Background: an optimization exercise with open tools, aiming at a short achievable clock period and few clock cycles. Do not read the settings as production practice. RTL that was checked went through simulation tests only; none was proved equivalent to the original. Not every run is shown, and edits may drop behaviour that the tests do not exercise. Function not checked in runs 10 and 11: the RTL went through the layout flow alone. Power and IR drop assume default switching activity.

==> run_1/zoom.png <==
Window x 190 to 230, y 190 to 230 µm. Cells in gray, sequential cells in the stronger gray; small squares are vias.
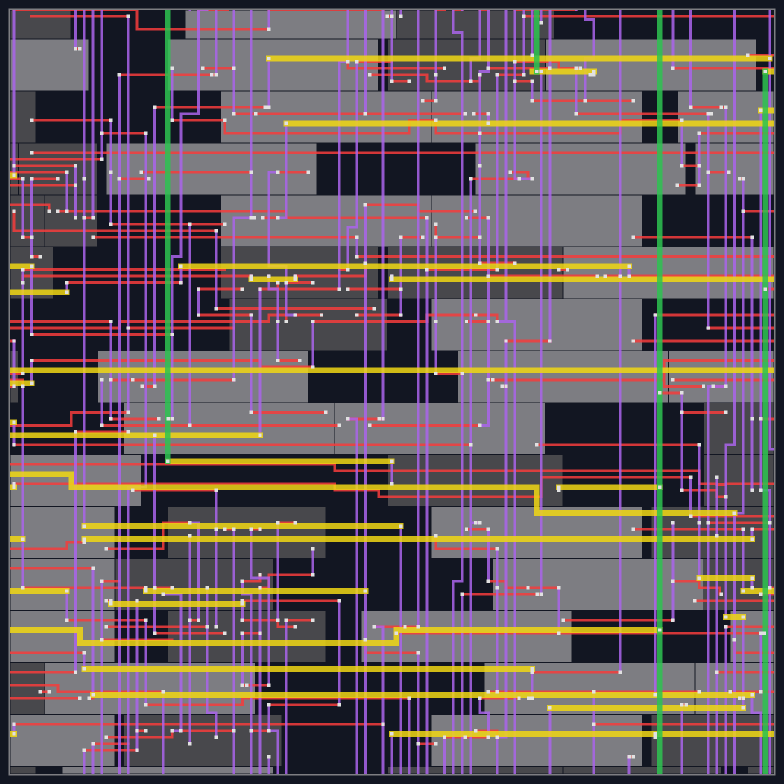
==> run_1/clock_map.png <==
Scale bar: 100 µm.
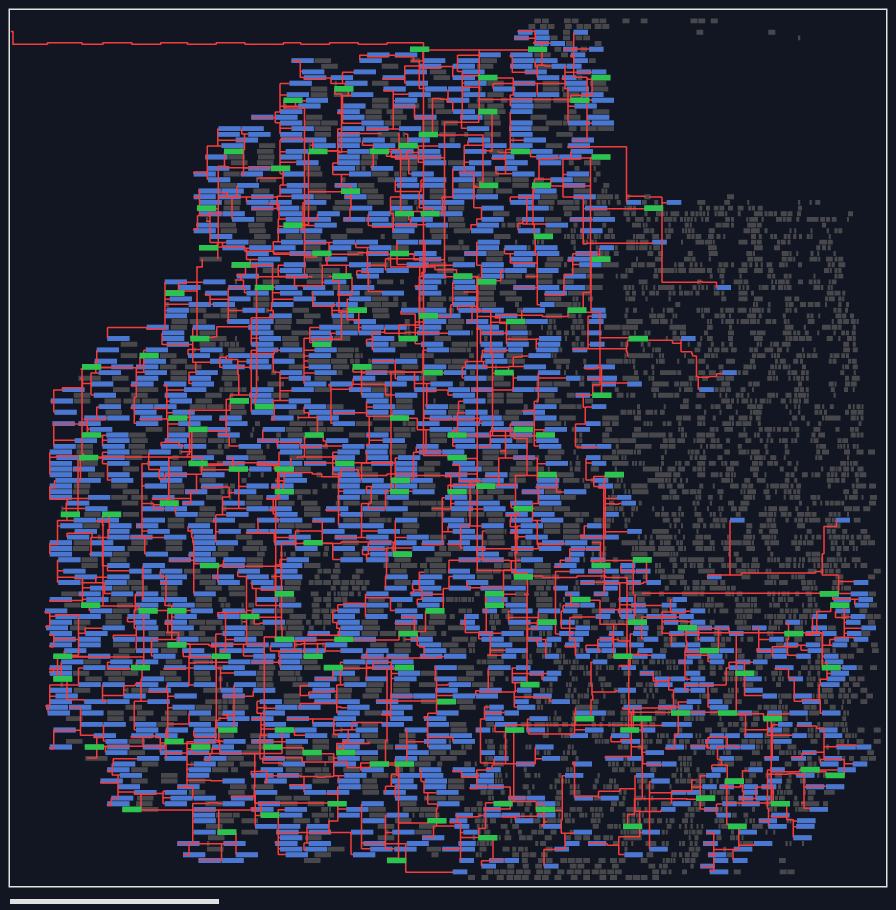
==> run_1/met1.png <==
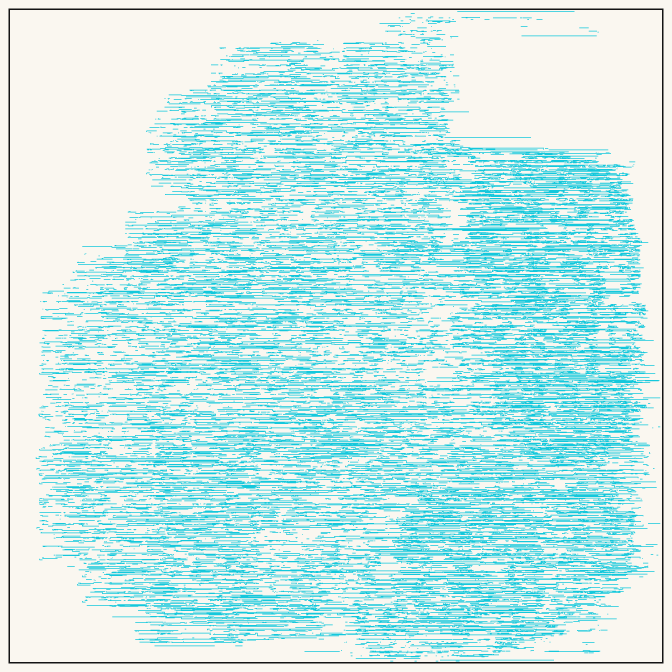
## config.mk

```make
export PLATFORM = sky130hd
export DESIGN_NAME = mips_single_cycle
export DESIGN_NICKNAME = mips_single_cycle
export VERILOG_FILES = /design/flow/design.v
export SDC_FILE = /design/flow/constraint.sdc
export NUM_CORES = 4
export LEC_CHECK = 0
export CAP_MARGIN = 20
export CORE_MARGIN = 2
export CORE_UTILIZATION = 40
export SLEW_MARGIN = 20
```

## constraint.sdc

```tcl
create_clock -name core_clock -period 9.0 [get_ports {clk}]
set_input_delay 1.8000 -clock core_clock [delete_from_list [all_inputs] [get_ports {clk}]]
set_output_delay 1.8000 -clock core_clock [all_outputs]
set_load 0.01 [all_outputs]
```

## design.v

```verilog
package definitions_pkg;
typedef enum logic [5:0] {
	R_TYPE  = 6'd0,
	ADDI = 6'd1,
	SUBI = 6'd2,	
	ANDI = 6'd3,
	ORI  = 6'd4,
	XORI = 6'd5,
	LUI  = 6'd6,
	LLI  = 6'd7,
	LWR  = 6'd8,
	SWR  = 6'd9,
	LWI  = 6'd10,
	SWI  = 6'd11,
	BEQ  = 6'd12,
	BNE  = 6'd13,
	J    = 6'd14,
	JAL  = 6'd15,
	RET  = 6'd16,
	BLTE = 6'd17
} op_t;
typedef enum logic [5:0] {
	ADD_R  = 6'd0,
	SUB_R  = 6'd1,	
	AND_R  = 6'd2,
	OR_R   = 6'd3,
	XOR_R  = 6'd4,
	SLL_R  = 6'd5,
	SRL_R  = 6'd6,
	SLA_R  = 6'd7,
	SRA_R  = 6'd8
} func_t;
typedef enum logic [3:0] {
	ADD =	4'b0000,
	SUB =	4'b0001,	
	AND =	4'b0010,
	OR =	4'b0011,
	XOR =	4'b0100,
	SLL =	4'b0101,
	SRL =	4'b0110,
	SLA =	4'b0111,
	SRA =	4'b1000,
	LU =	4'b1001,
	LL =	4'b1010,
	NO_OP = 4'b1011
} alu_op_t;
typedef enum logic [1:0] {
	INCREMENT =	2'd0,
	BRANCH    = 2'd1,
	JUMP 		 = 2'd2,
	RETURN 	 = 2'd3
} pc_sel_t;
typedef enum logic [1:0] {
	ALU_RESULT  =	2'd0,
	DATA_MEM    =  2'd1,
	R31_DATA 	=  2'd2
} data_write_t;
typedef enum logic [1:0] {
	RD_VALUE    =	2'd0,
	RT_VALUE   =  2'd1,
	R31_ADDR 	=  2'd2
} rd_t;
typedef enum logic {
	IMM_VALUE    =	1'd0,
	QT_VALUE   =  1'd1
} b_t;
typedef enum logic {
	ADDR_RT_VALUE =  1'd0,
	ADDR_R31      =  1'd1
} rt_t;
endpackage
module extend #(parameter N_IN=16, parameter N_OUT = 32)(
		input logic [N_IN-1:0]	immediate,
		input sign,
		output logic [N_OUT -1:0]	extended	
		);
		logic [N_OUT -1:0] zero_extended;
		logic [N_OUT -1:0] sign_extended;
		always_comb begin
			if(sign) extended = sign_extended;
			else extended = zero_extended;
		end
		assign zero_extended = {{N_OUT - N_IN{1'b0}},immediate};
		assign sign_extended = immediate[N_IN-1] ? {{N_OUT - N_IN{1'b1}},immediate}:{{N_OUT - N_IN{1'b0}},immediate};
endmodule
module controller(
	input clk,
	input definitions_pkg::op_t op,
	input definitions_pkg::func_t func,
	input logic equal,
	input logic lte,
	output logic we,
	output logic muxSel_sa,
	output logic dm_we,
	output definitions_pkg::rd_t muxSel_rd,
	output definitions_pkg::rt_t muxSel_rt,
	output definitions_pkg::b_t muxSel_b,
	output definitions_pkg::data_write_t muxSel_result,
	output logic muxSel_dm_address,
	output definitions_pkg::pc_sel_t muxSel_pc,
	output logic sel_sign
	);
	always_comb begin	
		case(op)
			definitions_pkg::R_TYPE:begin
				case(func)
					definitions_pkg::SLL : muxSel_sa = 1'b1;
					definitions_pkg::SRL : muxSel_sa = 1'b1;
					definitions_pkg::SLA : muxSel_sa = 1'b1;
					definitions_pkg::SRA : muxSel_sa = 1'b1;
					default : muxSel_sa = 1'b0;
				endcase
			end
			default muxSel_sa = 1'b0;
		endcase
	end
	always_comb begin	
		case(op)
			definitions_pkg::R_TYPE:muxSel_rd = definitions_pkg::RD_VALUE;
			definitions_pkg::JAL   :muxSel_rd = definitions_pkg::R31_ADDR;
			default muxSel_rd = definitions_pkg::RT_VALUE;
		endcase
	end
	always_comb begin	
		case(op)
			definitions_pkg::R_TYPE:muxSel_b = definitions_pkg::QT_VALUE;
			definitions_pkg::BEQ : muxSel_b = definitions_pkg::QT_VALUE;
			definitions_pkg::BNE : muxSel_b = definitions_pkg::QT_VALUE;
			definitions_pkg::BLTE : muxSel_b = definitions_pkg::QT_VALUE;
			default muxSel_b = definitions_pkg::IMM_VALUE;
		endcase
	end
	always_comb begin	
		case(op)
			definitions_pkg::RET : muxSel_rt = definitions_pkg::ADDR_R31;
			default muxSel_rt = definitions_pkg::ADDR_RT_VALUE;
		endcase
	end
	always_comb begin	
		case(op)
			definitions_pkg::SWR : we = 1'b0;
			definitions_pkg::SWI : we = 1'b0;
			definitions_pkg::BEQ : we = 1'b0;
			definitions_pkg::BNE : we = 1'b0;
			definitions_pkg::BLTE: we = 1'b0;
			definitions_pkg::J   : we = 1'b0;
			definitions_pkg::RET : we = 1'b0;
			default we = 1'b1;
		endcase
	end
	always_comb begin	
		case(op)
			definitions_pkg::SWR : dm_we = 1'b1;
			definitions_pkg::SWI :  dm_we = 1'b1;
			default dm_we = 1'b0;
		endcase
	end
	always_comb begin	
		case(op)
			definitions_pkg::LWR : muxSel_result = definitions_pkg::DATA_MEM;
			definitions_pkg::LWI : muxSel_result = definitions_pkg::DATA_MEM;
			definitions_pkg::JAL : muxSel_result = definitions_pkg::R31_DATA;
			default muxSel_result = definitions_pkg::ALU_RESULT;
		endcase
	end
	always_comb begin	
		case(op)
			definitions_pkg::LWR : muxSel_dm_address = 1'b1;
			definitions_pkg::SWR : muxSel_dm_address = 1'b1;
			definitions_pkg::LWI : muxSel_dm_address = 1'b0;
			definitions_pkg::SWI : muxSel_dm_address = 1'b0;
			default muxSel_dm_address = 1'b0;
		endcase
	end
	always_comb begin	
		case(op)
			definitions_pkg::BEQ : muxSel_pc = (equal)  ? definitions_pkg::BRANCH : definitions_pkg::INCREMENT;
			definitions_pkg::BNE : muxSel_pc = (~equal) ? definitions_pkg::BRANCH : definitions_pkg::INCREMENT;
			definitions_pkg::BLTE: muxSel_pc = (lte) ? definitions_pkg::BRANCH : definitions_pkg::INCREMENT;
			definitions_pkg::J   : muxSel_pc = definitions_pkg::JUMP;
			definitions_pkg::JAL : muxSel_pc = definitions_pkg::JUMP;
			definitions_pkg::RET : muxSel_pc = definitions_pkg::RETURN;
			default muxSel_pc = definitions_pkg::INCREMENT;
		endcase
	end
	always_comb begin	
		case(op)
			definitions_pkg::ANDI : sel_sign = 1'b0;
			definitions_pkg::ORI  : sel_sign = 1'b0;
			definitions_pkg::XORI : sel_sign = 1'b0;
			default sel_sign = 1'b1;
		endcase
	end
endmodule
module instruction_decoder(
	input definitions_pkg::op_t op,
	input definitions_pkg::func_t func,
	output definitions_pkg::alu_op_t alu_op
	);
	always_comb begin
		case(op)
			definitions_pkg::R_TYPE:begin
				case(func)
					definitions_pkg::ADD_R: 	alu_op	=	definitions_pkg::ADD;
					definitions_pkg::SUB_R:	alu_op	=	definitions_pkg::SUB;
					definitions_pkg::AND_R:	alu_op	=	definitions_pkg::AND;
					definitions_pkg::OR_R:	alu_op	=	definitions_pkg::OR;
					definitions_pkg::XOR_R:	alu_op	=	definitions_pkg::XOR;
					definitions_pkg::SLL_R:	alu_op	=	definitions_pkg::SLL;
					definitions_pkg::SRL_R:	alu_op	=	definitions_pkg::SRL;
					definitions_pkg::SLA_R:	alu_op	=	definitions_pkg::SLA;
					definitions_pkg::SRA_R:	alu_op	= 	definitions_pkg::SRA;
					default alu_op = definitions_pkg::NO_OP;
				endcase
			end
			definitions_pkg::ADDI: alu_op	=	definitions_pkg::ADD;
			definitions_pkg::SUBI:	alu_op	=	definitions_pkg::SUB;
			definitions_pkg::ANDI:	alu_op	=	definitions_pkg::AND;
			definitions_pkg::ORI:	alu_op	=	definitions_pkg::OR;
			definitions_pkg::XORI:	alu_op	=	definitions_pkg::XOR;
			definitions_pkg::LUI:	alu_op	=	definitions_pkg::LU;
			definitions_pkg::LLI:	alu_op	=	definitions_pkg::LL;
			default alu_op = definitions_pkg::NO_OP;
		endcase
	end
endmodule
module alu(
	input logic  [31:0] a,
	input logic  [31:0] b,
	input definitions_pkg::alu_op_t op,
	output logic Z,
	output logic C,
	output logic N,
	output logic O,
	output logic lte,
	output logic equal,
	output logic [31:0] r
	);
	logic extend;
	logic [32:0] extended_sum;
	logic [31:0] sum_result;
	always_comb begin
		case(op)
			definitions_pkg::ADD: 	r	=	sum_result;
			definitions_pkg::SUB:	r	=	a-b;
			definitions_pkg::AND:	r	=	a&b;
			definitions_pkg::OR:	r	=	a|b;
			definitions_pkg::XOR:	r	=	a^b;
			definitions_pkg::SLL:	r	=	b<<a;
			definitions_pkg::SRL:	r	=	b>>a;
			definitions_pkg::SLA:	r	=	$signed(b)<<<a;
			definitions_pkg::SRA:	r	= 	$signed(b)>>>a;
			definitions_pkg::LU:	r	=	{b[15:0],16'b0};
			definitions_pkg::LL:	r	=	{16'b0,b[15:0]};
			default: r = '0;
		endcase
	end
	always_comb begin
		extended_sum = {1'b0, a} + {1'b0, b}; 
		C = extended_sum[32];
		{extend, sum_result} = {a[31], a} + {b[31], b}; 
		O = ({extend, sum_result[31]} == 2'b01);
	end
		assign Z	= (r==0);
		assign N = r[31];
		assign equal = (a==b);
		assign lte = (b <= a);
endmodule
module regfile #(parameter SECT=5)(
	input logic clk,
	input logic we,
	input logic [SECT-1:0]	rs,
	input logic [SECT-1:0]	rt,
	input logic	[SECT-1:0]	rd,
	input logic	[31:0]	d,
	output logic	[31:0]	qs,
	output logic	[31:0]	qt
	);
	logic [31:0] RF	[31:0];
	assign qs = RF[rs];
	assign qt = RF[rt];
	always_ff @(posedge clk)begin	
		if(we) RF[rd] <= d;
	end
endmodule
module status_reg(
	input logic clk,
	input logic asyn_n_rst,
	input logic Z_in,
	input logic C_in,
	input logic N_in,
	input logic O_in,
	output logic Z,
	output logic C,
	output logic N,
	output logic O
	);
	always_ff @(posedge clk or negedge asyn_n_rst) begin
		if(!asyn_n_rst) begin
			{Z,C,N,O} <= 4'b0;
		end else begin
			{Z,C,N,O} <= {Z_in, C_in, N_in, O_in};
		end
	end
endmodule
module PC(
input logic clk,
	input logic asyn_n_rst,
	input logic [31:0] D,
	output logic [31:0] PC
	);
	always_ff @(posedge clk or negedge asyn_n_rst) begin	
		if(!asyn_n_rst) PC <= 32'b0;
		else PC <= D;
	end
endmodule
module mips_single_cycle(
	input logic asyn_n_rst,
	input logic clk,
	input logic [31:0] instruction,
	input logic [31:0] dm_q,
	output logic [31:0] PC,
	output logic [15:0] dm_address,
	output logic [31:0] dm_d,
	output logic dm_we
	);
	localparam int A_ADD = 0, A_SUB = 1, A_AND = 2, A_OR = 3, A_XOR = 4,
	               A_SLL = 5, A_SRL = 6, A_SRA = 7, A_PASS = 8, A_LOAD = 9;
	logic [5:0]  f_op;
	logic [4:0]  f_rs, f_rt, f_rd;
	logic [15:0] f_imm;
	logic [31:0] f_sext, f_pc1, next_pc;
	logic        f_r, f_addi, f_subi, f_andi, f_ori, f_xori, f_lui, f_lli;
	logic        f_lwr, f_swr, f_lwi, f_swi, f_beq, f_bne, f_j, f_jal, f_ret, f_blte;
	logic        f_br, f_pred, f_we, f_bimm;
	logic [4:0]  f_rsi, f_wri;
	logic [31:0] f_immval, f_alt;
	logic [9:0]  f_alu;
	logic [31:0] ras;
	logic        redirect;
	logic [31:0] redirect_pc;
	assign f_op  = instruction[31:26];
	assign f_rs  = instruction[25:21];
	assign f_rt  = instruction[20:16];
	assign f_rd  = instruction[15:11];
	assign f_imm = instruction[15:0];
	assign f_sext = {{16{f_imm[15]}}, f_imm};
	assign f_pc1 = PC + 32'd1;
	assign f_r    = (f_op == 6'd0);
	assign f_addi = (f_op == 6'd1);
	assign f_subi = (f_op == 6'd2);
	assign f_andi = (f_op == 6'd3);
	assign f_ori  = (f_op == 6'd4);
	assign f_xori = (f_op == 6'd5);
	assign f_lui  = (f_op == 6'd6);
	assign f_lli  = (f_op == 6'd7);
	assign f_lwr  = (f_op == 6'd8);
	assign f_swr  = (f_op == 6'd9);
	assign f_lwi  = (f_op == 6'd10);
	assign f_swi  = (f_op == 6'd11);
	assign f_beq  = (f_op == 6'd12);
	assign f_bne  = (f_op == 6'd13);
	assign f_j    = (f_op == 6'd14);
	assign f_jal  = (f_op == 6'd15);
	assign f_ret  = (f_op == 6'd16);
	assign f_blte = (f_op == 6'd17);
	assign f_br   = f_beq | f_bne | f_blte;
	assign f_pred = (f_rs == f_rt) ? !f_bne : !f_beq;
	assign f_we  = f_r | f_addi | f_subi | f_andi | f_ori | f_xori | f_lui | f_lli |
	               f_lwr | f_lwi | f_jal;
	assign f_rsi = f_ret ? 5'd31 : f_rs;
	assign f_wri = f_r ? f_rd : (f_jal ? 5'd31 : f_rt);
	assign f_bimm = !(f_r | f_br);
	always_comb begin
		f_immval = f_sext;
		if (f_andi | f_ori | f_xori | f_lli) f_immval = {16'b0, f_imm};
		if (f_lui) f_immval = {f_imm, 16'b0};
		if (f_jal) f_immval = f_pc1;
	end
	always_comb begin
		if (f_ret) f_alt = ras;
		else if (f_pred) f_alt = f_pc1;
		else f_alt = f_sext;
	end
	always_comb begin
		f_alu = '0;
		if (f_r) begin
			case (instruction[5:0])
				6'd0: f_alu[A_ADD] = 1'b1;
				6'd1: f_alu[A_SUB] = 1'b1;
				6'd2: f_alu[A_AND] = 1'b1;
				6'd3: f_alu[A_OR]  = 1'b1;
				6'd4: f_alu[A_XOR] = 1'b1;
				6'd5: f_alu[A_SLL] = 1'b1;
				6'd6: f_alu[A_SRL] = 1'b1;
				6'd7: f_alu[A_SLL] = 1'b1;
				6'd8: f_alu[A_SRA] = 1'b1;
				default: ;
			endcase
		end
		if (f_addi) f_alu[A_ADD] = 1'b1;
		if (f_subi) f_alu[A_SUB] = 1'b1;
		if (f_andi) f_alu[A_AND] = 1'b1;
		if (f_ori)  f_alu[A_OR]  = 1'b1;
		if (f_xori) f_alu[A_XOR] = 1'b1;
		if (f_lui | f_lli | f_jal) f_alu[A_PASS] = 1'b1;
		if (f_lwr | f_lwi) f_alu[A_LOAD] = 1'b1;
	end
	always_comb begin
		if (redirect) next_pc = redirect_pc;
		else if (f_j | f_jal) next_pc = {6'b0, instruction[25:0]};
		else if (f_br & f_pred) next_pc = f_sext;
		else if (f_ret) next_pc = ras;
		else next_pc = f_pc1;
	end
	logic        d_valid, d_we, d_load, d_store, d_memimm, d_bimm;
	logic        d_beq, d_bne, d_blte, d_ret, d_pred;
	logic        d_fwds, d_fwdt;
	logic [4:0]  d_rsi, d_rti, d_wri, d_sa;
	logic [15:0] d_imm;
	logic [31:0] d_immval, d_alt;
	logic [9:0]  d_alu;
	always_ff @(posedge clk or negedge asyn_n_rst) begin
		if (!asyn_n_rst) begin
			PC <= 32'b0;
			ras <= 32'b0;
			d_valid <= 1'b0;
			d_we <= 1'b0;
			d_store <= 1'b0;
			d_beq <= 1'b0;
			d_bne <= 1'b0;
			d_blte <= 1'b0;
			d_ret <= 1'b0;
		end else begin
			PC <= next_pc;
			if (f_jal & !redirect) ras <= f_pc1;
			d_valid <= !redirect;
			d_we    <= f_we & !redirect;
			d_store <= (f_swr | f_swi) & !redirect;
			d_beq   <= f_beq & !redirect;
			d_bne   <= f_bne & !redirect;
			d_blte  <= f_blte & !redirect;
			d_ret   <= f_ret & !redirect;
		end
	end
	always_ff @(posedge clk) begin
		d_load   <= f_lwr | f_lwi;
		d_memimm <= f_lwi | f_swi;
		d_bimm   <= f_bimm;
		d_pred   <= f_pred;
		d_rsi    <= f_rsi;
		d_rti    <= f_rt;
		d_wri    <= f_wri;
		d_sa     <= instruction[10:6];
		d_imm    <= f_imm;
		d_immval <= f_immval;
		d_alt    <= f_alt;
		d_alu    <= f_alu;
		d_fwds   <= d_we & (f_rsi == d_wri);
		d_fwdt   <= d_we & (f_rt == d_wri);
	end
	logic [31:0] rf [0:31];
	logic [31:0] qs, qt, a_val, t_val, e_result;
	logic        e_we;
	logic [4:0]  e_wri;
	assign qs = rf[d_rsi];
	assign qt = rf[d_rti];
	assign a_val = d_fwds ? e_result : qs;
	assign t_val = d_fwdt ? e_result : qt;
	logic        e_beq, e_bne, e_blte, e_ret, e_pred;
	logic [31:0] e_a, e_b, e_alt;
	logic [4:0]  e_sa;
	logic [9:0]  e_alu;
	always_ff @(posedge clk or negedge asyn_n_rst) begin
		if (!asyn_n_rst) begin
			e_we <= 1'b0;
			e_beq <= 1'b0;
			e_bne <= 1'b0;
			e_blte <= 1'b0;
			e_ret <= 1'b0;
			dm_we <= 1'b0;
		end else begin
			e_we   <= d_we & !redirect;
			e_beq  <= d_beq & !redirect;
			e_bne  <= d_bne & !redirect;
			e_blte <= d_blte & !redirect;
			e_ret  <= d_ret & !redirect;
			dm_we  <= d_store & !redirect;
		end
	end
	always_ff @(posedge clk) begin
		e_a   <= a_val;
		e_b   <= d_bimm ? d_immval : t_val;
		e_alt <= d_alt;
		e_pred <= d_pred;
		e_sa  <= d_sa;
		e_alu <= d_alu;
		e_wri <= d_wri;
		dm_d  <= t_val;
		dm_address <= d_memimm ? d_imm : a_val[15:0];
	end
	logic [31:0] r_add, r_sub, r_sll, r_srl, r_sra, alu_r;
	logic        eq, lte, taken;
	assign r_add = e_a + e_b;
	assign r_sub = e_a - e_b;
	assign r_sll = e_sa[4] ? 32'b0 : (e_b << e_sa[3:0]);
	assign r_srl = e_sa[4] ? 32'b0 : (e_b >> e_sa[3:0]);
	logic signed [31:0] e_bs, r_sra4;
	assign e_bs = e_b;
	assign r_sra4 = e_bs >>> e_sa[3:0];
	assign r_sra = e_sa[4] ? {32{e_b[31]}} : r_sra4;
	assign alu_r = ({32{e_alu[A_ADD]}}  & r_add) |
	               ({32{e_alu[A_SUB]}}  & r_sub) |
	               ({32{e_alu[A_AND]}}  & (e_a & e_b)) |
	               ({32{e_alu[A_OR]}}   & (e_a | e_b)) |
	               ({32{e_alu[A_XOR]}}  & (e_a ^ e_b)) |
	               ({32{e_alu[A_SLL]}}  & r_sll) |
	               ({32{e_alu[A_SRL]}}  & r_srl) |
	               ({32{e_alu[A_SRA]}}  & r_sra) |
	               ({32{e_alu[A_PASS]}} & e_b);
	assign e_result = e_alu[A_LOAD] ? dm_q : alu_r;
	always_ff @(posedge clk) begin
		if (e_we) rf[e_wri] <= e_result;
	end
	assign eq  = (e_a == e_b);
	assign lte = (e_b <= e_a);
	assign taken = (e_beq & eq) | (e_bne & !eq) | (e_blte & lte);
	assign redirect = ((e_beq | e_bne | e_blte) & (taken != e_pred)) |
	                  (e_ret & (e_a != e_alt));
	assign redirect_pc = e_ret ? e_a : e_alt;
endmodule
```

## run.sh

```bash
#!/bin/bash
# synth_recipe.tcl (not shown) runs the flow's synth.tcl, then flattens the netlist and writes it again
# the make line also repeats each setting of config.mk as NAME=value (left out here)
make -C /OpenROAD-flow-scripts/flow DESIGN_CONFIG=/design/flow/config.mk WORK_HOME=/design/flow/orfs CLKGATE_MAP_FILE= SYNTH_SCRIPT=/design/flow/synth_recipe.tcl finish
```

==> results.toml, run 1 <==
[cts]
cts-root-buf = "clkbuf_16"
clkSinkCount = 1375
clk_path_buf_depth = 3
htree_levels = 4
post-cts-setup-buffers = 0
postCtsHoldBufs = 0
cts_tree = "yes"
cts.clk_slew.worst_paths_ns = 0.06
cts_buffers = 147
cts_resized = 0

[final_layout]
multi_input_area_share_pct = 37.5
clock_area_share_pct = 6.41
buf_share_pct = 3.13
nNonClkBuffers = 266
n_antenna_cell = 3
final_nets = 4853
multi_input_area_um2 = 29500
clock_buffers = 194
seqCellArea_um2 = 38200
inv_count = 153
largest_class = "registers"
drive_gt1_share_pct = 25.8
most-common-layout-cells = "edfxtp_1 (1024), mux4_2 (680), dfxtp_1 (260)"
seq_cells = 1375
seq_share_pct = 48.6
multi_input_cells = 2736
fillers = 14800
area_delta_synth_final_pct = 13.6
final_common_cell = "edfxtp_1"

[timing]
setup_viol = 0
fin_crit_ns = 5.60
rsz0062_at_grt = "false"
period_share_pct = 62.2
relSlewSlack_pct = 24.0
worst_slew_pin_slew_ns = 1.13
max_freq_ghz = 0.179
totalNegativeSetupSlack_ns = 0
whs_ns = 0.312
hold_viol_final = 0
slew_violations = 0

[routing]
dr.pass1.iters = 6
met1_length_um = 93900
routed.top_layer = "met5"
wl_met2_um = 113000
drc_errors = 0
drt-total-wl_um = 244000
num_vias = 45700
drt_iter0_markers = 5967
wl_met3_um = 22100
via_per_inst = 6.43
wire_per_inst_um = 34.3
ant_nets = 0

[setup_path]
path_buf_inv = 2
cp.arrival_ns = 5.94
cp_slowest_cell = "nor4_1"
critPathMaxStageDelay_ns = 0.86
crit_end = "rf[17][30]$_DFFE_PP_"
worstSetupStartpoint = "e_b[15]$_DFF_P_"
ff2ff_setup_slack_ns = 3.40
worst_setup_path_end_kind = "register"
cp-start-kind = "register"
r2r_start = "e_b[15]$_DFF_P_"
crit_chain = "inv_1, ha_1, nor4_1, or4_1, o32ai_1, o21ba_2, a211oi_1, or2_2, o211ai_1, a2bb2oi_1, inv_1"
crit_top_cell = "inv_1"
critPathTopFamily = "compound AO/OA/AOI/OAI gates"
cp.required_ns = 9.34
crit_fanout = 32
crit_cells = 11
worstRegToRegCells = 11
crit_type = "register to register"
timing.rr.end = "rf[17][30]$_DFFE_PP_"

[global_route]
grt_use_total_pct = 27.5
met3_usage_pct = 5.75
grt.overflow.total = 0
grt_pass1_wl_um = 342000
grtUsageMet2_pct = 42.6
grt_max_degree = 113
antenna_found_initial = 12
use_met1_pct = 36.5
grt_pass1_vias = 44700
top_usage_layer = "met2"

[hold_path]
worstHoldStart = "d_alt[15]$_DFF_P_"
hold_depth = 0
holdPathEnd = "e_alt[15]$_DFF_P_"
hp-class = "register to register"

[floorplan]
fp.dieH_um = 420
well_tap_count = 2310
ios = 147
initial_utilization_pct = 40.3
core_um2 = 172000
row_count = 152
die-width_um = 420
die_area_um2 = 176000

[synthesis]
synth_top_cell_area_share_pct = 44.4
postSynthAreaPerCell_um2 = 15.0
synthTopCellsByCount = "edfxtp_1 (1024), mux4_2 (680), dfxtp_1 (275), nor2_1 (252), nand2_1 (245)"
ys_ff_latch = 1375
synth_cells = 4610
syn_area_um2 = 69200
synth_fp_nets = 4784
synth_edf_count = 1024
netlist_top_cells_area = "edfxtp_1 (44%), mux4_2 (22%), dfxtp_1 (8.0%)"
synth.distinct_cells = 85
yosysSeqAreaShare_pct = 55.1
async_reset_ff_share_pct = 5.53
ys.flop_type = "edfxtp_1"
yosysMostFrequentCell = "edfxtp_1"
ys.warnings.count = 1

[placement]
routabilityCongestion = 0.984
port_buffers = 146
dpl.hpwl_um = 158000

[run]
max_cap_violations = 0

[power]
leakage_nw = 26.8
powerDensity_nw_per_um2 = 214
ir_drop_uv = 175

[status]
outcome = "timing/DRC/antenna clean"
Testbench counts for the RTL of run 1, summed over its fixed seeds: cycles 20,651.
Notes on zoom.png above:
Green stands for met4. Yellow stands for met3. Purple stands for met2. Red stands for met1.
Most frequent: edfxtp_1 (22), mux4_2 (9), clkbuf_16 (3). Netlist names of flops here include rf (22). 36 logic cells have their middle in the window. Sequential cells in the window: 22.

Notes on clock_map.png above:
Green stands for cells driving clock nets, count 147. Red stands for clock wires, length 17100 µm. Blue stands for flip-flops, count 1375.
Position of the flops: all over the die.
Worst Skew: 0.0563 ns
Worst-Skew Late Latency: 0.81 ns
P_clk: 6.26 mW
clock share of power: 37.1%

Notes on met1.png above:
The layer carries 93.9 mm of wire. The longest straight run is 109 µm. The wires run mostly horizontal.

[run 1: logic make-up (layout without fill, tap and decap cells)]
family,after synthesis,in the layout,share of synthesized area [%]
flops,1375,1375,55.1
mux,894,894,25.5
simple gates,834,834,5.71
compound gates,802,802,7.65
buf+inv,499,684,2.78
fa+ha+maj,108,108,1.97
xor+xnor,98,98,1.24
other cells,0,3,0
[run 1: metrics by stage]
step                      setup slack, ns  cells  power [mW]  util, %  cell area (µm²)
after floorplan                      4.70   4610        9.40        -            69200
after global placement               3.34   6840        10.7     42.9            73600
after detailed placement             3.29   6840        10.7     42.9            73600
after CTS                            3.56   7105        16.9     45.8            78600
after global routing                 3.24   7105        17.4     45.8            78700
final                                3.40   7108        16.9     45.8            78700
[run 1: power by group]
group | switching [mW] | total (mW) | internal, mW
combinational | 1.76 | 2.95 | 1.19
clock | 2.67 | 6.26 | 3.60
sequential | 0.408 | 7.65 | 7.25
total | 4.84 | 16.9 | 12.0
[run 1: sequential cells by signal, summed over array words and instances (netlist names), 16 cells and up, named ones only]
register and count:
dm_address 16, d_immval 32, d_alt 32, e_b 32, e_a 32, d_imm 16
ras 32, rf 1024, e_alt 32, dm_d 32, PC 32
==> run 1 -> run 2 <==
--- a/config.mk
+++ b/config.mk
@@ -5,7 +5,9 @@
 export SDC_FILE = /design/flow/constraint.sdc
 export NUM_CORES = 4
 export LEC_CHECK = 0
+export ABC_CLOCK_PERIOD_IN_PS = 3000
 export CAP_MARGIN = 20
 export CORE_MARGIN = 2
 export CORE_UTILIZATION = 40
+export SETUP_SLACK_MARGIN = 5
 export SLEW_MARGIN = 20
==> run_2/clock_map.png <==
Scale bar: 100 µm.
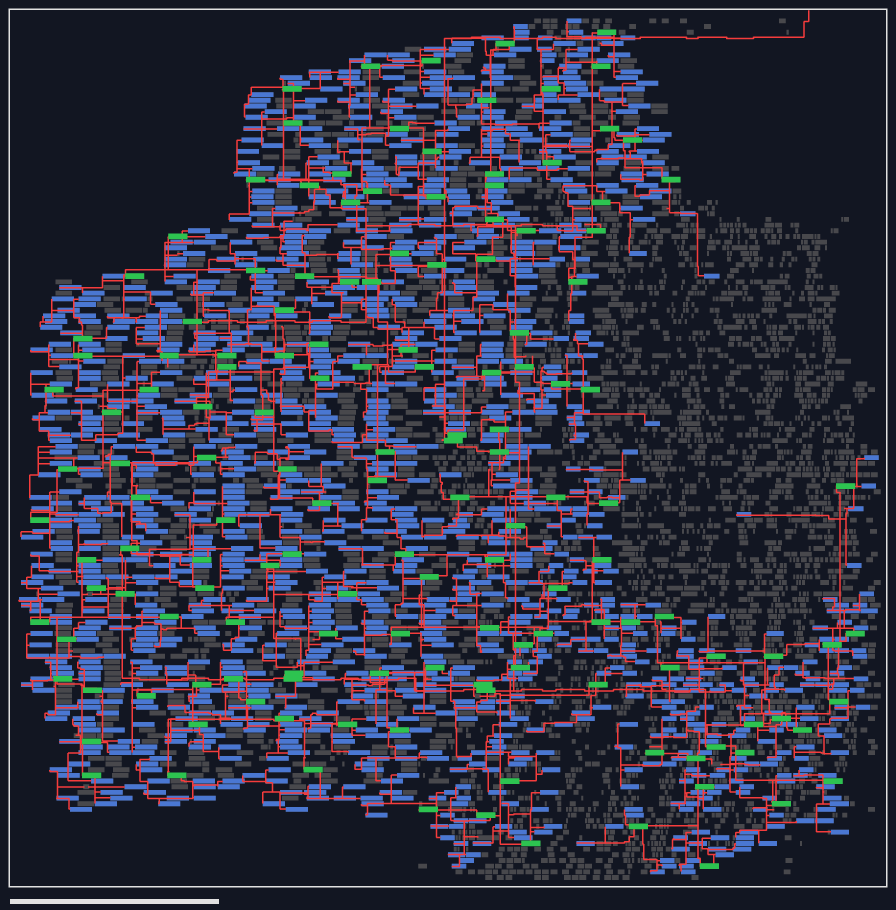
Red stands for clock wires, length 16600 µm. Blue stands for flip-flops, count 1375. Green stands for cells driving clock nets, count 149.
Position of the flops: all over the die.

==> run_2/final_placement.png <==
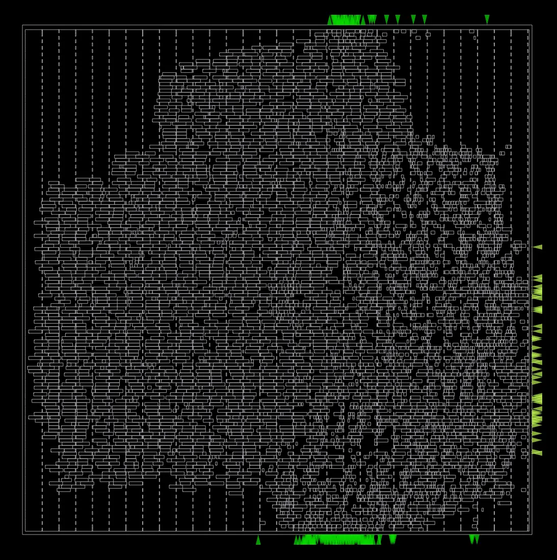
Row Count: 152
Final Util: 46.9%

==> results.toml, run 2 <==
[synthesis]
ys.flop_type = "edfxtp_1"
synth_cells = 4610
yosysSeqAreaShare_pct = 55.1
synth_adder_area_share_pct = 1.97
yosys.area_share.simple_pct = 5.71
synth.distinct_cells = 85
syn_area_um2 = 69200
ys.warnings.count = 1

[hold_path]
hp-class = "register to register"

[timing]
whs_ns = 0.317
max_freq_ghz = 0.248
worst_slack_ns = 4.97
totalNegativeSetupSlack_ns = 0
setup_viol = 0
fin_crit_ns = 4.03
rsz0062_at_grt = "true"
finClkSkew_ns = 0.0421

[cts]
clkLatencyLatePin_ns = 0.79
cts_buffers = 149
post-cts-setup-buffers = 37
cts_resized = 226
clk_path_buf_depth = 3
cts.clk_slew.worst_paths_ns = 0.06

[power]
p_sw_mw = 4.93
ir_drop_uv = 182
combinationalPower_mw = 3.25
switching_share_pct = 29.1
powerClk_mw = 6.05
pwr-share-clk_pct = 35.7
p_int_mw = 12.0
pg_seq_mw = 7.65
maxPowerGroup = "registers"
combPwrFrac_pct = 19.2

[routing]
dr.pass1.iters = 6
wl_met2_um = 117000
wire_per_inst_um = 34.8
ant_nets = 0
drt-total-wl_um = 250000
wl_met3_um = 24000
num_vias = 46700
via_per_inst = 6.48

[final_layout]
instances_no_fill = 7197
area_delta_synth_final_pct = 16.3
final_nets = 4939
largest_reg_flops = 1024
final_common_cell = "edfxtp_1"
drive_gt1_share_pct = 30.9

[setup_path]
worst_setup_path_end_kind = "register"
cp_slowest_cell = "buf_4"
cp-start-kind = "register"
crit_chain = "buf_4, buf_4, mux4_2, mux2_2, nand2_1, a21oi_1, a21oi_1, o221ai_1, a221o_1, o21ai_0, buf_4, clkinvlp_4"
critPathMaxStageDelay_ns = 0.48

[global_route]
use_met1_pct = 37.4
grt.overflow.total = 0
met3_usage_pct = 5.71
top_usage_layer = "met2"
grt_use_total_pct = 28.1
grt_pass1_wl_um = 350000
grt_max_degree = 129

[floorplan]
die_area_um2 = 176000

[placement]
pre_cts_ws_ns = 3.36
port_buffers = 146
place_area_um2 = 73600
place_inst = 6846

[status]
outcome = "timing/DRC/antenna clean"
==> run_2/zoom.png <==
Window x 190 to 230, y 190 to 230 µm. Cells in gray, sequential cells in the stronger gray; small squares are vias.
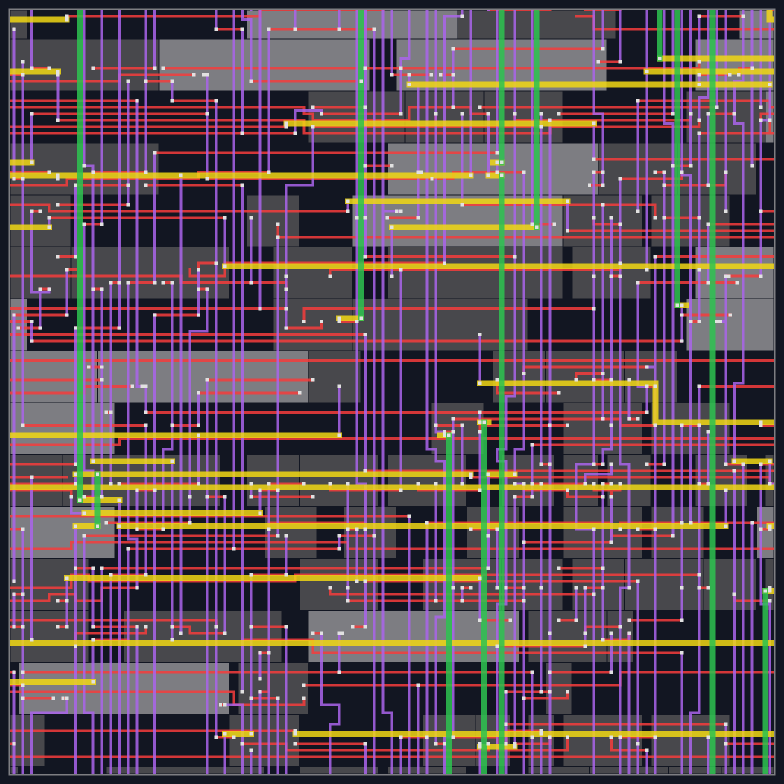
Red stands for met1. Purple stands for met2. Green stands for met4. Yellow stands for met3.
Sequential cells in the window: 8. Most frequent: nor2_4 (22), buf_4 (15), edfxtp_1 (8). Netlist names of flops here include rf (8). 64 logic cells have their middle in the window.

## run 2: path summary, 6_finish.rpt
| check | start | slack [ns] | endpoint | depth (start not counted) |
|---|---|---|---|---|
| min reg2reg | d_alt[3]$_DFF_P_ | 0.32 | e_alt[3]$_DFF_P_ | 0 |
| max reg2reg | e_sa[2]$_DFF_P_ | 4.97 | rf[17][21]$_DFFE_PP_ | 12 |
| min | d_alt[3]$_DFF_P_ | 0.32 | e_alt[3]$_DFF_P_ | 0 |
| max in group asynchronous | asyn_n_rst | 6.91 | e_ret$_DFF_PN0_ | 2 |
| max | e_sa[2]$_DFF_P_ | 4.97 | rf[17][21]$_DFFE_PP_ | 12 |
| min in group asynchronous | asyn_n_rst | 0.95 | d_we$_DFF_PN0_ | 1 |
## run 2: layout make-up
| class | count | area [µm²] |
|---|---|---|
| clock inverters | 84 | 826 |
| repair inverters | 22 | 165 |
| multi-input cells | 2739 | 30500 |
| clock buffers | 186 | 4000 |
| flip-flops and latches | 1375 | 38300 |
| well taps | 2310 | 2890 |
| repair buffers | 325 | 3220 |
| fillers | 14800 | 91200 |
| diodes | 3 | 7.51 |
| inverters | 153 | 659 |
==> run 2 -> run 3 <==
--- a/config.mk
+++ b/config.mk
@@ -5,9 +5,11 @@
 export SDC_FILE = /design/flow/constraint.sdc
 export NUM_CORES = 4
 export LEC_CHECK = 0
-export ABC_CLOCK_PERIOD_IN_PS = 3000
+export ABC_CLOCK_PERIOD_IN_PS = 2000
 export CAP_MARGIN = 20
 export CORE_MARGIN = 2
 export CORE_UTILIZATION = 40
+export GPL_TIMING_DRIVEN = 1
 export SETUP_SLACK_MARGIN = 5
 export SLEW_MARGIN = 20
+export TNS_END_PERCENT = 100
==> run_3/met1.png <==
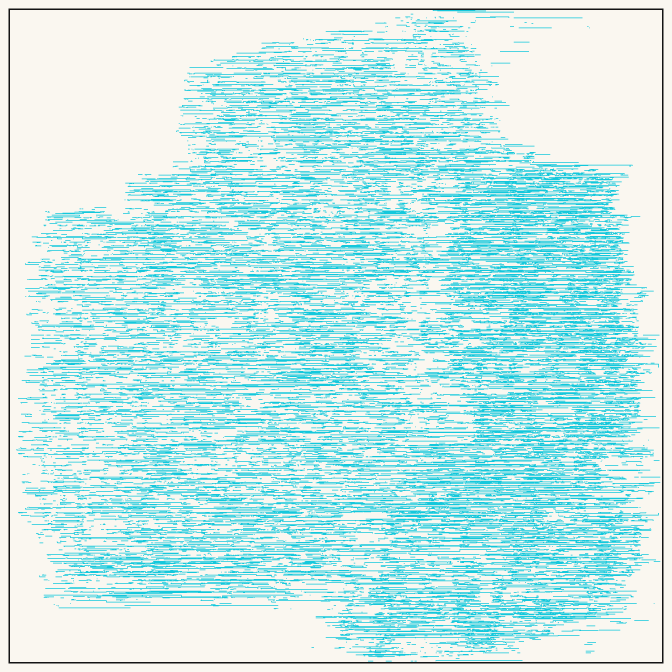
The layer holds 38% of the routed length. The wires run mostly horizontal. 4681 nets have wire on it. The layer carries 96.2 mm of wire. The longest straight run is 103 µm.
via count: 46700
M1 GR Usage: 37.4%
Total Wirelength: 250000 µm

==> run_3/metal_stack.png <==
Scale bar: 100 µm.
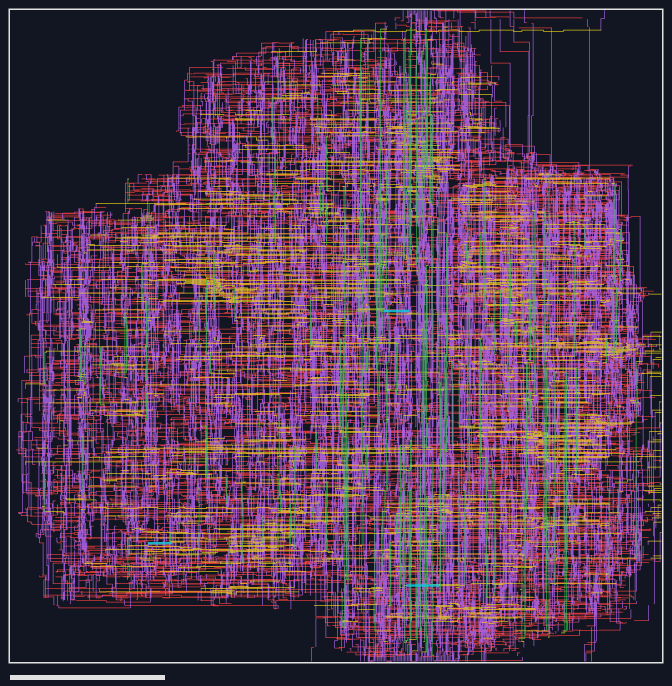
Red stands for met1, wire length 96.2 mm. Green stands for met4, wire length 13000 µm. Cyan stands for met5, wire length 47.8 µm. Yellow stands for met3, wire length 24.0 mm. Purple stands for met2, wire length 117 mm.

==> results.toml, run 3 <==
[final_layout]
largest_reg_flops = 1024
final_nets = 4939
seqCellArea_um2 = 38300
final_common_cell = "edfxtp_1"
postLayoutCellArea_um2 = 80500
top_register = "rf"
instances_no_fill = 7197
drive_gt1_share_pct = 30.9
multi_input_area_um2 = 30500
area_delta_synth_final_pct = 16.3
most-common-layout-cells = "edfxtp_1 (1024), mux4_2 (680), nand2_1 (241)"
fillers = 14800
utilization_pct = 46.9

[cts]
cts.clk_slew.worst_paths_ns = 0.06
clkSinkCount = 1375
cts_tree = "yes"
clk_path_buf_depth = 3
cts_buffers = 149
clkLatencyLatePin_ns = 0.79
cts-root-buf = "clkbuf_16"
htree_levels = 4

[setup_path]
cp.arrival_ns = 4.46
cp_slowest_cell = "buf_4"
critPathTopFamily = "buffers and inverters"
worst_setup_path_end_kind = "register"
timing.rr.end = "rf[17][21]$_DFFE_PP_"
path_buf_inv = 4
critPathMaxStageDelay_ns = 0.48
crit_type = "register to register"
crit_fanout = 38
r2r_start = "e_sa[2]$_DFF_P_"
crit_end = "rf[17][21]$_DFFE_PP_"
crit_chain = "buf_4, buf_4, mux4_2, mux2_2, nand2_1, a21oi_1, a21oi_1, o221ai_1, a221o_1, o21ai_0, buf_4, clkinvlp_4"
worstSetupStartpoint = "e_sa[2]$_DFF_P_"
crit_top_cell = "buf_4"
ff2ff_setup_slack_ns = 4.97
crit_cells = 12
cp-start-kind = "register"
cp.required_ns = 9.43
worstRegToRegCells = 12

[global_route]
grt_use_total_pct = 28.1
grt.overflow.total = 0
antenna_found_initial = 13
grt_pass1_wl_um = 350000
grt_pass1_vias = 46000
grtUsageMet2_pct = 44.3
grt_max_degree = 129
met3_usage_pct = 5.71
top_usage_layer = "met2"

[timing]
relSlewSlack_pct = 13.5
whs_ns = 0.317
hold_viol_final = 0
period_share_pct = 44.8
slew_violations = 0
finClkSkew_ns = 0.0421
totalNegativeSetupSlack_ns = 0
fin_crit_ns = 4.03
rsz0062_at_grt = "true"
setup_viol = 0
worst_slew_pin_slew_ns = 1.28
worst_slack_ns = 4.97
max_freq_ghz = 0.248

[routing]
met1_length_um = 96200
wl_met2_um = 117000
drc_errors = 0
wl_met3_um = 24000
dr.pass1.iters = 6
via_per_inst = 6.48
routed.top_layer = "met5"
wire_per_inst_um = 34.8
drt_iter0_markers = 6685
ant_nets = 0

[power]
ir_drop_uv = 182
leakage_nw = 27.1
pwr-share-seq_pct = 45.1
p_sw_mw = 4.93
p_int_mw = 12.0
pwr-share-clk_pct = 35.7
combPwrFrac_pct = 19.2
finalPower_mw = 16.9
switching_share_pct = 29.1
powerDensity_nw_per_um2 = 210

[synthesis]
synth_top_cell_area_share_pct = 44.4
synth.area.mux_share_pct = 25.5
yosysMostFrequentCell = "edfxtp_1"
synth_adder_area_share_pct = 1.97
netlist_top_cells_area = "edfxtp_1 (44%), mux4_2 (22%), dfxtp_1 (8.0%)"
synth_fp_nets = 4784
synth_edf_count = 1024
ys.flop_type = "edfxtp_1"
synth_top_family_by_area = "multiplexers"
post-synth-top-area-cell = "edfxtp_1"
ys_ff_latch = 1375
synth_compound_area_share_pct = 7.65
synthXorXnorAreaFrac_pct = 1.24
synth_cells = 4610
yosys.area_share.simple_pct = 5.71
async_reset_ff_share_pct = 5.53
yosysSeqAreaShare_pct = 55.1
ys.warnings.count = 1
synth.distinct_cells = 85
syn_area_um2 = 69200
postSynthAreaPerCell_um2 = 15.0
synthTopCellsByCount = "edfxtp_1 (1024), mux4_2 (680), dfxtp_1 (275), nor2_1 (252), nand2_1 (245)"

[placement]
dpl.hpwl_um = 160000
port_buffers = 146
routabilityCongestion = 0.988
place_inst = 6846
pre_cts_ws_ns = 3.36
place_area_um2 = 73600

[floorplan]
fp.dieH_um = 420
row_count = 152
core_um2 = 172000
initial_utilization_pct = 40.3
die_area_um2 = 176000
ios = 147
die-width_um = 420

[status]
outcome = "timing/DRC/antenna clean"

[hold_path]
worstHoldStart = "d_alt[3]$_DFF_P_"
hp-class = "register to register"
hold_depth = 0
holdPathEnd = "e_alt[3]$_DFF_P_"

[run]
max_cap_violations = 0
-- run 3: repair_timing --
item	in CTS	in global routing
hold buffers	0	0
setup endpoints to repair	948	781
setup buffers	37	16
pin swaps	9	10
gates resized for setup	226	113
cloned	21	4
-- run 3: cell type report --
cell class,count,share of cell area [%]
repair buffers,325,4.00
clock inverters,84,1.03
diodes,3,0.00932
flip-flops and latches,1375,47.6
repair inverters,22,0.205
clock buffers,186,4.97
multi-input cells,2739,37.8
well taps,2310,3.59
inverters,153,0.819
-- run 3: power by group through the flow --
stage               combinational (mW)  sequential (mW)  clock [mW]
finish                            3.25             7.65        6.05
global route                      3.42             7.67        6.39
CTS                               3.10             7.63        6.13
detailed placement                2.92             7.77           0
global placement                  2.92             7.77           0
floorplan                         1.79             7.60           0
-- run 3: kinds of logic (layout without fill, tap and decap cells) --
| group | Yosys count | count (layout) |
|---|---|---|
| xor+xnor | 98 | 98 |
| other cells | 0 | 3 |
| fa+ha+maj | 108 | 108 |
| compound gates | 802 | 804 |
| buf+inv | 499 | 770 |
| simple gates | 834 | 835 |
| mux | 894 | 894 |
| flops | 1375 | 1375 |
==> run 3 -> run 4 <==
==> flow/run.sh (new file) <==
#!/bin/bash
set -euo pipefail
bash standard.sh SETUP_SLACK_MARGIN=6.5 finish > standard_flow.log 2>&1
==> standard.sh (new file) <==
#!/bin/bash
# synth_recipe.tcl (not shown) runs the flow's synth.tcl, then flattens the netlist and writes it again
# the make line also repeats each setting of config.mk as NAME=value (left out here)
make -C /OpenROAD-flow-scripts/flow DESIGN_CONFIG=/design/flow/config.mk WORK_HOME=/design/flow/orfs CLKGATE_MAP_FILE= SYNTH_SCRIPT=/design/flow/synth_recipe.tcl "${@:-finish}"
==> config.mk (replaced) <==
export PLATFORM = sky130hd
export DESIGN_NAME = mips_single_cycle
export DESIGN_NICKNAME = mips_single_cycle
export VERILOG_FILES = /design/flow/design.v
export SDC_FILE = /design/flow/constraint.sdc
export NUM_CORES = 4
export LEC_CHECK = 0
export ABC_CLOCK_PERIOD_IN_PS = 2500
export CAP_MARGIN = 20
export CORE_MARGIN = 2
export CORE_UTILIZATION = 40
export SLEW_MARGIN = 20
export TNS_END_PERCENT = 100
removed: run.sh
==> run_4/clock_map.png <==
Scale bar: 100 µm.
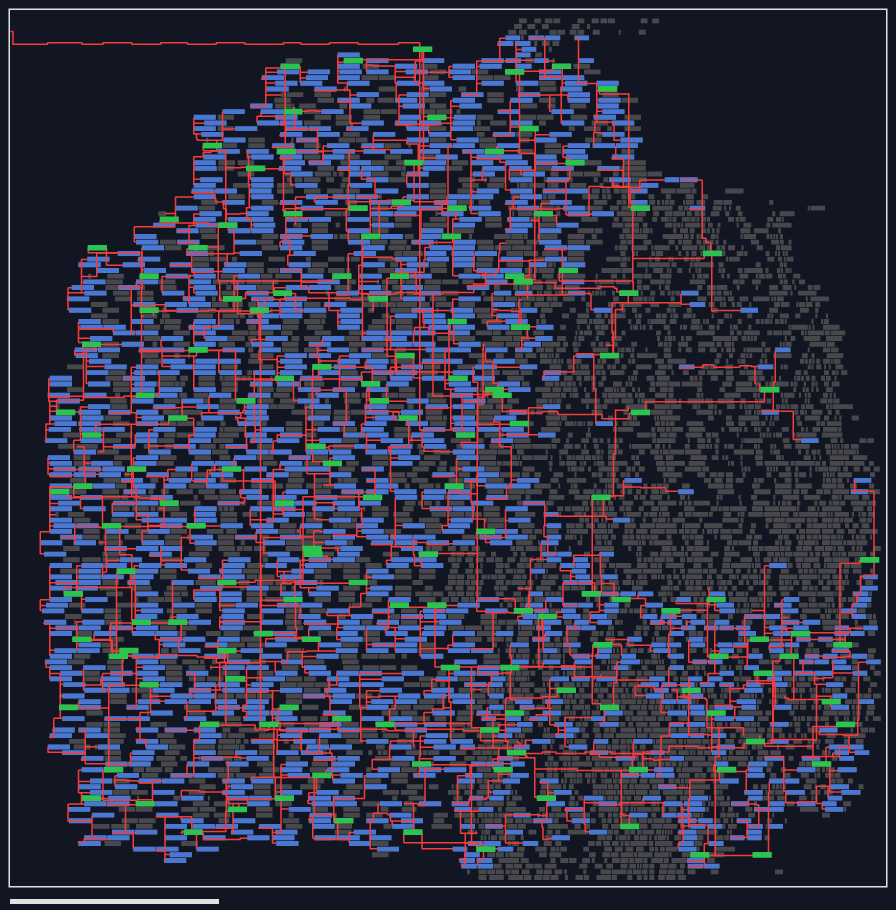
Green stands for cells driving clock nets, count 148. Red stands for clock wires, length 17600 µm. Blue stands for flip-flops, count 1375.
There are 149 routed clock nets.

==> run_4/met1.png <==
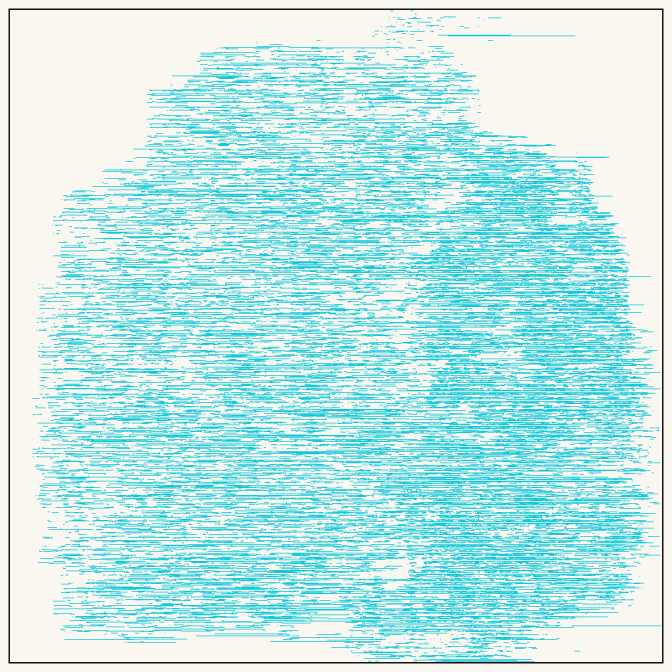
The layer holds 36% of the routed length. The longest straight run is 139 µm. 5202 nets have wire on it. The layer carries 105 mm of wire. The wires run mostly horizontal.

==> run_4/metal_stack.png <==
Scale bar: 100 µm.
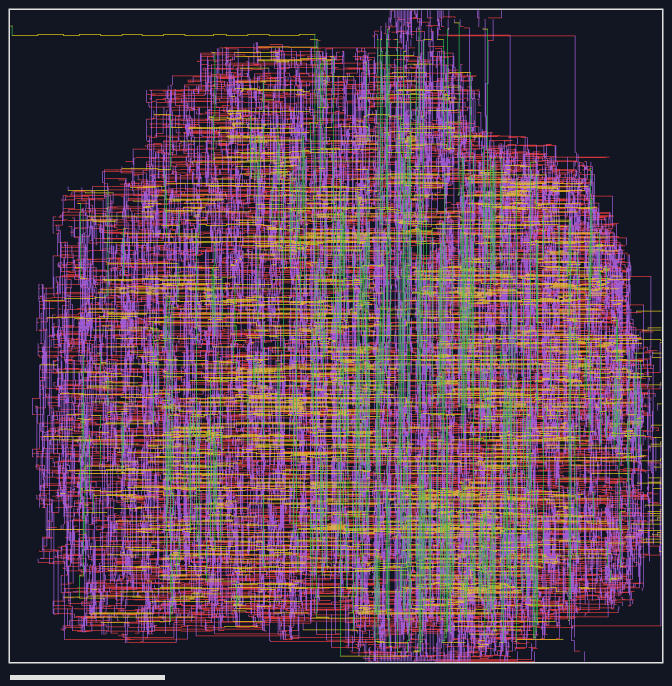
Red stands for met1, wire length 105 mm. Green stands for met4, wire length 22.8 mm. Purple stands for met2, wire length 130 mm. Yellow stands for met3, wire length 33.0 mm.
gr usage total: 32.2%
via count: 51600

==> results.toml, run 4 <==
[routing]
ant_nets = 0
wire_per_inst_um = 37.4
drc_errors = 0
routed.top_layer = "met4"
dr.pass1.iters = 6
drt-total-wl_um = 291000

[global_route]
grt_max_degree = 70
grtUsageMet2_pct = 48.2
top_usage_layer = "met2"
antenna_found_initial = 8

[final_layout]
seqCellArea_um2 = 38500
multi_input_cells = 2760
final_nets = 5504
seq_cells = 1375
buf_share_pct = 11.4
clock_buffers = 190
fillers = 13400
multi_input_area_um2 = 34600
largest_reg_flops = 1024
largest_class = "registers"
nNonClkBuffers = 864
top_register = "rf"
seq_share_pct = 41.6
drive_gt1_share_pct = 49.8
inv_count = 181

[power]
powerDensity_nw_per_um2 = 200
leakage_nw = 32.3
combPwrFrac_pct = 25.5
pg_seq_mw = 7.59
finalPower_mw = 18.5
p_int_mw = 12.9
p_sw_mw = 5.66
ir_drop_uv = 142

[synthesis]
synth.area.mux_share_pct = 25.5
synth_top_family_by_area = "multiplexers"
synth_cells = 4610
async_reset_ff_share_pct = 5.53
synth_fp_nets = 4784
synth.distinct_cells = 85
synth_adder_area_share_pct = 1.97
synthTopCellsByCount = "edfxtp_1 (1024), mux4_2 (680), dfxtp_1 (275), nor2_1 (252), nand2_1 (245)"
postSynthAreaPerCell_um2 = 15.0
yosysMostFrequentCell = "edfxtp_1"
synth_top_cell_area_share_pct = 44.4
ys.warnings.count = 1
synthXorXnorAreaFrac_pct = 1.24

[cts]
cts-root-buf = "clkbuf_16"
postCtsHoldBufs = 0
cts_resized = 1466
clkLatencyLatePin_ns = 0.83
cts_tree = "yes"
cts.clk_slew.worst_paths_ns = 0.06

[floorplan]
row_count = 152
initial_utilization_pct = 40.3

[setup_path]
critPathMaxStageDelay_ns = 0.53
cp.arrival_ns = 4.31
cp.required_ns = 9.70
worst_setup_path_end_kind = "register"
cp-start-kind = "register"
critPathTopFamily = "compound AO/OA/AOI/OAI gates"

[timing]
worst_slew_pin_slew_ns = 1.13
period_share_pct = 40.1
hold_viol_final = 0
max_freq_ghz = 0.277
finClkSkew_ns = 0.0636
whs_ns = 0.287
rsz0062_at_grt = "true"
setup_viol = 0
fin_crit_ns = 3.61
totalNegativeSetupSlack_ns = 0

[status]
outcome = "timing/DRC/antenna clean"

[run]
max_cap_violations = 0
-- run 4: cell counts after synthesis --
Identical to the previous run, type by type.
-- run 4: worst paths after layout --
path | from | endpoint | slack, ns | cells after the start
worst max register to register | e_b[26]$_DFF_P_ | ras[24]$_DFFE_PN0P_ | 5.39 | 12
min in group asynchronous | asyn_n_rst | PC[16]$_DFF_PN0_ | 0.80 | 1
max in group asynchronous | asyn_n_rst | PC[2]$_DFF_PN0_ | 6.90 | 2
worst max-delay path | e_b[26]$_DFF_P_ | ras[24]$_DFFE_PN0P_ | 5.39 | 12
worst min register to register | d_alt[15]$_DFF_P_ | e_alt[15]$_DFF_P_ | 0.29 | 0
worst min-delay path | d_alt[15]$_DFF_P_ | e_alt[15]$_DFF_P_ | 0.29 | 0
-- run 4: metrics by stage --
stage          util [%]  instances  instance area (µm²)  setup slack, ns
2_1_floorplan         -       4610                71700             5.45
3_3_place_gp       43.6       6820                74800             3.83
3_5_place_dp       43.6       6821                74800             3.83
4_1_cts            52.0       7590                89300             5.34
5_1_grt            53.9       7768                92600             5.33
6_report           53.9       7769                92600             5.39
==> run 4 -> run 5 <==
==> flow/run.sh (replaced) <==
#!/bin/bash
set -euo pipefail
bash standard.sh SETUP_SLACK_MARGIN=6 finish > standard_flow.log 2>&1
==> results.toml, run 5 <==
[status]
outcome = "timing/DRC/antenna clean"

[setup_path]
critPathTopFamily = "compound AO/OA/AOI/OAI gates"
ff2ff_setup_slack_ns = 5.39
worstRegToRegCells = 12
worst_setup_path_end_kind = "register"
critPathMaxStageDelay_ns = 0.42
crit_type = "register to register"
path_buf_inv = 4
crit_fanout = 8
cp.arrival_ns = 4.10
cp_slowest_cell = "or3_4"
cp.required_ns = 9.50
worstSetupStartpoint = "e_a[15]$_DFF_P_"
crit_chain = "buf_6, inv_1, ha_4, buf_4, or3_4, nor3_1, o211ai_1, a31oi_4, mux2_4, a221oi_4, o21bai_4, clkinvlp_4"
cp-start-kind = "register"
r2r_start = "e_a[15]$_DFF_P_"
crit_cells = 12

[final_layout]
seq_share_pct = 42.9
fillers = 13700
top_register = "rf"
buf_share_pct = 9.52
multi_input_area_share_pct = 37.8
multi_input_area_um2 = 33900
inv_count = 182
largest_reg_flops = 1024
clock_area_share_pct = 5.38
instances_no_fill = 7633
postLayoutCellArea_um2 = 89600
final_common_cell = "edfxtp_1"
area_delta_synth_final_pct = 29.5
drive_gt1_share_pct = 45.9
largest_class = "registers"
n_antenna_cell = 4
most-common-layout-cells = "edfxtp_1 (1024), mux4_2 (680), buf_4 (300)"
utilization_pct = 52.2
final_nets = 5374
multi_input_cells = 2761
clock_buffers = 191
seqCellArea_um2 = 38500
nNonClkBuffers = 732

[global_route]
grt_use_total_pct = 30.6
antenna_found_initial = 12
grt_pass1_vias = 48900
grt_max_degree = 64
grt.overflow.total = 0
grt_pass1_wl_um = 378000

[timing]
finClkSkew_ns = 0.0568
period_share_pct = 40.1
hold_viol_final = 0
totalNegativeSetupSlack_ns = 0
relSlewSlack_pct = 23.6
whs_ns = 0.300
rsz0062_at_grt = "true"
setup_viol = 0
slew_violations = 0
worst_slew_pin_slew_ns = 1.14
fin_crit_ns = 3.61
max_freq_ghz = 0.277
worst_slack_ns = 5.39

[synthesis]
yosysMostFrequentCell = "edfxtp_1"
yosysSeqAreaShare_pct = 55.1
synthTopCellsByCount = "edfxtp_1 (1024), mux4_2 (680), dfxtp_1 (275), nor2_1 (252), nand2_1 (245)"
synth_top_cell_area_share_pct = 44.4
synth_edf_count = 1024
async_reset_ff_share_pct = 5.53
post-synth-top-area-cell = "edfxtp_1"
syn_area_um2 = 69200
synth_cells = 4610
synth_fp_nets = 4784
synth.distinct_cells = 85
netlist_top_cells_area = "edfxtp_1 (44%), mux4_2 (22%), dfxtp_1 (8.0%)"
ys_ff_latch = 1375
ys.flop_type = "edfxtp_1"
postSynthAreaPerCell_um2 = 15.0
ys.warnings.count = 1

[floorplan]
initial_utilization_pct = 40.3
die_area_um2 = 176000
well_tap_count = 2310
ios = 147
die-width_um = 420
row_count = 152
fp.dieH_um = 420

[placement]
dpl.hpwl_um = 159000
routabilityCongestion = 1.01
pre_cts_ws_ns = 3.34
place_area_um2 = 74300
port_buffers = 146
place_inst = 6832

[routing]
drc_errors = 0
wire_per_inst_um = 35.9
drt_iter0_markers = 7932
via_per_inst = 6.59
dr.pass1.iters = 13
ant_nets = 0

[cts]
htree_levels = 4
cts.clk_slew.worst_paths_ns = 0.07
clk_path_buf_depth = 3
cts_buffers = 148
cts_tree = "yes"
postCtsHoldBufs = 0
cts-root-buf = "clkbuf_16"
clkSinkCount = 1375
clkLatencyLatePin_ns = 0.83

[run]
max_cap_violations = 0

[power]
ir_drop_uv = 148
powerDensity_nw_per_um2 = 204
finalPower_mw = 18.3
leakage_nw = 31.1

[hold_path]
hold_depth = 0
worstHoldStart = "d_alu[7]$_SDFF_PN0_"
hp-class = "register to register"
## run 5: per-layer routing
layer / vias to the layer above / track usage [%] / share of wire [%]
met4: 6 / 18.1 / 7.3
li1: 19800 / - / -
met1: 26000 / 38.7 / 36
met2: 3602 / 47.8 / 46
met3: 878 / 7.56 / 11
met5: - / 0 / 0.015
## run 5: worst paths after layout
kind | end
setup / recovery | rf[14][25]$_DFFE_PP_
hold / removal | e_alu[7]$_DFF_P_
setup reg to reg | rf[14][25]$_DFFE_PP_
hold reg to reg | e_alu[7]$_DFF_P_
max in group asynchronous | PC[4]$_DFF_PN0_
min in group asynchronous | d_we$_DFF_PN0_
## run 5: logic make-up after synthesis
family	synth area share, %
simple gates	5.71
buf+inv	2.78
xor+xnor	1.24
mux	25.5
flops	55.1
fa+ha+maj	1.97
compound gates	7.65
## run 5: timing repair
action	CTS	global route
cloned	83	14
gates resized for setup	1352	280
pin swaps	183	127
endpoints found under the setup margin	1396	1265
setup buffers	330	101
## run 5: where the power goes
part | switching, mW | internal [mW]
Sequential | 0.347 | 7.26
Combinational | 2.55 | 2.02
Clock | 2.67 | 3.43
==> run_5/zoom.png <==
Window x 190 to 230, y 190 to 230 µm. Cells in gray, sequential cells in the stronger gray; small squares are vias.
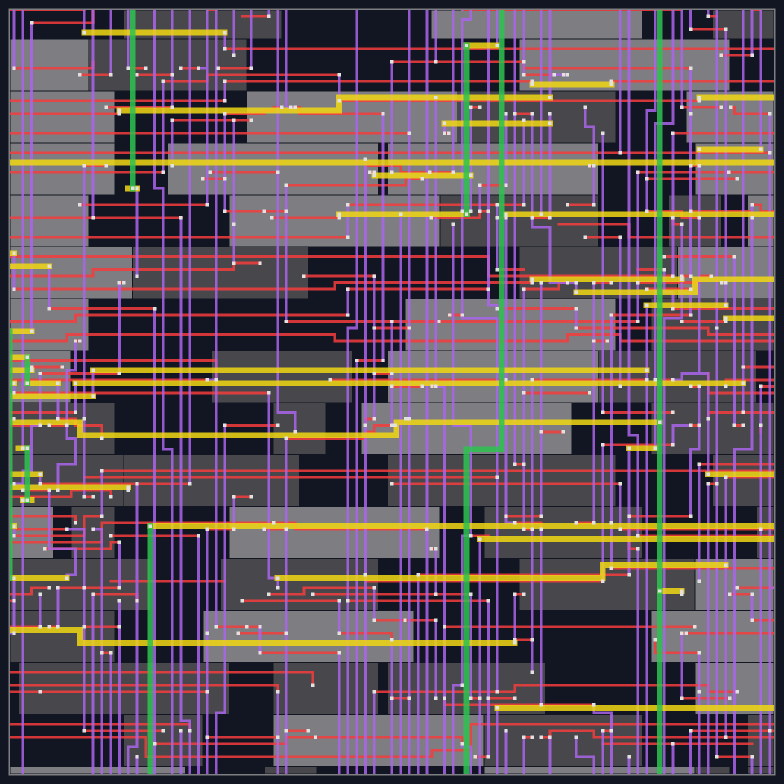
Yellow stands for met3. Green stands for met4. Red stands for met1. Purple stands for met2.
Sequential cells in the window: 14. Most frequent: mux4_2 (15), edfxtp_1 (14), clkbuf_16 (3). 41 logic cells have their middle in the window. Netlist names of flops here include rf (14).

==> run_5/final_placement.png <==
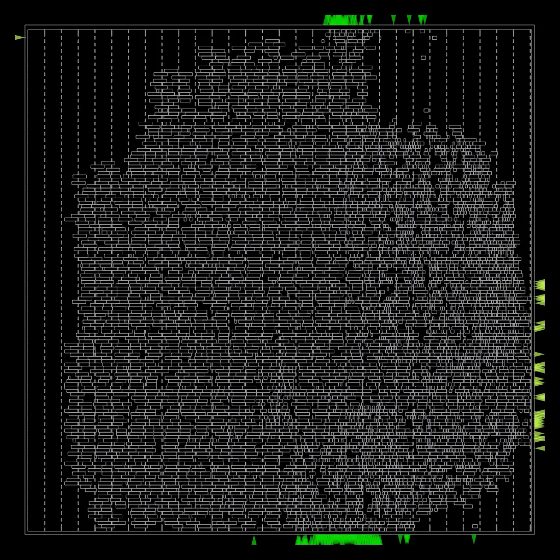
Core Box Area: 172000 µm²
FFs & Latches: 1375

==> run_5/met1.png <==
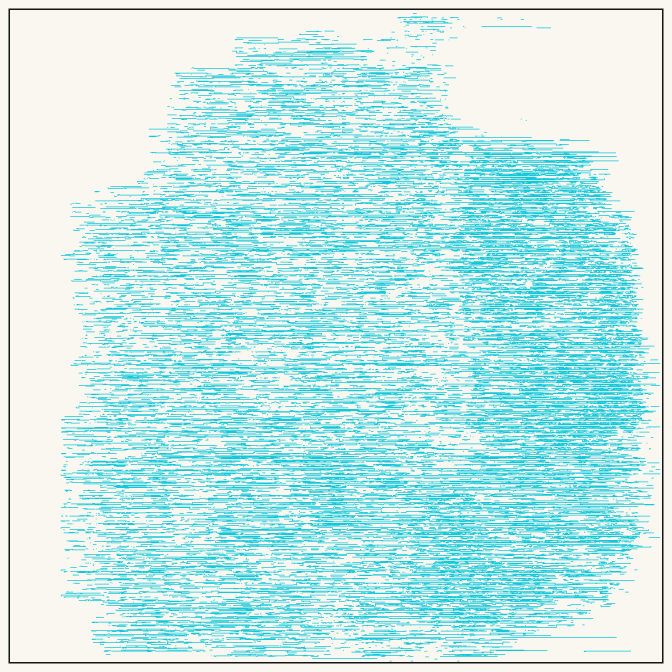
The layer holds 36% of the routed length. 5085 nets have wire on it. The longest straight run is 89.7 µm.
Total Wirelength: 274000 µm
via count: 50300
M1 GR Usage: 38.7%

==> run 5 -> run 6 <==
--- a/design.v
+++ b/design.v
@@ -413,9 +413,12 @@
 		else if (f_ret) next_pc = ras;
 		else next_pc = f_pc1;
 	end
-	logic        d_valid, d_we, d_load, d_store, d_memimm, d_bimm;
-	logic        d_beq, d_bne, d_blte, d_ret, d_pred;
-	logic        d_fwds, d_fwdt;
+	logic        k1, k2;
+	logic        d_we, d_load, d_store, d_memimm, d_bimm;
+	logic        d_chkeq, d_chkne, d_chkle, d_chkgt, d_ret;
+	logic        d_fwds, d_fwdt, d_fwds2, d_fwdt2;
+	logic        e_we;
+	logic [4:0]  e_wri;
 	logic [4:0]  d_rsi, d_rti, d_wri, d_sa;
 	logic [15:0] d_imm;
 	logic [31:0] d_immval, d_alt;
@@ -424,30 +427,28 @@
 		if (!asyn_n_rst) begin
 			PC <= 32'b0;
 			ras <= 32'b0;
-			d_valid <= 1'b0;
-			d_we <= 1'b0;
-			d_store <= 1'b0;
-			d_beq <= 1'b0;
-			d_bne <= 1'b0;
-			d_blte <= 1'b0;
-			d_ret <= 1'b0;
+			k1 <= 1'b1;
+			k2 <= 1'b1;
 		end else begin
 			PC <= next_pc;
-			if (f_jal & !redirect) ras <= f_pc1;
-			d_valid <= !redirect;
-			d_we    <= f_we & !redirect;
-			d_store <= (f_swr | f_swi) & !redirect;
-			d_beq   <= f_beq & !redirect;
-			d_bne   <= f_bne & !redirect;
-			d_blte  <= f_blte & !redirect;
-			d_ret   <= f_ret & !redirect;
+			if (f_jal) ras <= f_pc1;
+			k1 <= redirect;
+			k2 <= k1;
 		end
 	end
 	always_ff @(posedge clk) begin
+		d_we    <= f_we;
+		d_store <= f_swr | f_swi;
+		d_chkeq <= (f_beq & !f_pred) | (f_bne & f_pred);
+		d_chkne <= (f_beq & f_pred) | (f_bne & !f_pred);
+		d_chkle <= f_blte & !f_pred;
+		d_chkgt <= f_blte & f_pred;
+		d_ret   <= f_ret;
+	end
+	always_ff @(posedge clk) begin
 		d_load   <= f_lwr | f_lwi;
 		d_memimm <= f_lwi | f_swi;
 		d_bimm   <= f_bimm;
-		d_pred   <= f_pred;
 		d_rsi    <= f_rsi;
 		d_rti    <= f_rt;
 		d_wri    <= f_wri;
@@ -456,43 +457,39 @@
 		d_immval <= f_immval;
 		d_alt    <= f_alt;
 		d_alu    <= f_alu;
-		d_fwds   <= d_we & (f_rsi == d_wri);
-		d_fwdt   <= d_we & (f_rt == d_wri);
+		d_fwds   <= d_we & !k1 & (f_rsi == d_wri);
+		d_fwdt   <= d_we & !k1 & (f_rt == d_wri);
+		d_fwds2  <= e_we & e_valid & (f_rsi == e_wri);
+		d_fwdt2  <= e_we & e_valid & (f_rt == e_wri);
 	end
 	logic [31:0] rf [0:31];
 	logic [31:0] qs, qt, a_val, t_val, e_result;
-	logic        e_we;
-	logic [4:0]  e_wri;
-	assign qs = rf[d_rsi];
-	assign qt = rf[d_rti];
+	logic        w_we;
+	logic [4:0]  w_wri;
+	logic [31:0] w_data;
+	assign qs = d_fwds2 ? w_data : rf[d_rsi];
+	assign qt = d_fwdt2 ? w_data : rf[d_rti];
 	assign a_val = d_fwds ? e_result : qs;
 	assign t_val = d_fwdt ? e_result : qt;
-	logic        e_beq, e_bne, e_blte, e_ret, e_pred;
+	logic        e_chkeq, e_chkne, e_chkle, e_chkgt, e_ret, e_valid;
 	logic [31:0] e_a, e_b, e_alt;
 	logic [4:0]  e_sa;
 	logic [9:0]  e_alu;
+	assign e_valid = !k1 & !k2;
 	always_ff @(posedge clk or negedge asyn_n_rst) begin
-		if (!asyn_n_rst) begin
-			e_we <= 1'b0;
-			e_beq <= 1'b0;
-			e_bne <= 1'b0;
-			e_blte <= 1'b0;
-			e_ret <= 1'b0;
-			dm_we <= 1'b0;
-		end else begin
-			e_we   <= d_we & !redirect;
-			e_beq  <= d_beq & !redirect;
-			e_bne  <= d_bne & !redirect;
-			e_blte <= d_blte & !redirect;
-			e_ret  <= d_ret & !redirect;
-			dm_we  <= d_store & !redirect;
-		end
+		if (!asyn_n_rst) dm_we <= 1'b0;
+		else dm_we <= d_store & !k1 & !redirect;
 	end
 	always_ff @(posedge clk) begin
 		e_a   <= a_val;
 		e_b   <= d_bimm ? d_immval : t_val;
 		e_alt <= d_alt;
-		e_pred <= d_pred;
+		e_we   <= d_we;
+		e_chkeq <= d_chkeq;
+		e_chkne <= d_chkne;
+		e_chkle <= d_chkle;
+		e_chkgt <= d_chkgt;
+		e_ret  <= d_ret;
 		e_sa  <= d_sa;
 		e_alu <= d_alu;
 		e_wri <= d_wri;
@@ -500,7 +497,7 @@
 		dm_address <= d_memimm ? d_imm : a_val[15:0];
 	end
 	logic [31:0] r_add, r_sub, r_sll, r_srl, r_sra, alu_r;
-	logic        eq, lte, taken;
+	logic        eq, lte;
 	assign r_add = e_a + e_b;
 	assign r_sub = e_a - e_b;
 	assign r_sll = e_sa[4] ? 32'b0 : (e_b << e_sa[3:0]);
@@ -519,13 +516,19 @@
 	               ({32{e_alu[A_SRA]}}  & r_sra) |
 	               ({32{e_alu[A_PASS]}} & e_b);
 	assign e_result = e_alu[A_LOAD] ? dm_q : alu_r;
+	always_ff @(posedge clk or negedge asyn_n_rst) begin
+		if (!asyn_n_rst) w_we <= 1'b0;
+		else w_we <= e_we & e_valid;
+	end
 	always_ff @(posedge clk) begin
-		if (e_we) rf[e_wri] <= e_result;
+		w_wri  <= e_wri;
+		w_data <= e_result;
+		if (w_we) rf[w_wri] <= w_data;
 	end
 	assign eq  = (e_a == e_b);
 	assign lte = (e_b <= e_a);
-	assign taken = (e_beq & eq) | (e_bne & !eq) | (e_blte & lte);
-	assign redirect = ((e_beq | e_bne | e_blte) & (taken != e_pred)) |
-	                  (e_ret & (e_a != e_alt));
+	assign redirect = e_valid & ((e_chkeq & eq) | (e_chkne & !eq) |
+	                             (e_chkle & lte) | (e_chkgt & !lte) |
+	                             (e_ret & (e_a != e_alt)));
 	assign redirect_pc = e_ret ? e_a : e_alt;
 endmodule
==> flow/run.sh (replaced) <==
#!/bin/bash
set -euo pipefail
bash standard.sh SETUP_SLACK_MARGIN=6.3 finish > standard_flow.log 2>&1
==> run_6/clock_map.png <==
Scale bar: 100 µm.
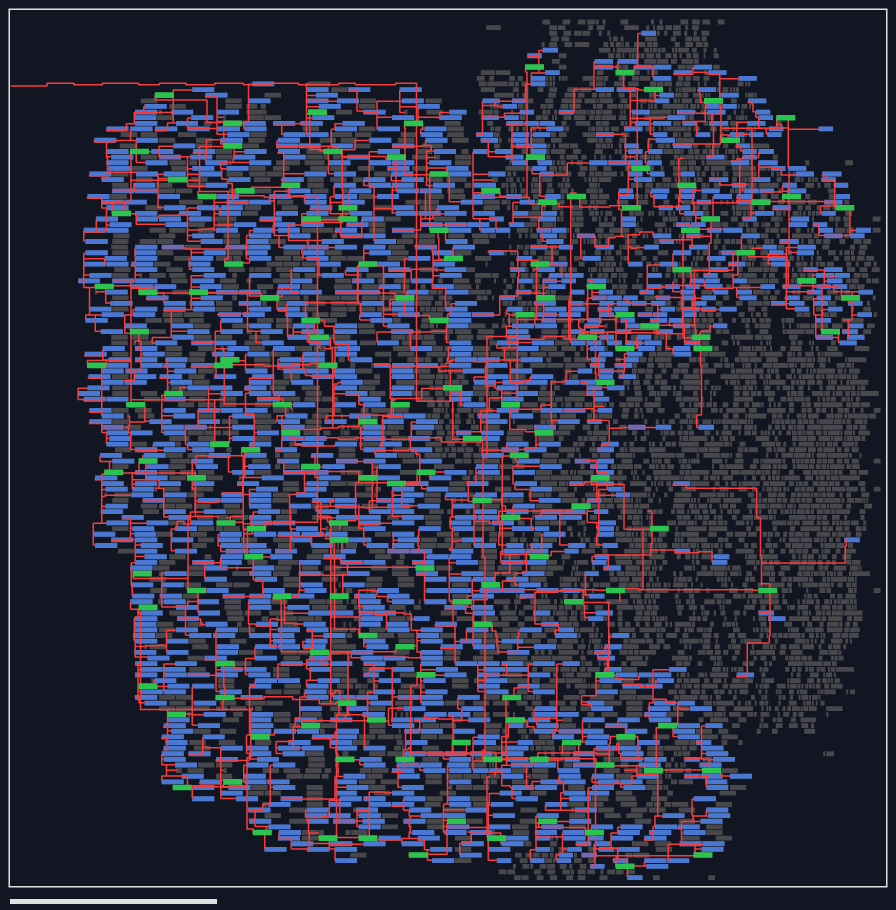
Green stands for cells driving clock nets, count 149. Red stands for clock wires, length 17300 µm. Blue stands for flip-flops, count 1417.
There are 150 routed clock nets.
P_clk: 6.12 mW
clock share of power: 32.5%
Worst Skew: 0.0269 ns

==> run_6/final_placement.png <==
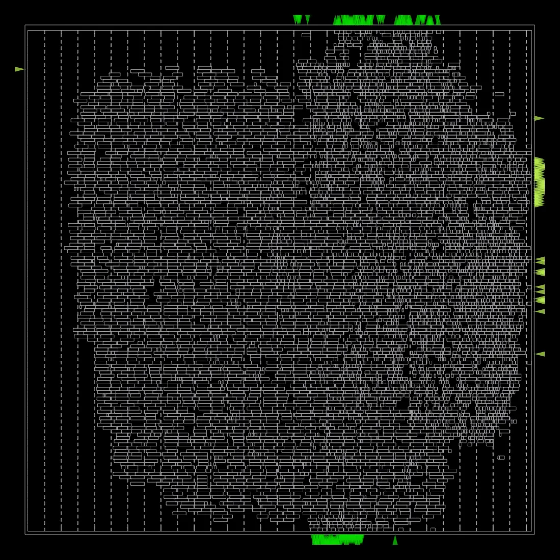
# Taps: 2325
Final Util: 52.4%

==> run_6/met1.png <==
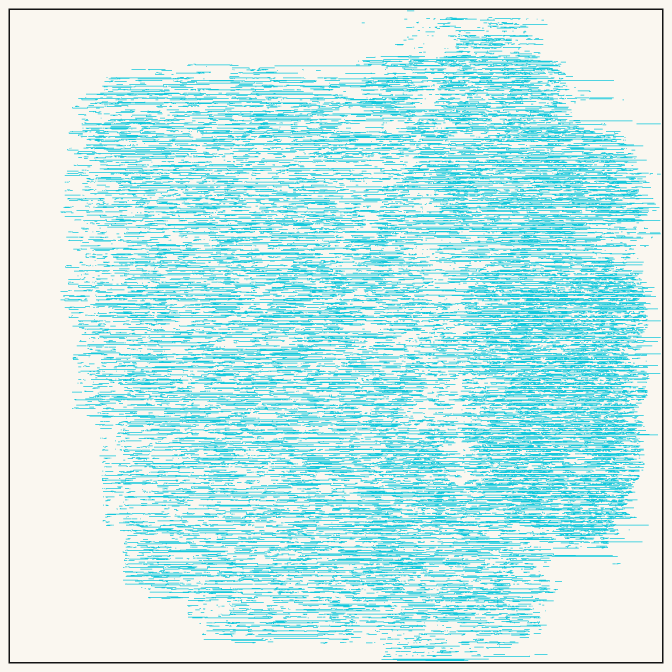
5236 nets have wire on it. The layer carries 100 mm of wire. The longest straight run is 129 µm.

==> results.toml, run 6 <==
[status]
outcome = "timing/DRC/antenna clean"

[power]
pwr-share-seq_pct = 43.1
combinationalPower_mw = 4.59
maxPowerGroup = "registers"
powerDensity_nw_per_um2 = 206
finalPower_mw = 18.8

[floorplan]
core_um2 = 174000
die_area_um2 = 179000
die-width_um = 423
initial_utilization_pct = 40.4

[cts]
cts-root-buf = "clkbuf_16"
htree_levels = 4
post-cts-setup-buffers = 307
cts_tree = "yes"
clkSinkCount = 1417

[routing]
drc_errors = 0
num_vias = 51300
via_per_inst = 6.57
dr.pass1.iters = 6
wire_per_inst_um = 36.1
drt_iter0_markers = 8221

[hold_path]
hp-class = "register to register"
hold_depth = 0

[final_layout]
area_delta_synth_final_pct = 29.7
final_common_cell = "edfxtp_1"
top_register = "rf"
drive_gt1_share_pct = 46.8

[placement]
routabilityCongestion = 1.00
dpl.hpwl_um = 164000
place_area_um2 = 75200
pre_cts_ws_ns = 3.97

[synthesis]
synthXorXnorAreaFrac_pct = 1.32
yosysSeqAreaShare_pct = 55.4
post-synth-top-area-cell = "edfxtp_1"
ys_ff_latch = 1417
ys.flop_type = "edfxtp_1"
synth_edf_count = 1024
synth.distinct_cells = 86
syn_area_um2 = 70300
ys.warnings.count = 1
synth_adder_area_share_pct = 1.94
synth_fp_nets = 4912
synth_compound_area_share_pct = 7.46
yosys.area_share.simple_pct = 5.55

[setup_path]
critPathMaxStageDelay_ns = 0.54
worstRegToRegCells = 10
r2r_start = "e_sa[0]$_DFF_P_"
cp.required_ns = 9.69
path_buf_inv = 1
crit_top_cell = "mux2_4"
cp-start-kind = "register"

[global_route]
grt_pass1_vias = 49300
grt.overflow.total = 0
grt_max_degree = 69
grt_use_total_pct = 30.7
antenna_found_initial = 10

[timing]
setup_viol = 0
worst_slew_pin_slew_ns = 1.24
worst_slack_ns = 5.53
rsz0062_at_grt = "true"
totalNegativeSetupSlack_ns = 0
period_share_pct = 38.6

[run]
max_cap_violations = 0
Testbench counts for the RTL of run 6, summed over its fixed seeds: cycles 20,653.
==> run 6: routing by layer <==
metal	wire length (µm)	part of all wire (%)	vias to the layer above	GRT usage (%)
met5	11	0.0039	-	0
met4	23000	8.2	2	20.5
met3	30500	11	870	6.61
met2	128000	46	3695	47.2
met1	100000	36	26600	39.1
li1	-	-	20200	-
==> run 6: cell type report <==
cell class	instances	area [µm²]
fill	13900	83000
multi-input combinational	2832	34000
antenna	10	25.0
clock inverter	88	795
inverter	147	627
tap	2325	2910
timing repair inverter	1	5.00
clock buffer	184	4020
timing repair buffer	814	9470
sequential	1417	39300
==> run 6: how the worst max path moves through the flow <==
stage / startpoint / endpoint / slack (ns) / depth (start not counted)
floorplan: instruction[20] / PC[10]$_DFF_PN0_ / 5.50 / 12
global placement: instruction[28] / PC[25]$_DFF_PN0_ / 3.96 / 8
detailed placement: instruction[26] / PC[25]$_DFF_PN0_ / 3.97 / 8
CTS: e_sa[0]$_DFF_P_ / e_b[21]$_DFF_P_ / 5.56 / 10
global route: e_a[0]$_DFF_P_ / PC[28]$_DFF_PN0_ / 5.55 / 18
finish: e_sa[0]$_DFF_P_ / e_b[21]$_DFF_P_ / 5.53 / 10
==> run 6 -> run 7 <==
--- a/config.mk
+++ b/config.mk
@@ -8,6 +8,6 @@
 export ABC_CLOCK_PERIOD_IN_PS = 2500
 export CAP_MARGIN = 20
 export CORE_MARGIN = 2
-export CORE_UTILIZATION = 40
+export CORE_UTILIZATION = 60
 export SLEW_MARGIN = 20
 export TNS_END_PERCENT = 100
==> run_7/met1.png <==
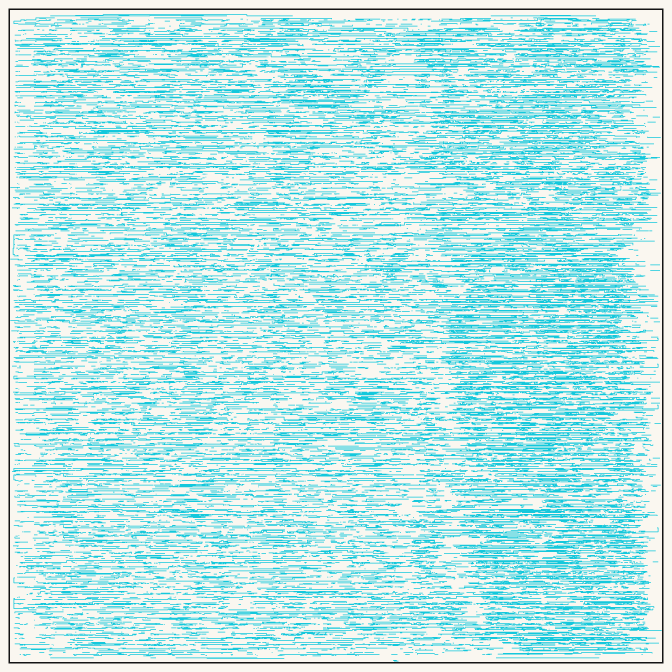
The wires run mostly horizontal. The longest straight run is 80.5 µm. The layer carries 91.1 mm of wire. 5208 nets have wire on it. The layer holds 31% of the routed length.

==> run_7/clock_map.png <==
Scale bar: 100 µm.
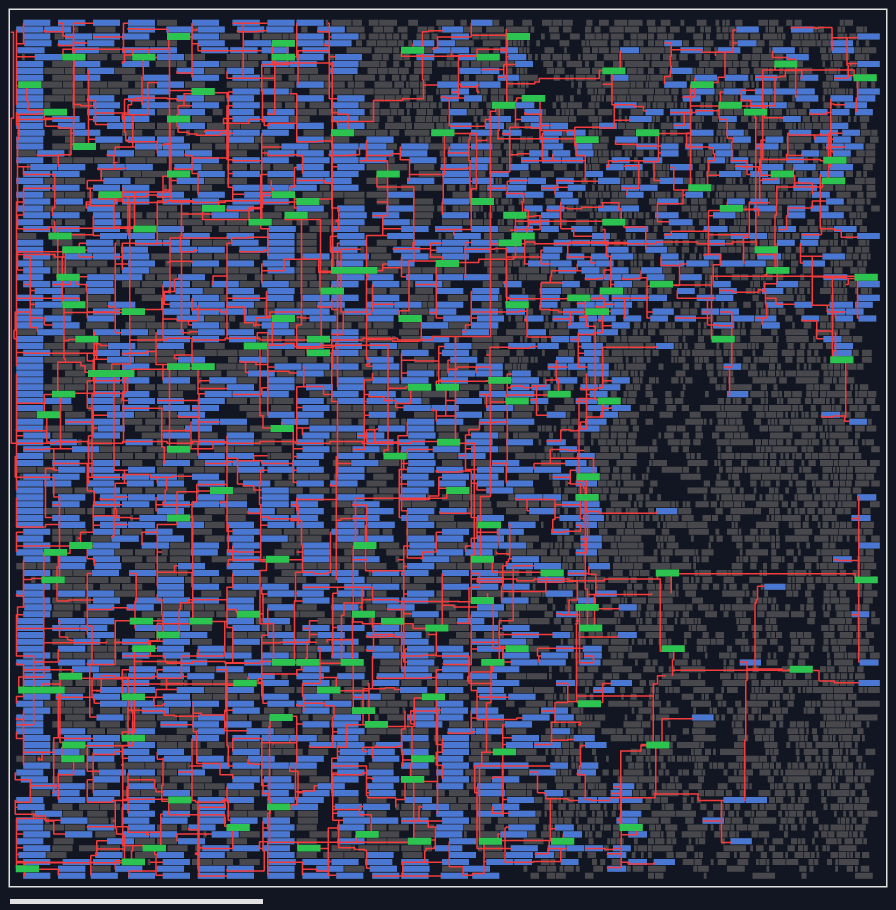
Red stands for clock wires, length 18400 µm. Blue stands for flip-flops, count 1417. Green stands for cells driving clock nets, count 148.
Position of the flops: all over the die.
Worst Skew: 0.0560 ns
clock share of power: 33.9%
Worst-Skew Late Latency: 0.82 ns

==> run_7/metal_stack.png <==
Scale bar: 100 µm.
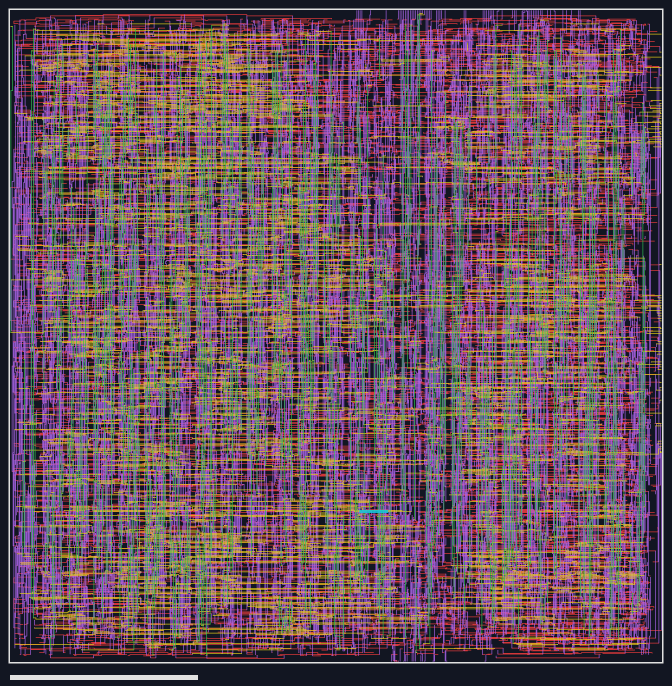
Purple stands for met2, wire length 132 mm. Green stands for met4, wire length 33.7 mm. Cyan stands for met5, wire length 13.8 µm. Yellow stands for met3, wire length 40.4 mm. Red stands for met1, wire length 91.1 mm.
Total Wirelength: 297000 µm
average routed wire per standard cell: 42.6 µm
gr usage total: 46.6%
via count: 53400

==> results.toml, run 7 <==
[status]
outcome = "timing/DRC/antenna clean"

[setup_path]
cp_slowest_cell = "a2111oi_4"
crit_type = "register to register"
crit_cells = 13
cp.required_ns = 9.71
r2r_start = "e_b[15]$_DFF_P_"
critPathTopFamily = "compound AO/OA/AOI/OAI gates"
worst_setup_path_end_kind = "register"
crit_fanout = 11
crit_chain = "inv_1, ha_4, inv_1, a21oi_4, a2111oi_4, o21ai_2, a21boi_2, nor4b_4, mux2i_2, a21boi_4, buf_6, buf_16, mux2i_1"
worstSetupStartpoint = "e_b[15]$_DFF_P_"
timing.rr.end = "PC[19]$_DFF_PN0_"
cp-start-kind = "register"
crit_end = "PC[19]$_DFF_PN0_"
critPathMaxStageDelay_ns = 0.49
cp.arrival_ns = 4.09
worstRegToRegCells = 13
crit_top_cell = "inv_1"
ff2ff_setup_slack_ns = 5.62
path_buf_inv = 4

[routing]
drt_iter0_markers = 9067
drc_errors = 0
dr.pass1.iters = 8
via_per_inst = 7.66
ant_nets = 0

[synthesis]
async_reset_ff_share_pct = 4.80
netlist_top_cells_area = "edfxtp_1 (44%), mux4_2 (22%), dfxtp_1 (9.3%)"
synth_top_family_by_area = "multiplexers"
ys.flop_type = "edfxtp_1"
ys_ff_latch = 1417
synth_adder_area_share_pct = 1.94
synth.area.mux_share_pct = 25.5
ys.warnings.count = 1
synth.distinct_cells = 86
postSynthAreaPerCell_um2 = 14.8
synth_cells = 4738
yosys.area_share.simple_pct = 5.55
yosysSeqAreaShare_pct = 55.4
syn_area_um2 = 70300
synthTopCellsByCount = "edfxtp_1 (1024), mux4_2 (680), nor2_1 (347), dfxtp_1 (325), a21oi_1 (280)"
synthXorXnorAreaFrac_pct = 1.32
synth_top_cell_area_share_pct = 43.7
yosysMostFrequentCell = "edfxtp_1"
synth_fp_nets = 4912
synth_compound_area_share_pct = 7.46
post-synth-top-area-cell = "edfxtp_1"
synth_edf_count = 1024

[floorplan]
die_area_um2 = 120000
fp.dieH_um = 346
ios = 147
initial_utilization_pct = 60.5
core_um2 = 116000
row_count = 125
die-width_um = 346

[cts]
clk_path_buf_depth = 3
postCtsHoldBufs = 0
cts.clk_slew.worst_paths_ns = 0.07
cts_buffers = 148
cts_tree = "yes"
clkSinkCount = 1417
htree_levels = 4
cts-root-buf = "clkbuf_16"

[placement]
dpl.hpwl_um = 149000
routabilityCongestion = 1.01
port_buffers = 146
pre_cts_ws_ns = 4.18
place_inst = 6163
place_area_um2 = 74200

[final_layout]
drive_gt1_share_pct = 46.0
fillers = 6532
postLayoutCellArea_um2 = 89900
seqCellArea_um2 = 39400
instances_no_fill = 6971
final_common_cell = "edfxtp_1"
largest_reg_flops = 1024
multi_input_area_um2 = 33800
area_delta_synth_final_pct = 27.8
top_register = "rf"
utilization_pct = 77.4
most-common-layout-cells = "edfxtp_1 (1024), mux4_2 (680), buf_4 (377)"
final_nets = 5501

[global_route]
top_usage_layer = "met2"
grt.overflow.total = 0
grt_pass1_wl_um = 388000
grt_pass1_vias = 50700
met3_usage_pct = 11.5
grtUsageMet2_pct = 70.8
grt_max_degree = 74
use_met1_pct = 57.2
antenna_found_initial = 4

[power]
leakage_nw = 31.7
powerDensity_nw_per_um2 = 211
finalPower_mw = 18.9
ir_drop_uv = 296

[hold_path]
hp-class = "register to register"
hold_depth = 0
worstHoldStart = "d_alu[0]$_SDFF_PP1_"
holdPathEnd = "e_alu[0]$_DFF_P_"

[timing]
whs_ns = 0.326
period_share_pct = 37.5
totalNegativeSetupSlack_ns = 0
fin_crit_ns = 3.38
max_freq_ghz = 0.296
rsz0062_at_grt = "true"
worst_slack_ns = 5.62
worst_slew_pin_slew_ns = 1.16
slew_violations = 0
relSlewSlack_pct = 20.4
hold_viol_final = 0
setup_viol = 0

[run]
max_cap_violations = 0
run 7: final cells by class:
type | count | area share, %
diodes | 1 | 0.00278
clock buffers | 189 | 4.51
clock inverters | 80 | 1.03
inverters | 147 | 0.671
multi-input cells | 2832 | 37.6
flip-flops and latches | 1417 | 43.8
well taps | 1524 | 2.12
repair buffers | 781 | 10.3
run 7: where the power goes:
group / internal [mW] / leakage (nW) / switching (mW)
combinational: 2.01 / 16.2 / 2.40
clock: 3.56 / 2.43 / 2.86
sequential: 7.51 / 13.0 / 0.578
run 7: timing repair:
action                      CTS  global route
resized for setup          1221           438
setup endpoints to repair   449           308
buffers inserted            276           191
hold endpoints to repair      0             0
cloned                       52            19
pin swaps                   102           139
run 7: logic make-up (layout without fill, tap and decap cells):
family	after synthesis	in the layout
DFF	1417	1417
muxes	936	936
and+or+nand+nor	861	863
AOI/OAI and AO/OA	818	818
buffers and inverters	491	1197
adders and majority gates	108	108
xor gates and xnor gates	106	106
other	1	2
run 7: metal layers:
metal  routed length (µm)  vias up
li1                     -    20100
met1                91100    26400
met2               132000     5317
met3                40400     1577
met4                33700        2
met5                   13        -
==> run 7 -> run 8 <==
--- a/design.v
+++ b/design.v
@@ -365,7 +365,16 @@
 	assign f_ret  = (f_op == 6'd16);
 	assign f_blte = (f_op == 6'd17);
 	assign f_br   = f_beq | f_bne | f_blte;
-	assign f_pred = (f_rs == f_rt) ? !f_bne : !f_beq;
+	logic [15:0]      bh_valid;
+	logic [15:0][3:0] bh_tag;
+	logic [15:0][1:0] bh_ctr;
+	logic             f_hit, f_same, f_spred;
+	logic [1:0]       f_ctr;
+	assign f_hit = bh_valid[PC[3:0]] & (bh_tag[PC[3:0]] == PC[7:4]);
+	assign f_ctr = bh_ctr[PC[3:0]];
+	assign f_same = (f_rs == f_rt);
+	assign f_spred = !f_beq;
+	assign f_pred = f_same ? !f_bne : (f_hit ? f_ctr[1] : f_spred);
 	assign f_we  = f_r | f_addi | f_subi | f_andi | f_ori | f_xori | f_lui | f_lli |
 	               f_lwr | f_lwi | f_jal;
 	assign f_rsi = f_ret ? 5'd31 : f_rs;
@@ -423,6 +432,9 @@
 	logic [15:0] d_imm;
 	logic [31:0] d_immval, d_alt;
 	logic [9:0]  d_alu;
+	logic        d_dyn, d_pred, d_fwdb, d_fwdm;
+	logic [1:0]  d_ctr;
+	logic [7:0]  d_bpc;
 	always_ff @(posedge clk or negedge asyn_n_rst) begin
 		if (!asyn_n_rst) begin
 			PC <= 32'b0;
@@ -457,8 +469,14 @@
 		d_immval <= f_immval;
 		d_alt    <= f_alt;
 		d_alu    <= f_alu;
+		d_dyn    <= f_br & !f_same;
+		d_pred   <= f_pred;
+		d_ctr    <= f_hit ? f_ctr : (f_spred ? 2'd2 : 2'd1);
+		d_bpc    <= PC[7:0];
 		d_fwds   <= d_we & !k1 & (f_rsi == d_wri);
 		d_fwdt   <= d_we & !k1 & (f_rt == d_wri);
+		d_fwdb   <= d_we & !k1 & (f_rt == d_wri) & !f_bimm;
+		d_fwdm   <= d_we & !k1 & (f_rsi == d_wri) & !(f_lwi | f_swi);
 		d_fwds2  <= e_we & e_valid & (f_rsi == e_wri);
 		d_fwdt2  <= e_we & e_valid & (f_rt == e_wri);
 	end
@@ -473,6 +491,9 @@
 	assign t_val = d_fwdt ? e_result : qt;
 	logic        e_chkeq, e_chkne, e_chkle, e_chkgt, e_ret, e_valid;
 	logic [31:0] e_a, e_b, e_alt;
+	logic        e_dyn, e_pred;
+	logic [1:0]  e_ctr;
+	logic [7:0]  e_bpc;
 	logic [4:0]  e_sa;
 	logic [9:0]  e_alu;
 	assign e_valid = !k1 & !k2;
@@ -482,7 +503,11 @@
 	end
 	always_ff @(posedge clk) begin
 		e_a   <= a_val;
-		e_b   <= d_bimm ? d_immval : t_val;
+		e_b   <= d_fwdb ? e_result : (d_bimm ? d_immval : qt);
+		e_dyn <= d_dyn;
+		e_pred <= d_pred;
+		e_ctr <= d_ctr;
+		e_bpc <= d_bpc;
 		e_alt <= d_alt;
 		e_we   <= d_we;
 		e_chkeq <= d_chkeq;
@@ -494,7 +519,7 @@
 		e_alu <= d_alu;
 		e_wri <= d_wri;
 		dm_d  <= t_val;
-		dm_address <= d_memimm ? d_imm : a_val[15:0];
+		dm_address <= d_fwdm ? e_result[15:0] : (d_memimm ? d_imm : qs[15:0]);
 	end
 	logic [31:0] r_add, r_sub, r_sll, r_srl, r_sra, alu_r;
 	logic        eq, lte;
@@ -527,8 +552,29 @@
 	end
 	assign eq  = (e_a == e_b);
 	assign lte = (e_b <= e_a);
-	assign redirect = e_valid & ((e_chkeq & eq) | (e_chkne & !eq) |
-	                             (e_chkle & lte) | (e_chkgt & !lte) |
-	                             (e_ret & (e_a != e_alt)));
+	logic       mis_br, e_taken, w_bhen;
+	logic [1:0] w_ctr;
+	logic [7:0] w_bpc;
+	assign mis_br = (e_chkeq & eq) | (e_chkne & !eq) | (e_chkle & lte) | (e_chkgt & !lte);
+	assign redirect = e_valid & (mis_br | (e_ret & (e_a != e_alt)));
+	assign e_taken = e_pred ^ mis_br;
+	always_ff @(posedge clk or negedge asyn_n_rst) begin
+		if (!asyn_n_rst) begin
+			w_bhen <= 1'b0;
+			bh_valid <= 16'b0;
+		end else begin
+			w_bhen <= e_valid & e_dyn;
+			if (w_bhen) bh_valid[w_bpc[3:0]] <= 1'b1;
+		end
+	end
+	always_ff @(posedge clk) begin
+		w_bpc <= e_bpc;
+		w_ctr <= e_taken ? ((e_ctr == 2'd3) ? 2'd3 : e_ctr + 2'd1)
+		                 : ((e_ctr == 2'd0) ? 2'd0 : e_ctr - 2'd1);
+		if (w_bhen) begin
+			bh_tag[w_bpc[3:0]] <= w_bpc[7:4];
+			bh_ctr[w_bpc[3:0]] <= w_ctr;
+		end
+	end
 	assign redirect_pc = e_ret ? e_a : e_alt;
 endmodule
--- a/config.mk
+++ b/config.mk
@@ -8,6 +8,7 @@
 export ABC_CLOCK_PERIOD_IN_PS = 2500
 export CAP_MARGIN = 20
 export CORE_MARGIN = 2
-export CORE_UTILIZATION = 60
+export CORE_UTILIZATION = 72
+export PLACE_DENSITY = 0.75
 export SLEW_MARGIN = 20
 export TNS_END_PERCENT = 100
==> results.toml, run 8 <==
[synthesis]
postSynthAreaPerCell_um2 = 14.7
yosysSeqAreaShare_pct = 55.8
synth_top_cell_area_share_pct = 43.7
netlist_top_cells_area = "edfxtp_1 (44%), mux4_2 (21%), dfxtp_1 (9.4%)"
synth_compound_area_share_pct = 7.33
synth_cells = 5225
synthTopCellsByCount = "edfxtp_1 (1120), mux4_2 (710), nor2_1 (396), dfxtp_1 (361), clkbuf_1 (277)"
synth_fp_nets = 5404
async_reset_ff_share_pct = 5.43
yosysMostFrequentCell = "edfxtp_1"
ys.flop_type = "edfxtp_1"
ys_ff_latch = 1566
synthXorXnorAreaFrac_pct = 1.14
syn_area_um2 = 77000
synth_top_family_by_area = "multiplexers"
post-synth-top-area-cell = "edfxtp_1"
synth.distinct_cells = 89
yosys.area_share.simple_pct = 5.98
ys.warnings.count = 1
synth.area.mux_share_pct = 25.2
synth_edf_count = 1120
synth_adder_area_share_pct = 1.88

[floorplan]
die-width_um = 331
ios = 147
row_count = 119
initial_utilization_pct = 72.8
fp.dieH_um = 331

[placement]
routabilityCongestion = 1.04
dpl.hpwl_um = 176000
place_inst = 6490
place_area_um2 = 80500
port_buffers = 146
pre_cts_ws_ns = 3.78

[cts]
postCtsHoldBufs = 0
post-cts-setup-buffers = 388
clkSinkCount = 1566
clk_path_buf_depth = 3
cts_resized = 1482
cts-root-buf = "clkbuf_16"
cts_buffers = 154
htree_levels = 4

[status]
stop_stage = "4_1_cts"
first-error = "[ERROR DPL-0033] detailed placement checks failed during check placement."
outcome = "aborted with a tool error"
Testbench counts for the RTL of run 8, summed over its fixed seeds: cycles 20,461.
-- run 8: cell count changes after synthesis, moves of 54 or more --
| cell | delta |
|---|---|
| edfxtp_1 | +96 |
| o21ai_0 | +80 |
| a21oi_1 | -65 |
| mux2_2 | +63 |
| clkbuf_1 | +56 |
| buf_2 | -54 |
-- run 8: worst max path at each step --
| stage | from | endpoint | slack [ns] | depth (start not counted) |
|---|---|---|---|---|
| after floorplan | instruction[18] | PC[0]$_DFF_PN0_ | 5.47 | 10 |
| after global placement | instruction[17] | d_alt[0]$_DFF_P_ | 3.82 | 10 |
| after detailed placement | instruction[18] | d_alt[0]$_DFF_P_ | 3.78 | 9 |
-- run 8: kinds of logic after synthesis --
kind of cell,after synthesis
simple gates,1008
fa+ha+maj,115
buf+inv,534
flops,1566
mux,1026
xor+xnor,100
compound gates,876
-- run 8: power by group through the flow --
| stage | clock, mW | combinational, mW | sequential [mW] |
|---|---|---|---|
| 2_1_floorplan | 0 | 2.48 | 8.91 |
| 3_3_place_gp | 0 | 3.49 | 9.19 |
| 3_5_place_dp | 0 | 3.59 | 9.23 |
==> run 8 -> run 9 <==
--- a/config.mk
+++ b/config.mk
@@ -8,7 +8,6 @@
 export ABC_CLOCK_PERIOD_IN_PS = 2500
 export CAP_MARGIN = 20
 export CORE_MARGIN = 2
-export CORE_UTILIZATION = 72
-export PLACE_DENSITY = 0.75
+export CORE_UTILIZATION = 60
 export SLEW_MARGIN = 20
 export TNS_END_PERCENT = 100
==> run_9/met1.png <==
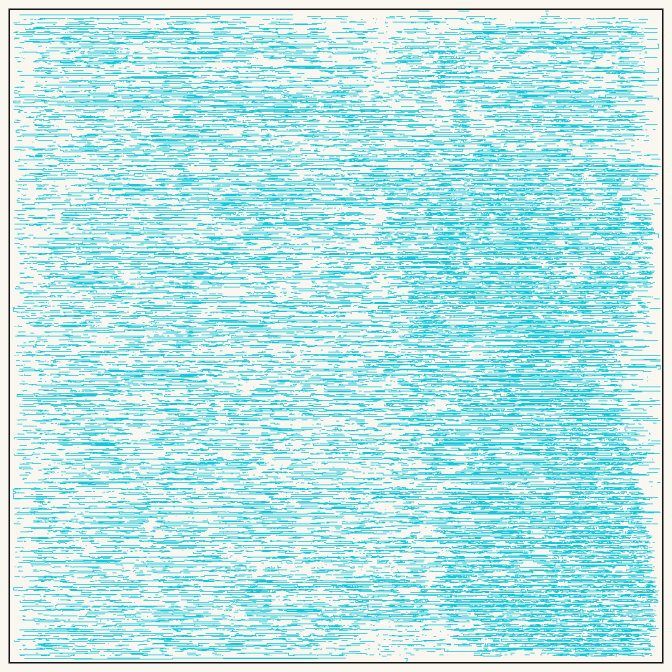
The wires run mostly horizontal. The layer holds 35% of the routed length. 5638 nets have wire on it. The layer carries 99.1 mm of wire. The longest straight run is 96.1 µm.

==> run_9/clock_map.png <==
Scale bar: 100 µm.
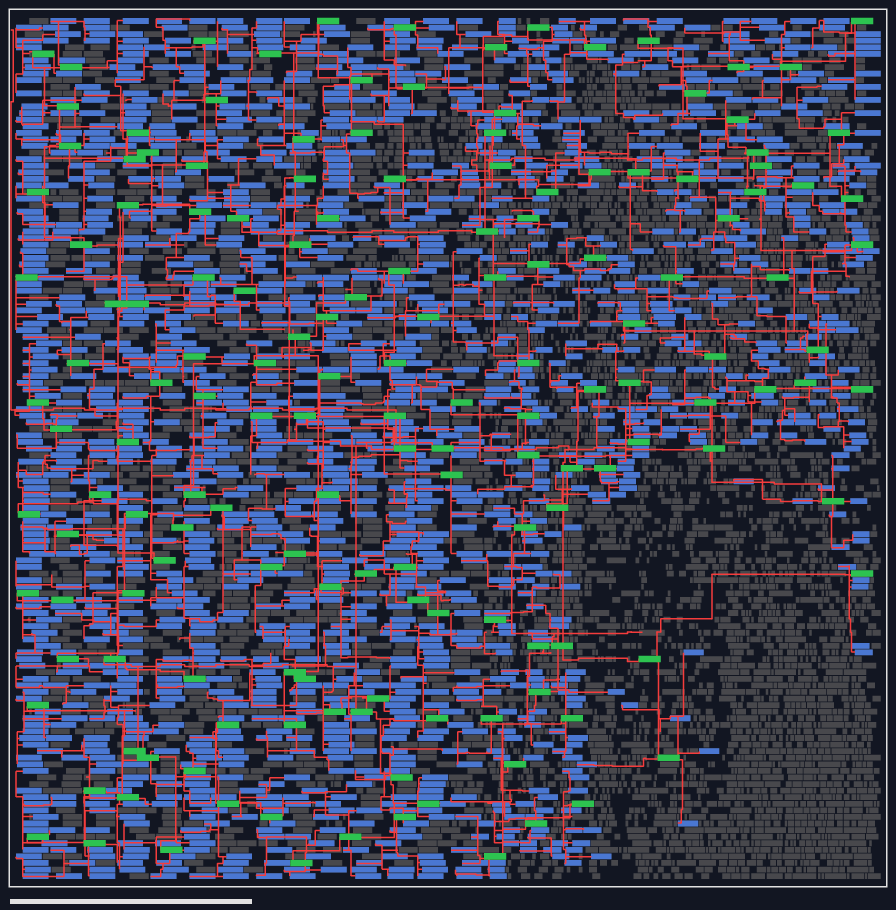
Red stands for clock wires, length 19000 µm. Blue stands for flip-flops, count 1566. Green stands for cells driving clock nets, count 162.
Position of the flops: all over the die.

==> run_9/zoom.png <==
Window x 161 to 201, y 161 to 201 µm. Cells in gray, sequential cells in the stronger gray; small squares are vias.
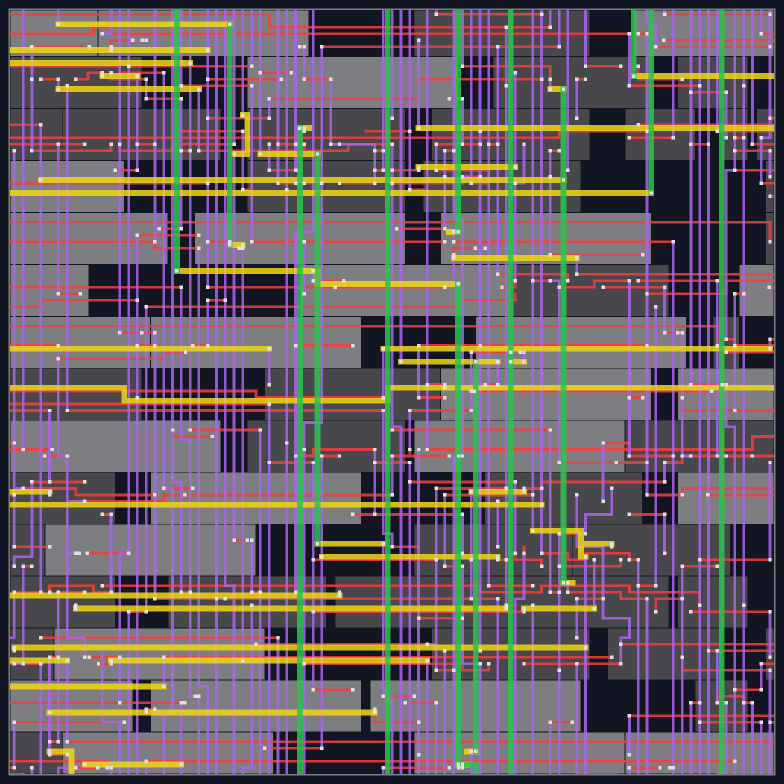
Yellow stands for met3. Purple stands for met2. Green stands for met4. Red stands for met1.
Sequential cells in the window: 24. Most frequent: edfxtp_1 (22), mux4_2 (18). 55 logic cells have their middle in the window. Netlist names of flops here include rf (22), w_data (2).

==> results.toml, run 9 <==
[status]
outcome = "timing/DRC/antenna clean"

[cts]
cts-root-buf = "clkbuf_16"
cts_tree = "yes"
postCtsHoldBufs = 0
clk_path_buf_depth = 3
cts_buffers = 162

[placement]
pre_cts_ws_ns = 3.74
place_inst = 6770
dpl.hpwl_um = 157000
port_buffers = 146
place_area_um2 = 80900

[global_route]
grtUsageMet2_pct = 64.8
grt_use_total_pct = 42.6
met3_usage_pct = 11.0
grt_pass1_wl_um = 393000
grt_max_degree = 71
grt.overflow.total = 0
grt_pass1_vias = 53800
top_usage_layer = "met2"

[setup_path]
crit_chain = "inv_4, ha_4, inv_2, fa_2, nor3b_4, o31a_1, o31ai_4, buf_6, a311oi_4, a211oi_4, buf_12, mux2i_4, nand2b_4, clkinv_8, a21oi_4, buf_6, a311oi_1"
worstRegToRegCells = 17
critPathMaxStageDelay_ns = 0.40
crit_top_cell = "buf_6"
cp_slowest_cell = "dfxtp_4"
timing.rr.end = "PC[24]$_DFF_PN0_"
cp-start-kind = "register"
cp.required_ns = 9.67
worstSetupStartpoint = "e_a[0]$_DFF_P_"
worst_setup_path_end_kind = "register"
crit_fanout = 8
cp.arrival_ns = 4.36
r2r_start = "e_a[0]$_DFF_P_"

[floorplan]
die_area_um2 = 131000
fp.dieH_um = 362
die-width_um = 362
row_count = 131
initial_utilization_pct = 60.4

[synthesis]
syn_area_um2 = 77000
synth_compound_area_share_pct = 7.33
synthXorXnorAreaFrac_pct = 1.14
synth.area.mux_share_pct = 25.2
yosysMostFrequentCell = "edfxtp_1"
postSynthAreaPerCell_um2 = 14.7
synth_top_cell_area_share_pct = 43.7
synth.distinct_cells = 89
ys.flop_type = "edfxtp_1"
ys_ff_latch = 1566
ys.warnings.count = 1
synth_edf_count = 1120
post-synth-top-area-cell = "edfxtp_1"
synth_adder_area_share_pct = 1.88
synth_top_family_by_area = "multiplexers"
synthTopCellsByCount = "edfxtp_1 (1120), mux4_2 (710), nor2_1 (396), dfxtp_1 (361), clkbuf_1 (277)"
yosysSeqAreaShare_pct = 55.8
synth_cells = 5225
netlist_top_cells_area = "edfxtp_1 (44%), mux4_2 (21%), dfxtp_1 (9.4%)"
synth_fp_nets = 5404

[power]
p_int_mw = 14.9
leakage_nw = 34.7
ir_drop_uv = 270
pwr-share-clk_pct = 32.4
powerDensity_nw_per_um2 = 223
powerClk_mw = 6.98
finalPower_mw = 21.6
combPwrFrac_pct = 25.6
p_sw_mw = 6.64
pg_seq_mw = 9.06
switching_share_pct = 30.8
combinationalPower_mw = 5.52
pwr-share-seq_pct = 42.0
maxPowerGroup = "registers"

[routing]
ant_nets = 0
routed.top_layer = "met5"
drc_errors = 0
via_per_inst = 7.37
drt_iter0_markers = 8417
met1_length_um = 99100
wl_met3_um = 36900
num_vias = 55700
wl_met2_um = 130000
drt-total-wl_um = 287000
wire_per_inst_um = 37.9

[final_layout]
fillers = 7438
drive_gt1_share_pct = 43.7
instances_no_fill = 7559
final_common_cell = "edfxtp_1"
postLayoutCellArea_um2 = 96700
top_register = "rf"
final_nets = 5933
most-common-layout-cells = "edfxtp_1 (1120), mux4_2 (712), buf_4 (309)"
area_delta_synth_final_pct = 25.6
largest_reg_flops = 1024

[timing]
period_share_pct = 40.9
totalNegativeSetupSlack_ns = 0
rsz0062_at_grt = "true"
fin_crit_ns = 3.68
relSlewSlack_pct = 23.9
setup_viol = 0
whs_ns = 0.308
worst_slew_pin_slew_ns = 1.14
hold_viol_final = 0
slew_violations = 0
finClkSkew_ns = 0.0617

[hold_path]
worstHoldStart = "d_alt[19]$_DFF_P_"
holdPathEnd = "e_alt[19]$_DFF_P_"
hp-class = "register to register"
==> run 9: cell counts after synthesis <==
No cell type changed its count.
==> run 9: worst max-delay path: cells and delay by family, from the launching register on <==
family          cells  cell delay (ns)
mux                 1             0.22
simple gates        2             0.42
compound gates      6             1.28
flops               1             0.40
fa+ha+maj           2             0.52
buf+inv             6             0.72
==> run 9: logic make-up after synthesis <==
family	after synthesis
multiplexers	1026
AND/OR/NAND/NOR	1008
XOR/XNOR	100
AO/OA/AOI/OAI	876
adder cells (fa/ha/maj)	115
flip-flops	1566
buffers and inverters	534
==> run 9: cell type report <==
cell class                 instances  area (µm²)  share of cell area, %
clock inverter                    92        1000                   1.04
timing repair buffer             731        8500                   8.79
tap                             1662        2080                   2.15
antenna                            5        12.5                 0.0129
sequential                      1566       43300                   44.8
clock buffer                     210        4530                   4.68
multi-input combinational       3133       36600                   37.8
inverter                         157         664                  0.687
timing repair inverter             3        50.0                 0.0517
==> run 9: timing repair <==
action / CTS / global route
gates cloned: 57 / 6
buffers inserted: 320 / 98
endpoints found under the setup margin: 549 / 453
gates resized for setup: 1341 / 308
pin swaps: 167 / 135
==> run 9 -> run 10 <==
--- a/design.v
+++ b/design.v
@@ -370,8 +370,15 @@
 	logic [15:0][1:0] bh_ctr;
 	logic             f_hit, f_same, f_spred;
 	logic [1:0]       f_ctr;
-	assign f_hit = bh_valid[PC[3:0]] & (bh_tag[PC[3:0]] == PC[7:4]);
-	assign f_ctr = bh_ctr[PC[3:0]];
+	logic [7:0]       pc_prev;
+	always_ff @(posedge clk or negedge asyn_n_rst) begin
+		if (!asyn_n_rst) f_hit <= 1'b0;
+		else f_hit <= bh_valid[PC[3:0]] & (bh_tag[PC[3:0]] == PC[7:4]);
+	end
+	always_ff @(posedge clk) begin
+		pc_prev <= PC[7:0];
+		f_ctr   <= bh_ctr[PC[3:0]];
+	end
 	assign f_same = (f_rs == f_rt);
 	assign f_spred = !f_beq;
 	assign f_pred = f_same ? !f_bne : (f_hit ? f_ctr[1] : f_spred);
@@ -456,6 +463,7 @@
 		d_chkle <= f_blte & !f_pred;
 		d_chkgt <= f_blte & f_pred;
 		d_ret   <= f_ret;
+		d_cmp   <= f_br | f_ret;
 	end
 	always_ff @(posedge clk) begin
 		d_load   <= f_lwr | f_lwi;
@@ -472,7 +480,7 @@
 		d_dyn    <= f_br & !f_same;
 		d_pred   <= f_pred;
 		d_ctr    <= f_hit ? f_ctr : (f_spred ? 2'd2 : 2'd1);
-		d_bpc    <= PC[7:0];
+		d_bpc    <= pc_prev;
 		d_fwds   <= d_we & !k1 & (f_rsi == d_wri);
 		d_fwdt   <= d_we & !k1 & (f_rt == d_wri);
 		d_fwdb   <= d_we & !k1 & (f_rt == d_wri) & !f_bimm;
@@ -491,6 +499,8 @@
 	assign t_val = d_fwdt ? e_result : qt;
 	logic        e_chkeq, e_chkne, e_chkle, e_chkgt, e_ret, e_valid;
 	logic [31:0] e_a, e_b, e_alt;
+	logic [31:0] e_ca, e_cb;
+	logic        d_cmp;
 	logic        e_dyn, e_pred;
 	logic [1:0]  e_ctr;
 	logic [7:0]  e_bpc;
@@ -510,11 +520,13 @@
 		e_bpc <= d_bpc;
 		e_alt <= d_alt;
 		e_we   <= d_we;
-		e_chkeq <= d_chkeq;
-		e_chkne <= d_chkne;
-		e_chkle <= d_chkle;
-		e_chkgt <= d_chkgt;
-		e_ret  <= d_ret;
+		e_chkeq <= d_chkeq & !k1 & !redirect;
+		e_chkne <= d_chkne & !k1 & !redirect;
+		e_chkle <= d_chkle & !k1 & !redirect;
+		e_chkgt <= d_chkgt & !k1 & !redirect;
+		e_ret  <= d_ret & !k1 & !redirect;
+		e_ca  <= d_cmp ? a_val : 32'b0;
+		e_cb  <= d_cmp ? t_val : 32'b0;
 		e_sa  <= d_sa;
 		e_alu <= d_alu;
 		e_wri <= d_wri;
@@ -550,13 +562,13 @@
 		w_data <= e_result;
 		if (w_we) rf[w_wri] <= w_data;
 	end
-	assign eq  = (e_a == e_b);
-	assign lte = (e_b <= e_a);
+	assign eq  = (e_ca == e_cb);
+	assign lte = (e_cb <= e_ca);
 	logic       mis_br, e_taken, w_bhen;
 	logic [1:0] w_ctr;
 	logic [7:0] w_bpc;
 	assign mis_br = (e_chkeq & eq) | (e_chkne & !eq) | (e_chkle & lte) | (e_chkgt & !lte);
-	assign redirect = e_valid & (mis_br | (e_ret & (e_a != e_alt)));
+	assign redirect = mis_br | (e_ret & (e_ca != e_alt));
 	assign e_taken = e_pred ^ mis_br;
 	always_ff @(posedge clk or negedge asyn_n_rst) begin
 		if (!asyn_n_rst) begin
@@ -576,5 +588,5 @@
 			bh_ctr[w_bpc[3:0]] <= w_ctr;
 		end
 	end
-	assign redirect_pc = e_ret ? e_a : e_alt;
+	assign redirect_pc = e_ret ? e_ca : e_alt;
 endmodule
==> results.toml, run 10 <==
[synthesis]
ys.warnings.count = 1
synth_fp_nets = 5720
yosysSeqAreaShare_pct = 55.7
synth_top_cell_area_share_pct = 42.1
synthTopCellsByCount = "edfxtp_1 (1120), mux4_2 (711), dfxtp_1 (436), nor2_1 (381), nand2_1 (323)"
synth_edf_count = 1120
ys.flop_type = "edfxtp_1"
syn_area_um2 = 79900

[setup_path]
cp_slowest_cell = "or4_4"
timing.rr.end = "dm_d[25]$_DFF_P_"
cp.required_ns = 9.68
cp-start-kind = "register"
r2r_start = "e_a[17]$_DFF_P_"
crit_chain = "inv_4, ha_4, or4_4, or3_4, a31o_4, a2111oi_4, mux2_4, a211o_1, o31a_1, buf_6"
worstRegToRegCells = 10
worstSetupStartpoint = "e_a[17]$_DFF_P_"
crit_type = "register to register"
path_buf_inv = 2
crit_fanout = 3

[routing]
wl_met3_um = 40300
drc_errors = 0
met1_length_um = 103000
ant_nets = 0
via_per_inst = 7.28
routed.top_layer = "met5"
drt-total-wl_um = 300000
drt_iter0_markers = 9227

[final_layout]
top_register = "rf"
largest_class = "registers"
clock_area_share_pct = 5.34
clock_buffers = 209
n_antenna_cell = 4
seq_cells = 1642
final_common_cell = "edfxtp_1"
multi_input_area_share_pct = 37.4
fillers = 7311
multi_input_area_um2 = 38600
most-common-layout-cells = "edfxtp_1 (1120), mux4_2 (711), buf_4 (371)"
largest_reg_flops = 1024
instances_no_fill = 8074
postLayoutCellArea_um2 = 103000
area_delta_synth_final_pct = 29.1
final_nets = 6390

[cts]
cts_buffers = 165
clk_path_buf_depth = 3
cts_resized = 1557
cts-root-buf = "clkbuf_16"
cts.clk_slew.worst_paths_ns = 0.06

[global_route]
use_met1_pct = 57.4
grtUsageMet2_pct = 65.2
grt.overflow.total = 0
grt_pass1_wl_um = 414000
antenna_found_initial = 8

[timing]
hold_viol_final = 0
worst_slack_ns = 5.51
totalNegativeSetupSlack_ns = 0
worst_slew_pin_slew_ns = 1.13
slew_violations = 0
setup_viol = 0

[placement]
place_inst = 7132
port_buffers = 146

[hold_path]
hp-class = "register to register"
hold_depth = 0

[floorplan]
fp.dieH_um = 369
row_count = 133
initial_utilization_pct = 60.6
die_area_um2 = 136000

[power]
finalPower_mw = 21.9
powerDensity_nw_per_um2 = 212
ir_drop_uv = 227
leakage_nw = 37.2

[run]
max_cap_violations = 0

[status]
outcome = "timing/DRC/antenna clean"
## run 10: cells by family (layout without fill, tap and decap cells)
family | count (synthesis) | in the layout | synth area share, %
buf+inv | 592 | 1386 | 2.94
other cells | 0 | 4 | 0
mux | 1017 | 1017 | 24.0
fa+ha+maj | 137 | 137 | 2.16
flops | 1642 | 1642 | 55.7
xor+xnor | 110 | 110 | 1.21
simple gates | 1075 | 1077 | 6.17
compound gates | 946 | 946 | 7.75
## run 10: how the worst max path moves through the flow
| stage | endpoint | slack (ns) | depth (start not counted) |
|---|---|---|---|
| 2_1_floorplan | PC[25]$_DFF_PN0_ | 5.52 | 8 |
| 3_3_place_gp | d_fwdm$_DFF_P_ | 3.57 | 11 |
| 3_5_place_dp | d_fwdm$_DFF_P_ | 3.62 | 11 |
| 4_1_cts | dm_d[25]$_DFF_P_ | 5.55 | 10 |
| 5_1_grt | dm_d[25]$_DFF_P_ | 5.47 | 11 |
| 6_report | dm_d[25]$_DFF_P_ | 5.51 | 10 |
## run 10: report_power, final
part	total (mW)	internal [mW]	switching (mW)
logic	5.49	2.57	2.92
registers	9.35	8.72	0.636
clock network	7.04	3.95	3.08
==> run_10/met1.png <==
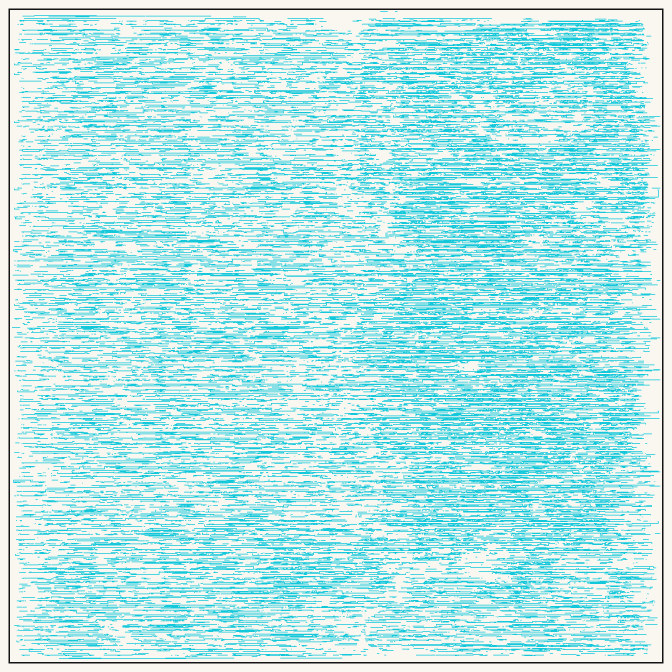
The layer holds 34% of the routed length. 6053 nets have wire on it. The longest straight run is 82.3 µm.

==> run_10/clock_map.png <==
Scale bar: 100 µm.
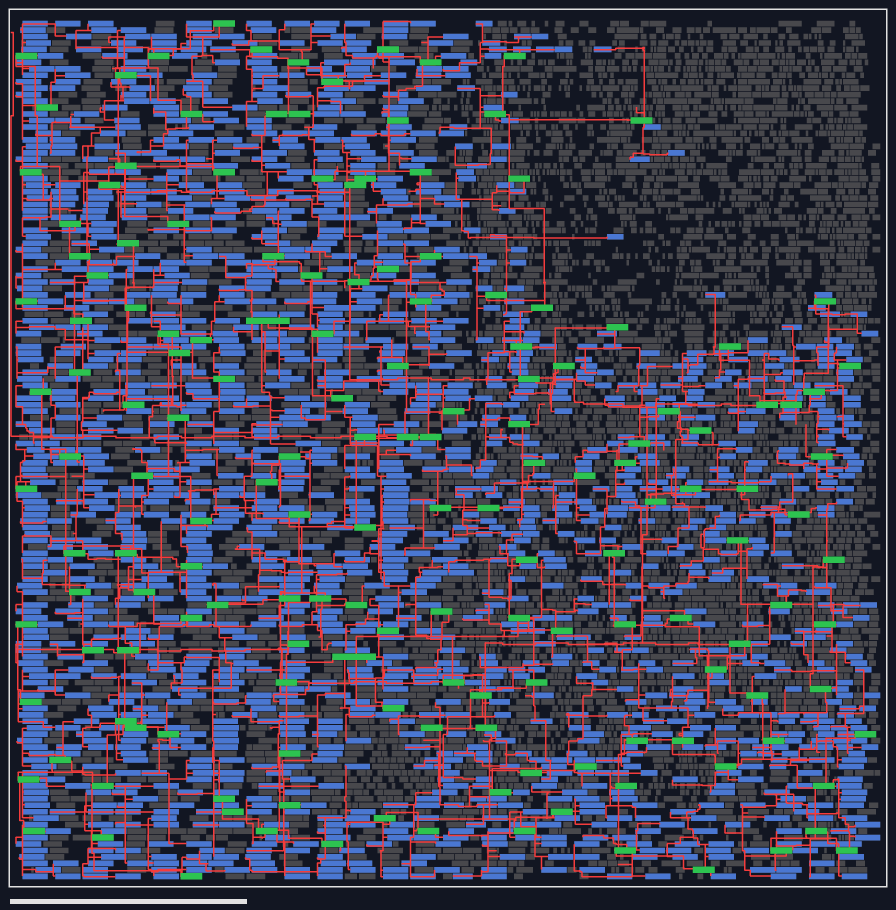
Blue stands for flip-flops, count 1642. Red stands for clock wires, length 19200 µm. Green stands for cells driving clock nets, count 165.
Position of the flops: all over the die. There are 166 routed clock nets.
clock share of power: 32.2%
P_clk: 7.04 mW
Worst-Skew Late Latency: 0.84 ns

==> run_10/metal_stack.png <==
Scale bar: 100 µm.
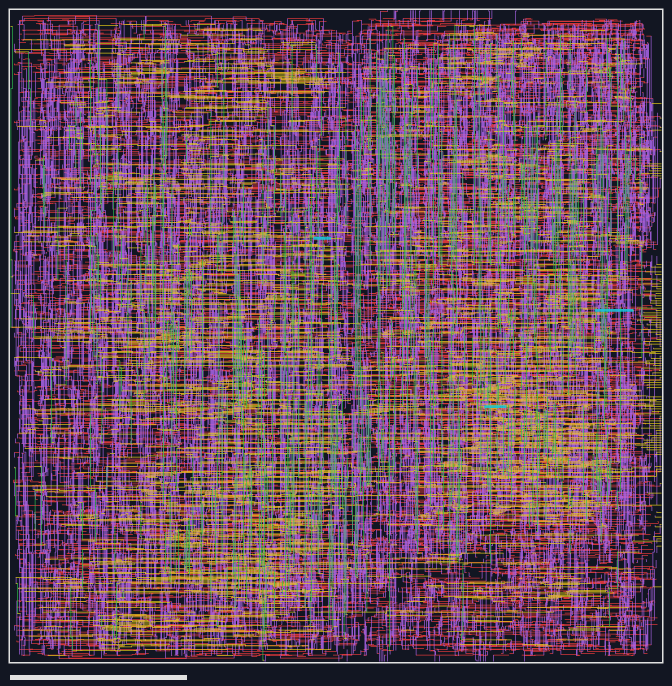
Purple stands for met2, wire length 136 mm. Red stands for met1, wire length 103 mm. Yellow stands for met3, wire length 40.3 mm. Cyan stands for met5, wire length 39.6 µm. Green stands for met4, wire length 21.5 mm.
gr usage total: 43.2%
via count: 58800

## Run 11: large edit since run 10, in outline
design.v: 592 -> 596 lines; modules unchanged: 7
  mips_single_cycle: edited, 276 -> 280 lines
==> run_11/metal_stack.png <==
Scale bar: 100 µm.
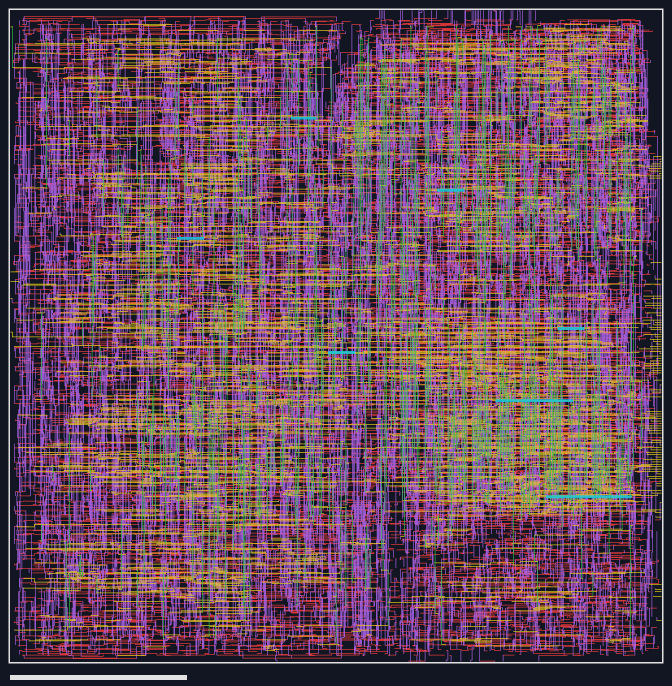
Purple stands for met2, wire length 132 mm. Green stands for met4, wire length 22.2 mm. Yellow stands for met3, wire length 41.0 mm. Cyan stands for met5, wire length 157 µm. Red stands for met1, wire length 103 mm.
Total Wirelength: 298000 µm
average routed wire per standard cell: 36.8 µm
via count: 59500
gr usage total: 42.5%

==> run_11/met1.png <==
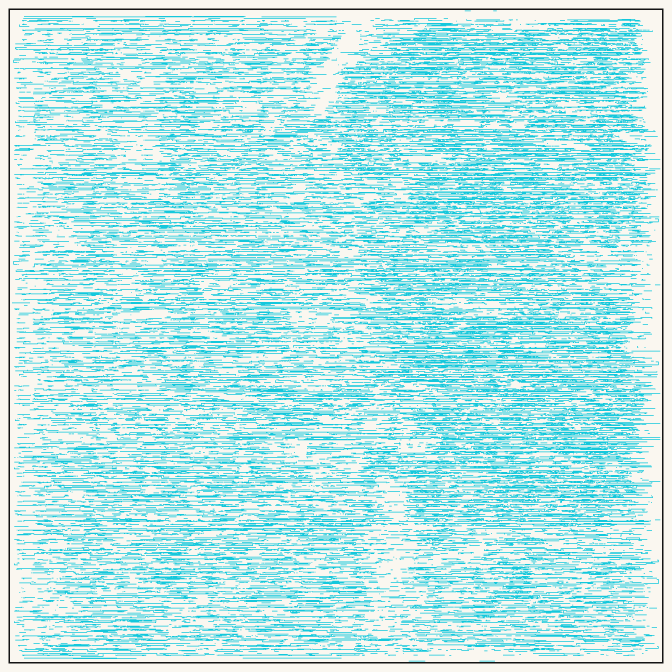
The layer holds 35% of the routed length. The wires run mostly horizontal. The layer carries 103 mm of wire.
M1 GR Usage: 57.3%

==> results.toml, run 11 <==
[cts]
cts_tree = "yes"
clkSinkCount = 1642
cts_resized = 1552

[final_layout]
area_delta_synth_final_pct = 29.4
final_common_cell = "edfxtp_1"

[power]
powerClk_mw = 7.26
powerDensity_nw_per_um2 = 218
combPwrFrac_pct = 26.3
p_sw_mw = 6.94
combinationalPower_mw = 5.92
pg_seq_mw = 9.35
pwr-share-seq_pct = 41.5

[synthesis]
yosysMostFrequentCell = "edfxtp_1"
synth_fp_nets = 5683
netlist_top_cells_area = "edfxtp_1 (42%), mux4_2 (20%), dfxtp_1 (11%)"
synth_top_cell_area_share_pct = 42.1
yosysSeqAreaShare_pct = 55.7
synthTopCellsByCount = "edfxtp_1 (1120), mux4_2 (717), dfxtp_1 (436), nor2_1 (377), nand2_1 (311)"

[floorplan]
die-width_um = 369
die_area_um2 = 136000

[status]
outcome = "timing/DRC/antenna clean"

[setup_path]
crit_type = "register to register"
worst_setup_path_end_kind = "register"
worstSetupStartpoint = "e_b[1]$_DFF_P_"
crit_cells = 11
critPathTopFamily = "compound AO/OA/AOI/OAI gates"
cp-start-kind = "register"
critPathMaxStageDelay_ns = 0.44
path_buf_inv = 1
cp_slowest_cell = "o41ai_4"

[routing]
wl_met2_um = 132000
drc_errors = 0

[timing]
max_freq_ghz = 0.291
rsz0062_at_grt = "true"
fin_crit_ns = 3.44

[global_route]
grt_pass1_wl_um = 410000

[hold_path]
holdPathEnd = "e_bpc[3]$_DFF_P_"
==> run_11/clock_map.png <==
Scale bar: 100 µm.
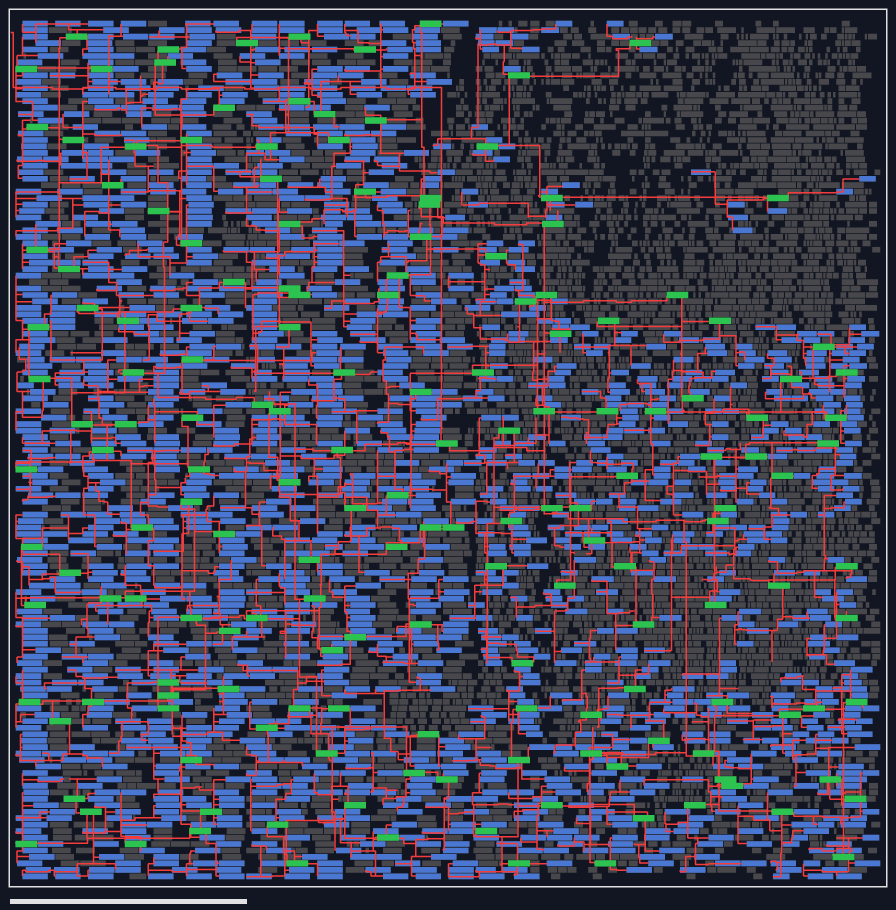
Green stands for cells driving clock nets, count 170. Blue stands for flip-flops, count 1642. Red stands for clock wires, length 19200 µm.
There are 171 routed clock nets. Position of the flops: all over the die.

-- run 11: changes by cell type after synthesis, sizes merged, moves of 11 or more --
cell,before,now
a21oi,310,284
mux2i,210,160
clkbuf,264,239
buf,133,149
nor2b,17,56
inv,193,176
xnor2,41,67
o21ai,162,204
a222oi,0,11
o22ai,34,17
and2,75,52
nand2,323,311
a22oi,32,21
-- run 11: area by class of cell --
type                       count  area [µm²]  area share (%)
clock inverter                92        1080            1.05
timing repair buffer         915       11000            10.6
tap                         1755        2200            2.12
multi-input combinational   3281       38700            37.5
clock buffer                 229        4710            4.56
sequential                  1642       44900            43.5
antenna                        4        10.0         0.00968
inverter                     177         739           0.715
-- run 11: per-stage QoR --
stage | power [mW] | utilization [%] | cells
after detailed placement | 13.4 | 63.8 | 7099
after CTS | 21.8 | 75.7 | 7914
final | 22.5 | 78.4 | 8095
after floorplan | 11.9 | - | 5482
after global placement | 13.3 | 63.8 | 7099
after global routing | 23.1 | 78.4 | 8092
-- run 11: kinds of logic after synthesis --
family,after synthesis
adder cells (fa/ha/maj),137
multiplexers,970
AND/OR/NAND/NOR,1081
flip-flops,1642
AO/OA/AOI/OAI,953
buffers and inverters,565
XOR/XNOR,134

Check on run 11: ideal ports give 5.560 ns setup slack; a clkbuf_16 on the clock port and buf_2 on the inputs give 5.560 ns; moving port delays by the midpoint clock arrival (0.903 ns) as well gives 4.913 ns.
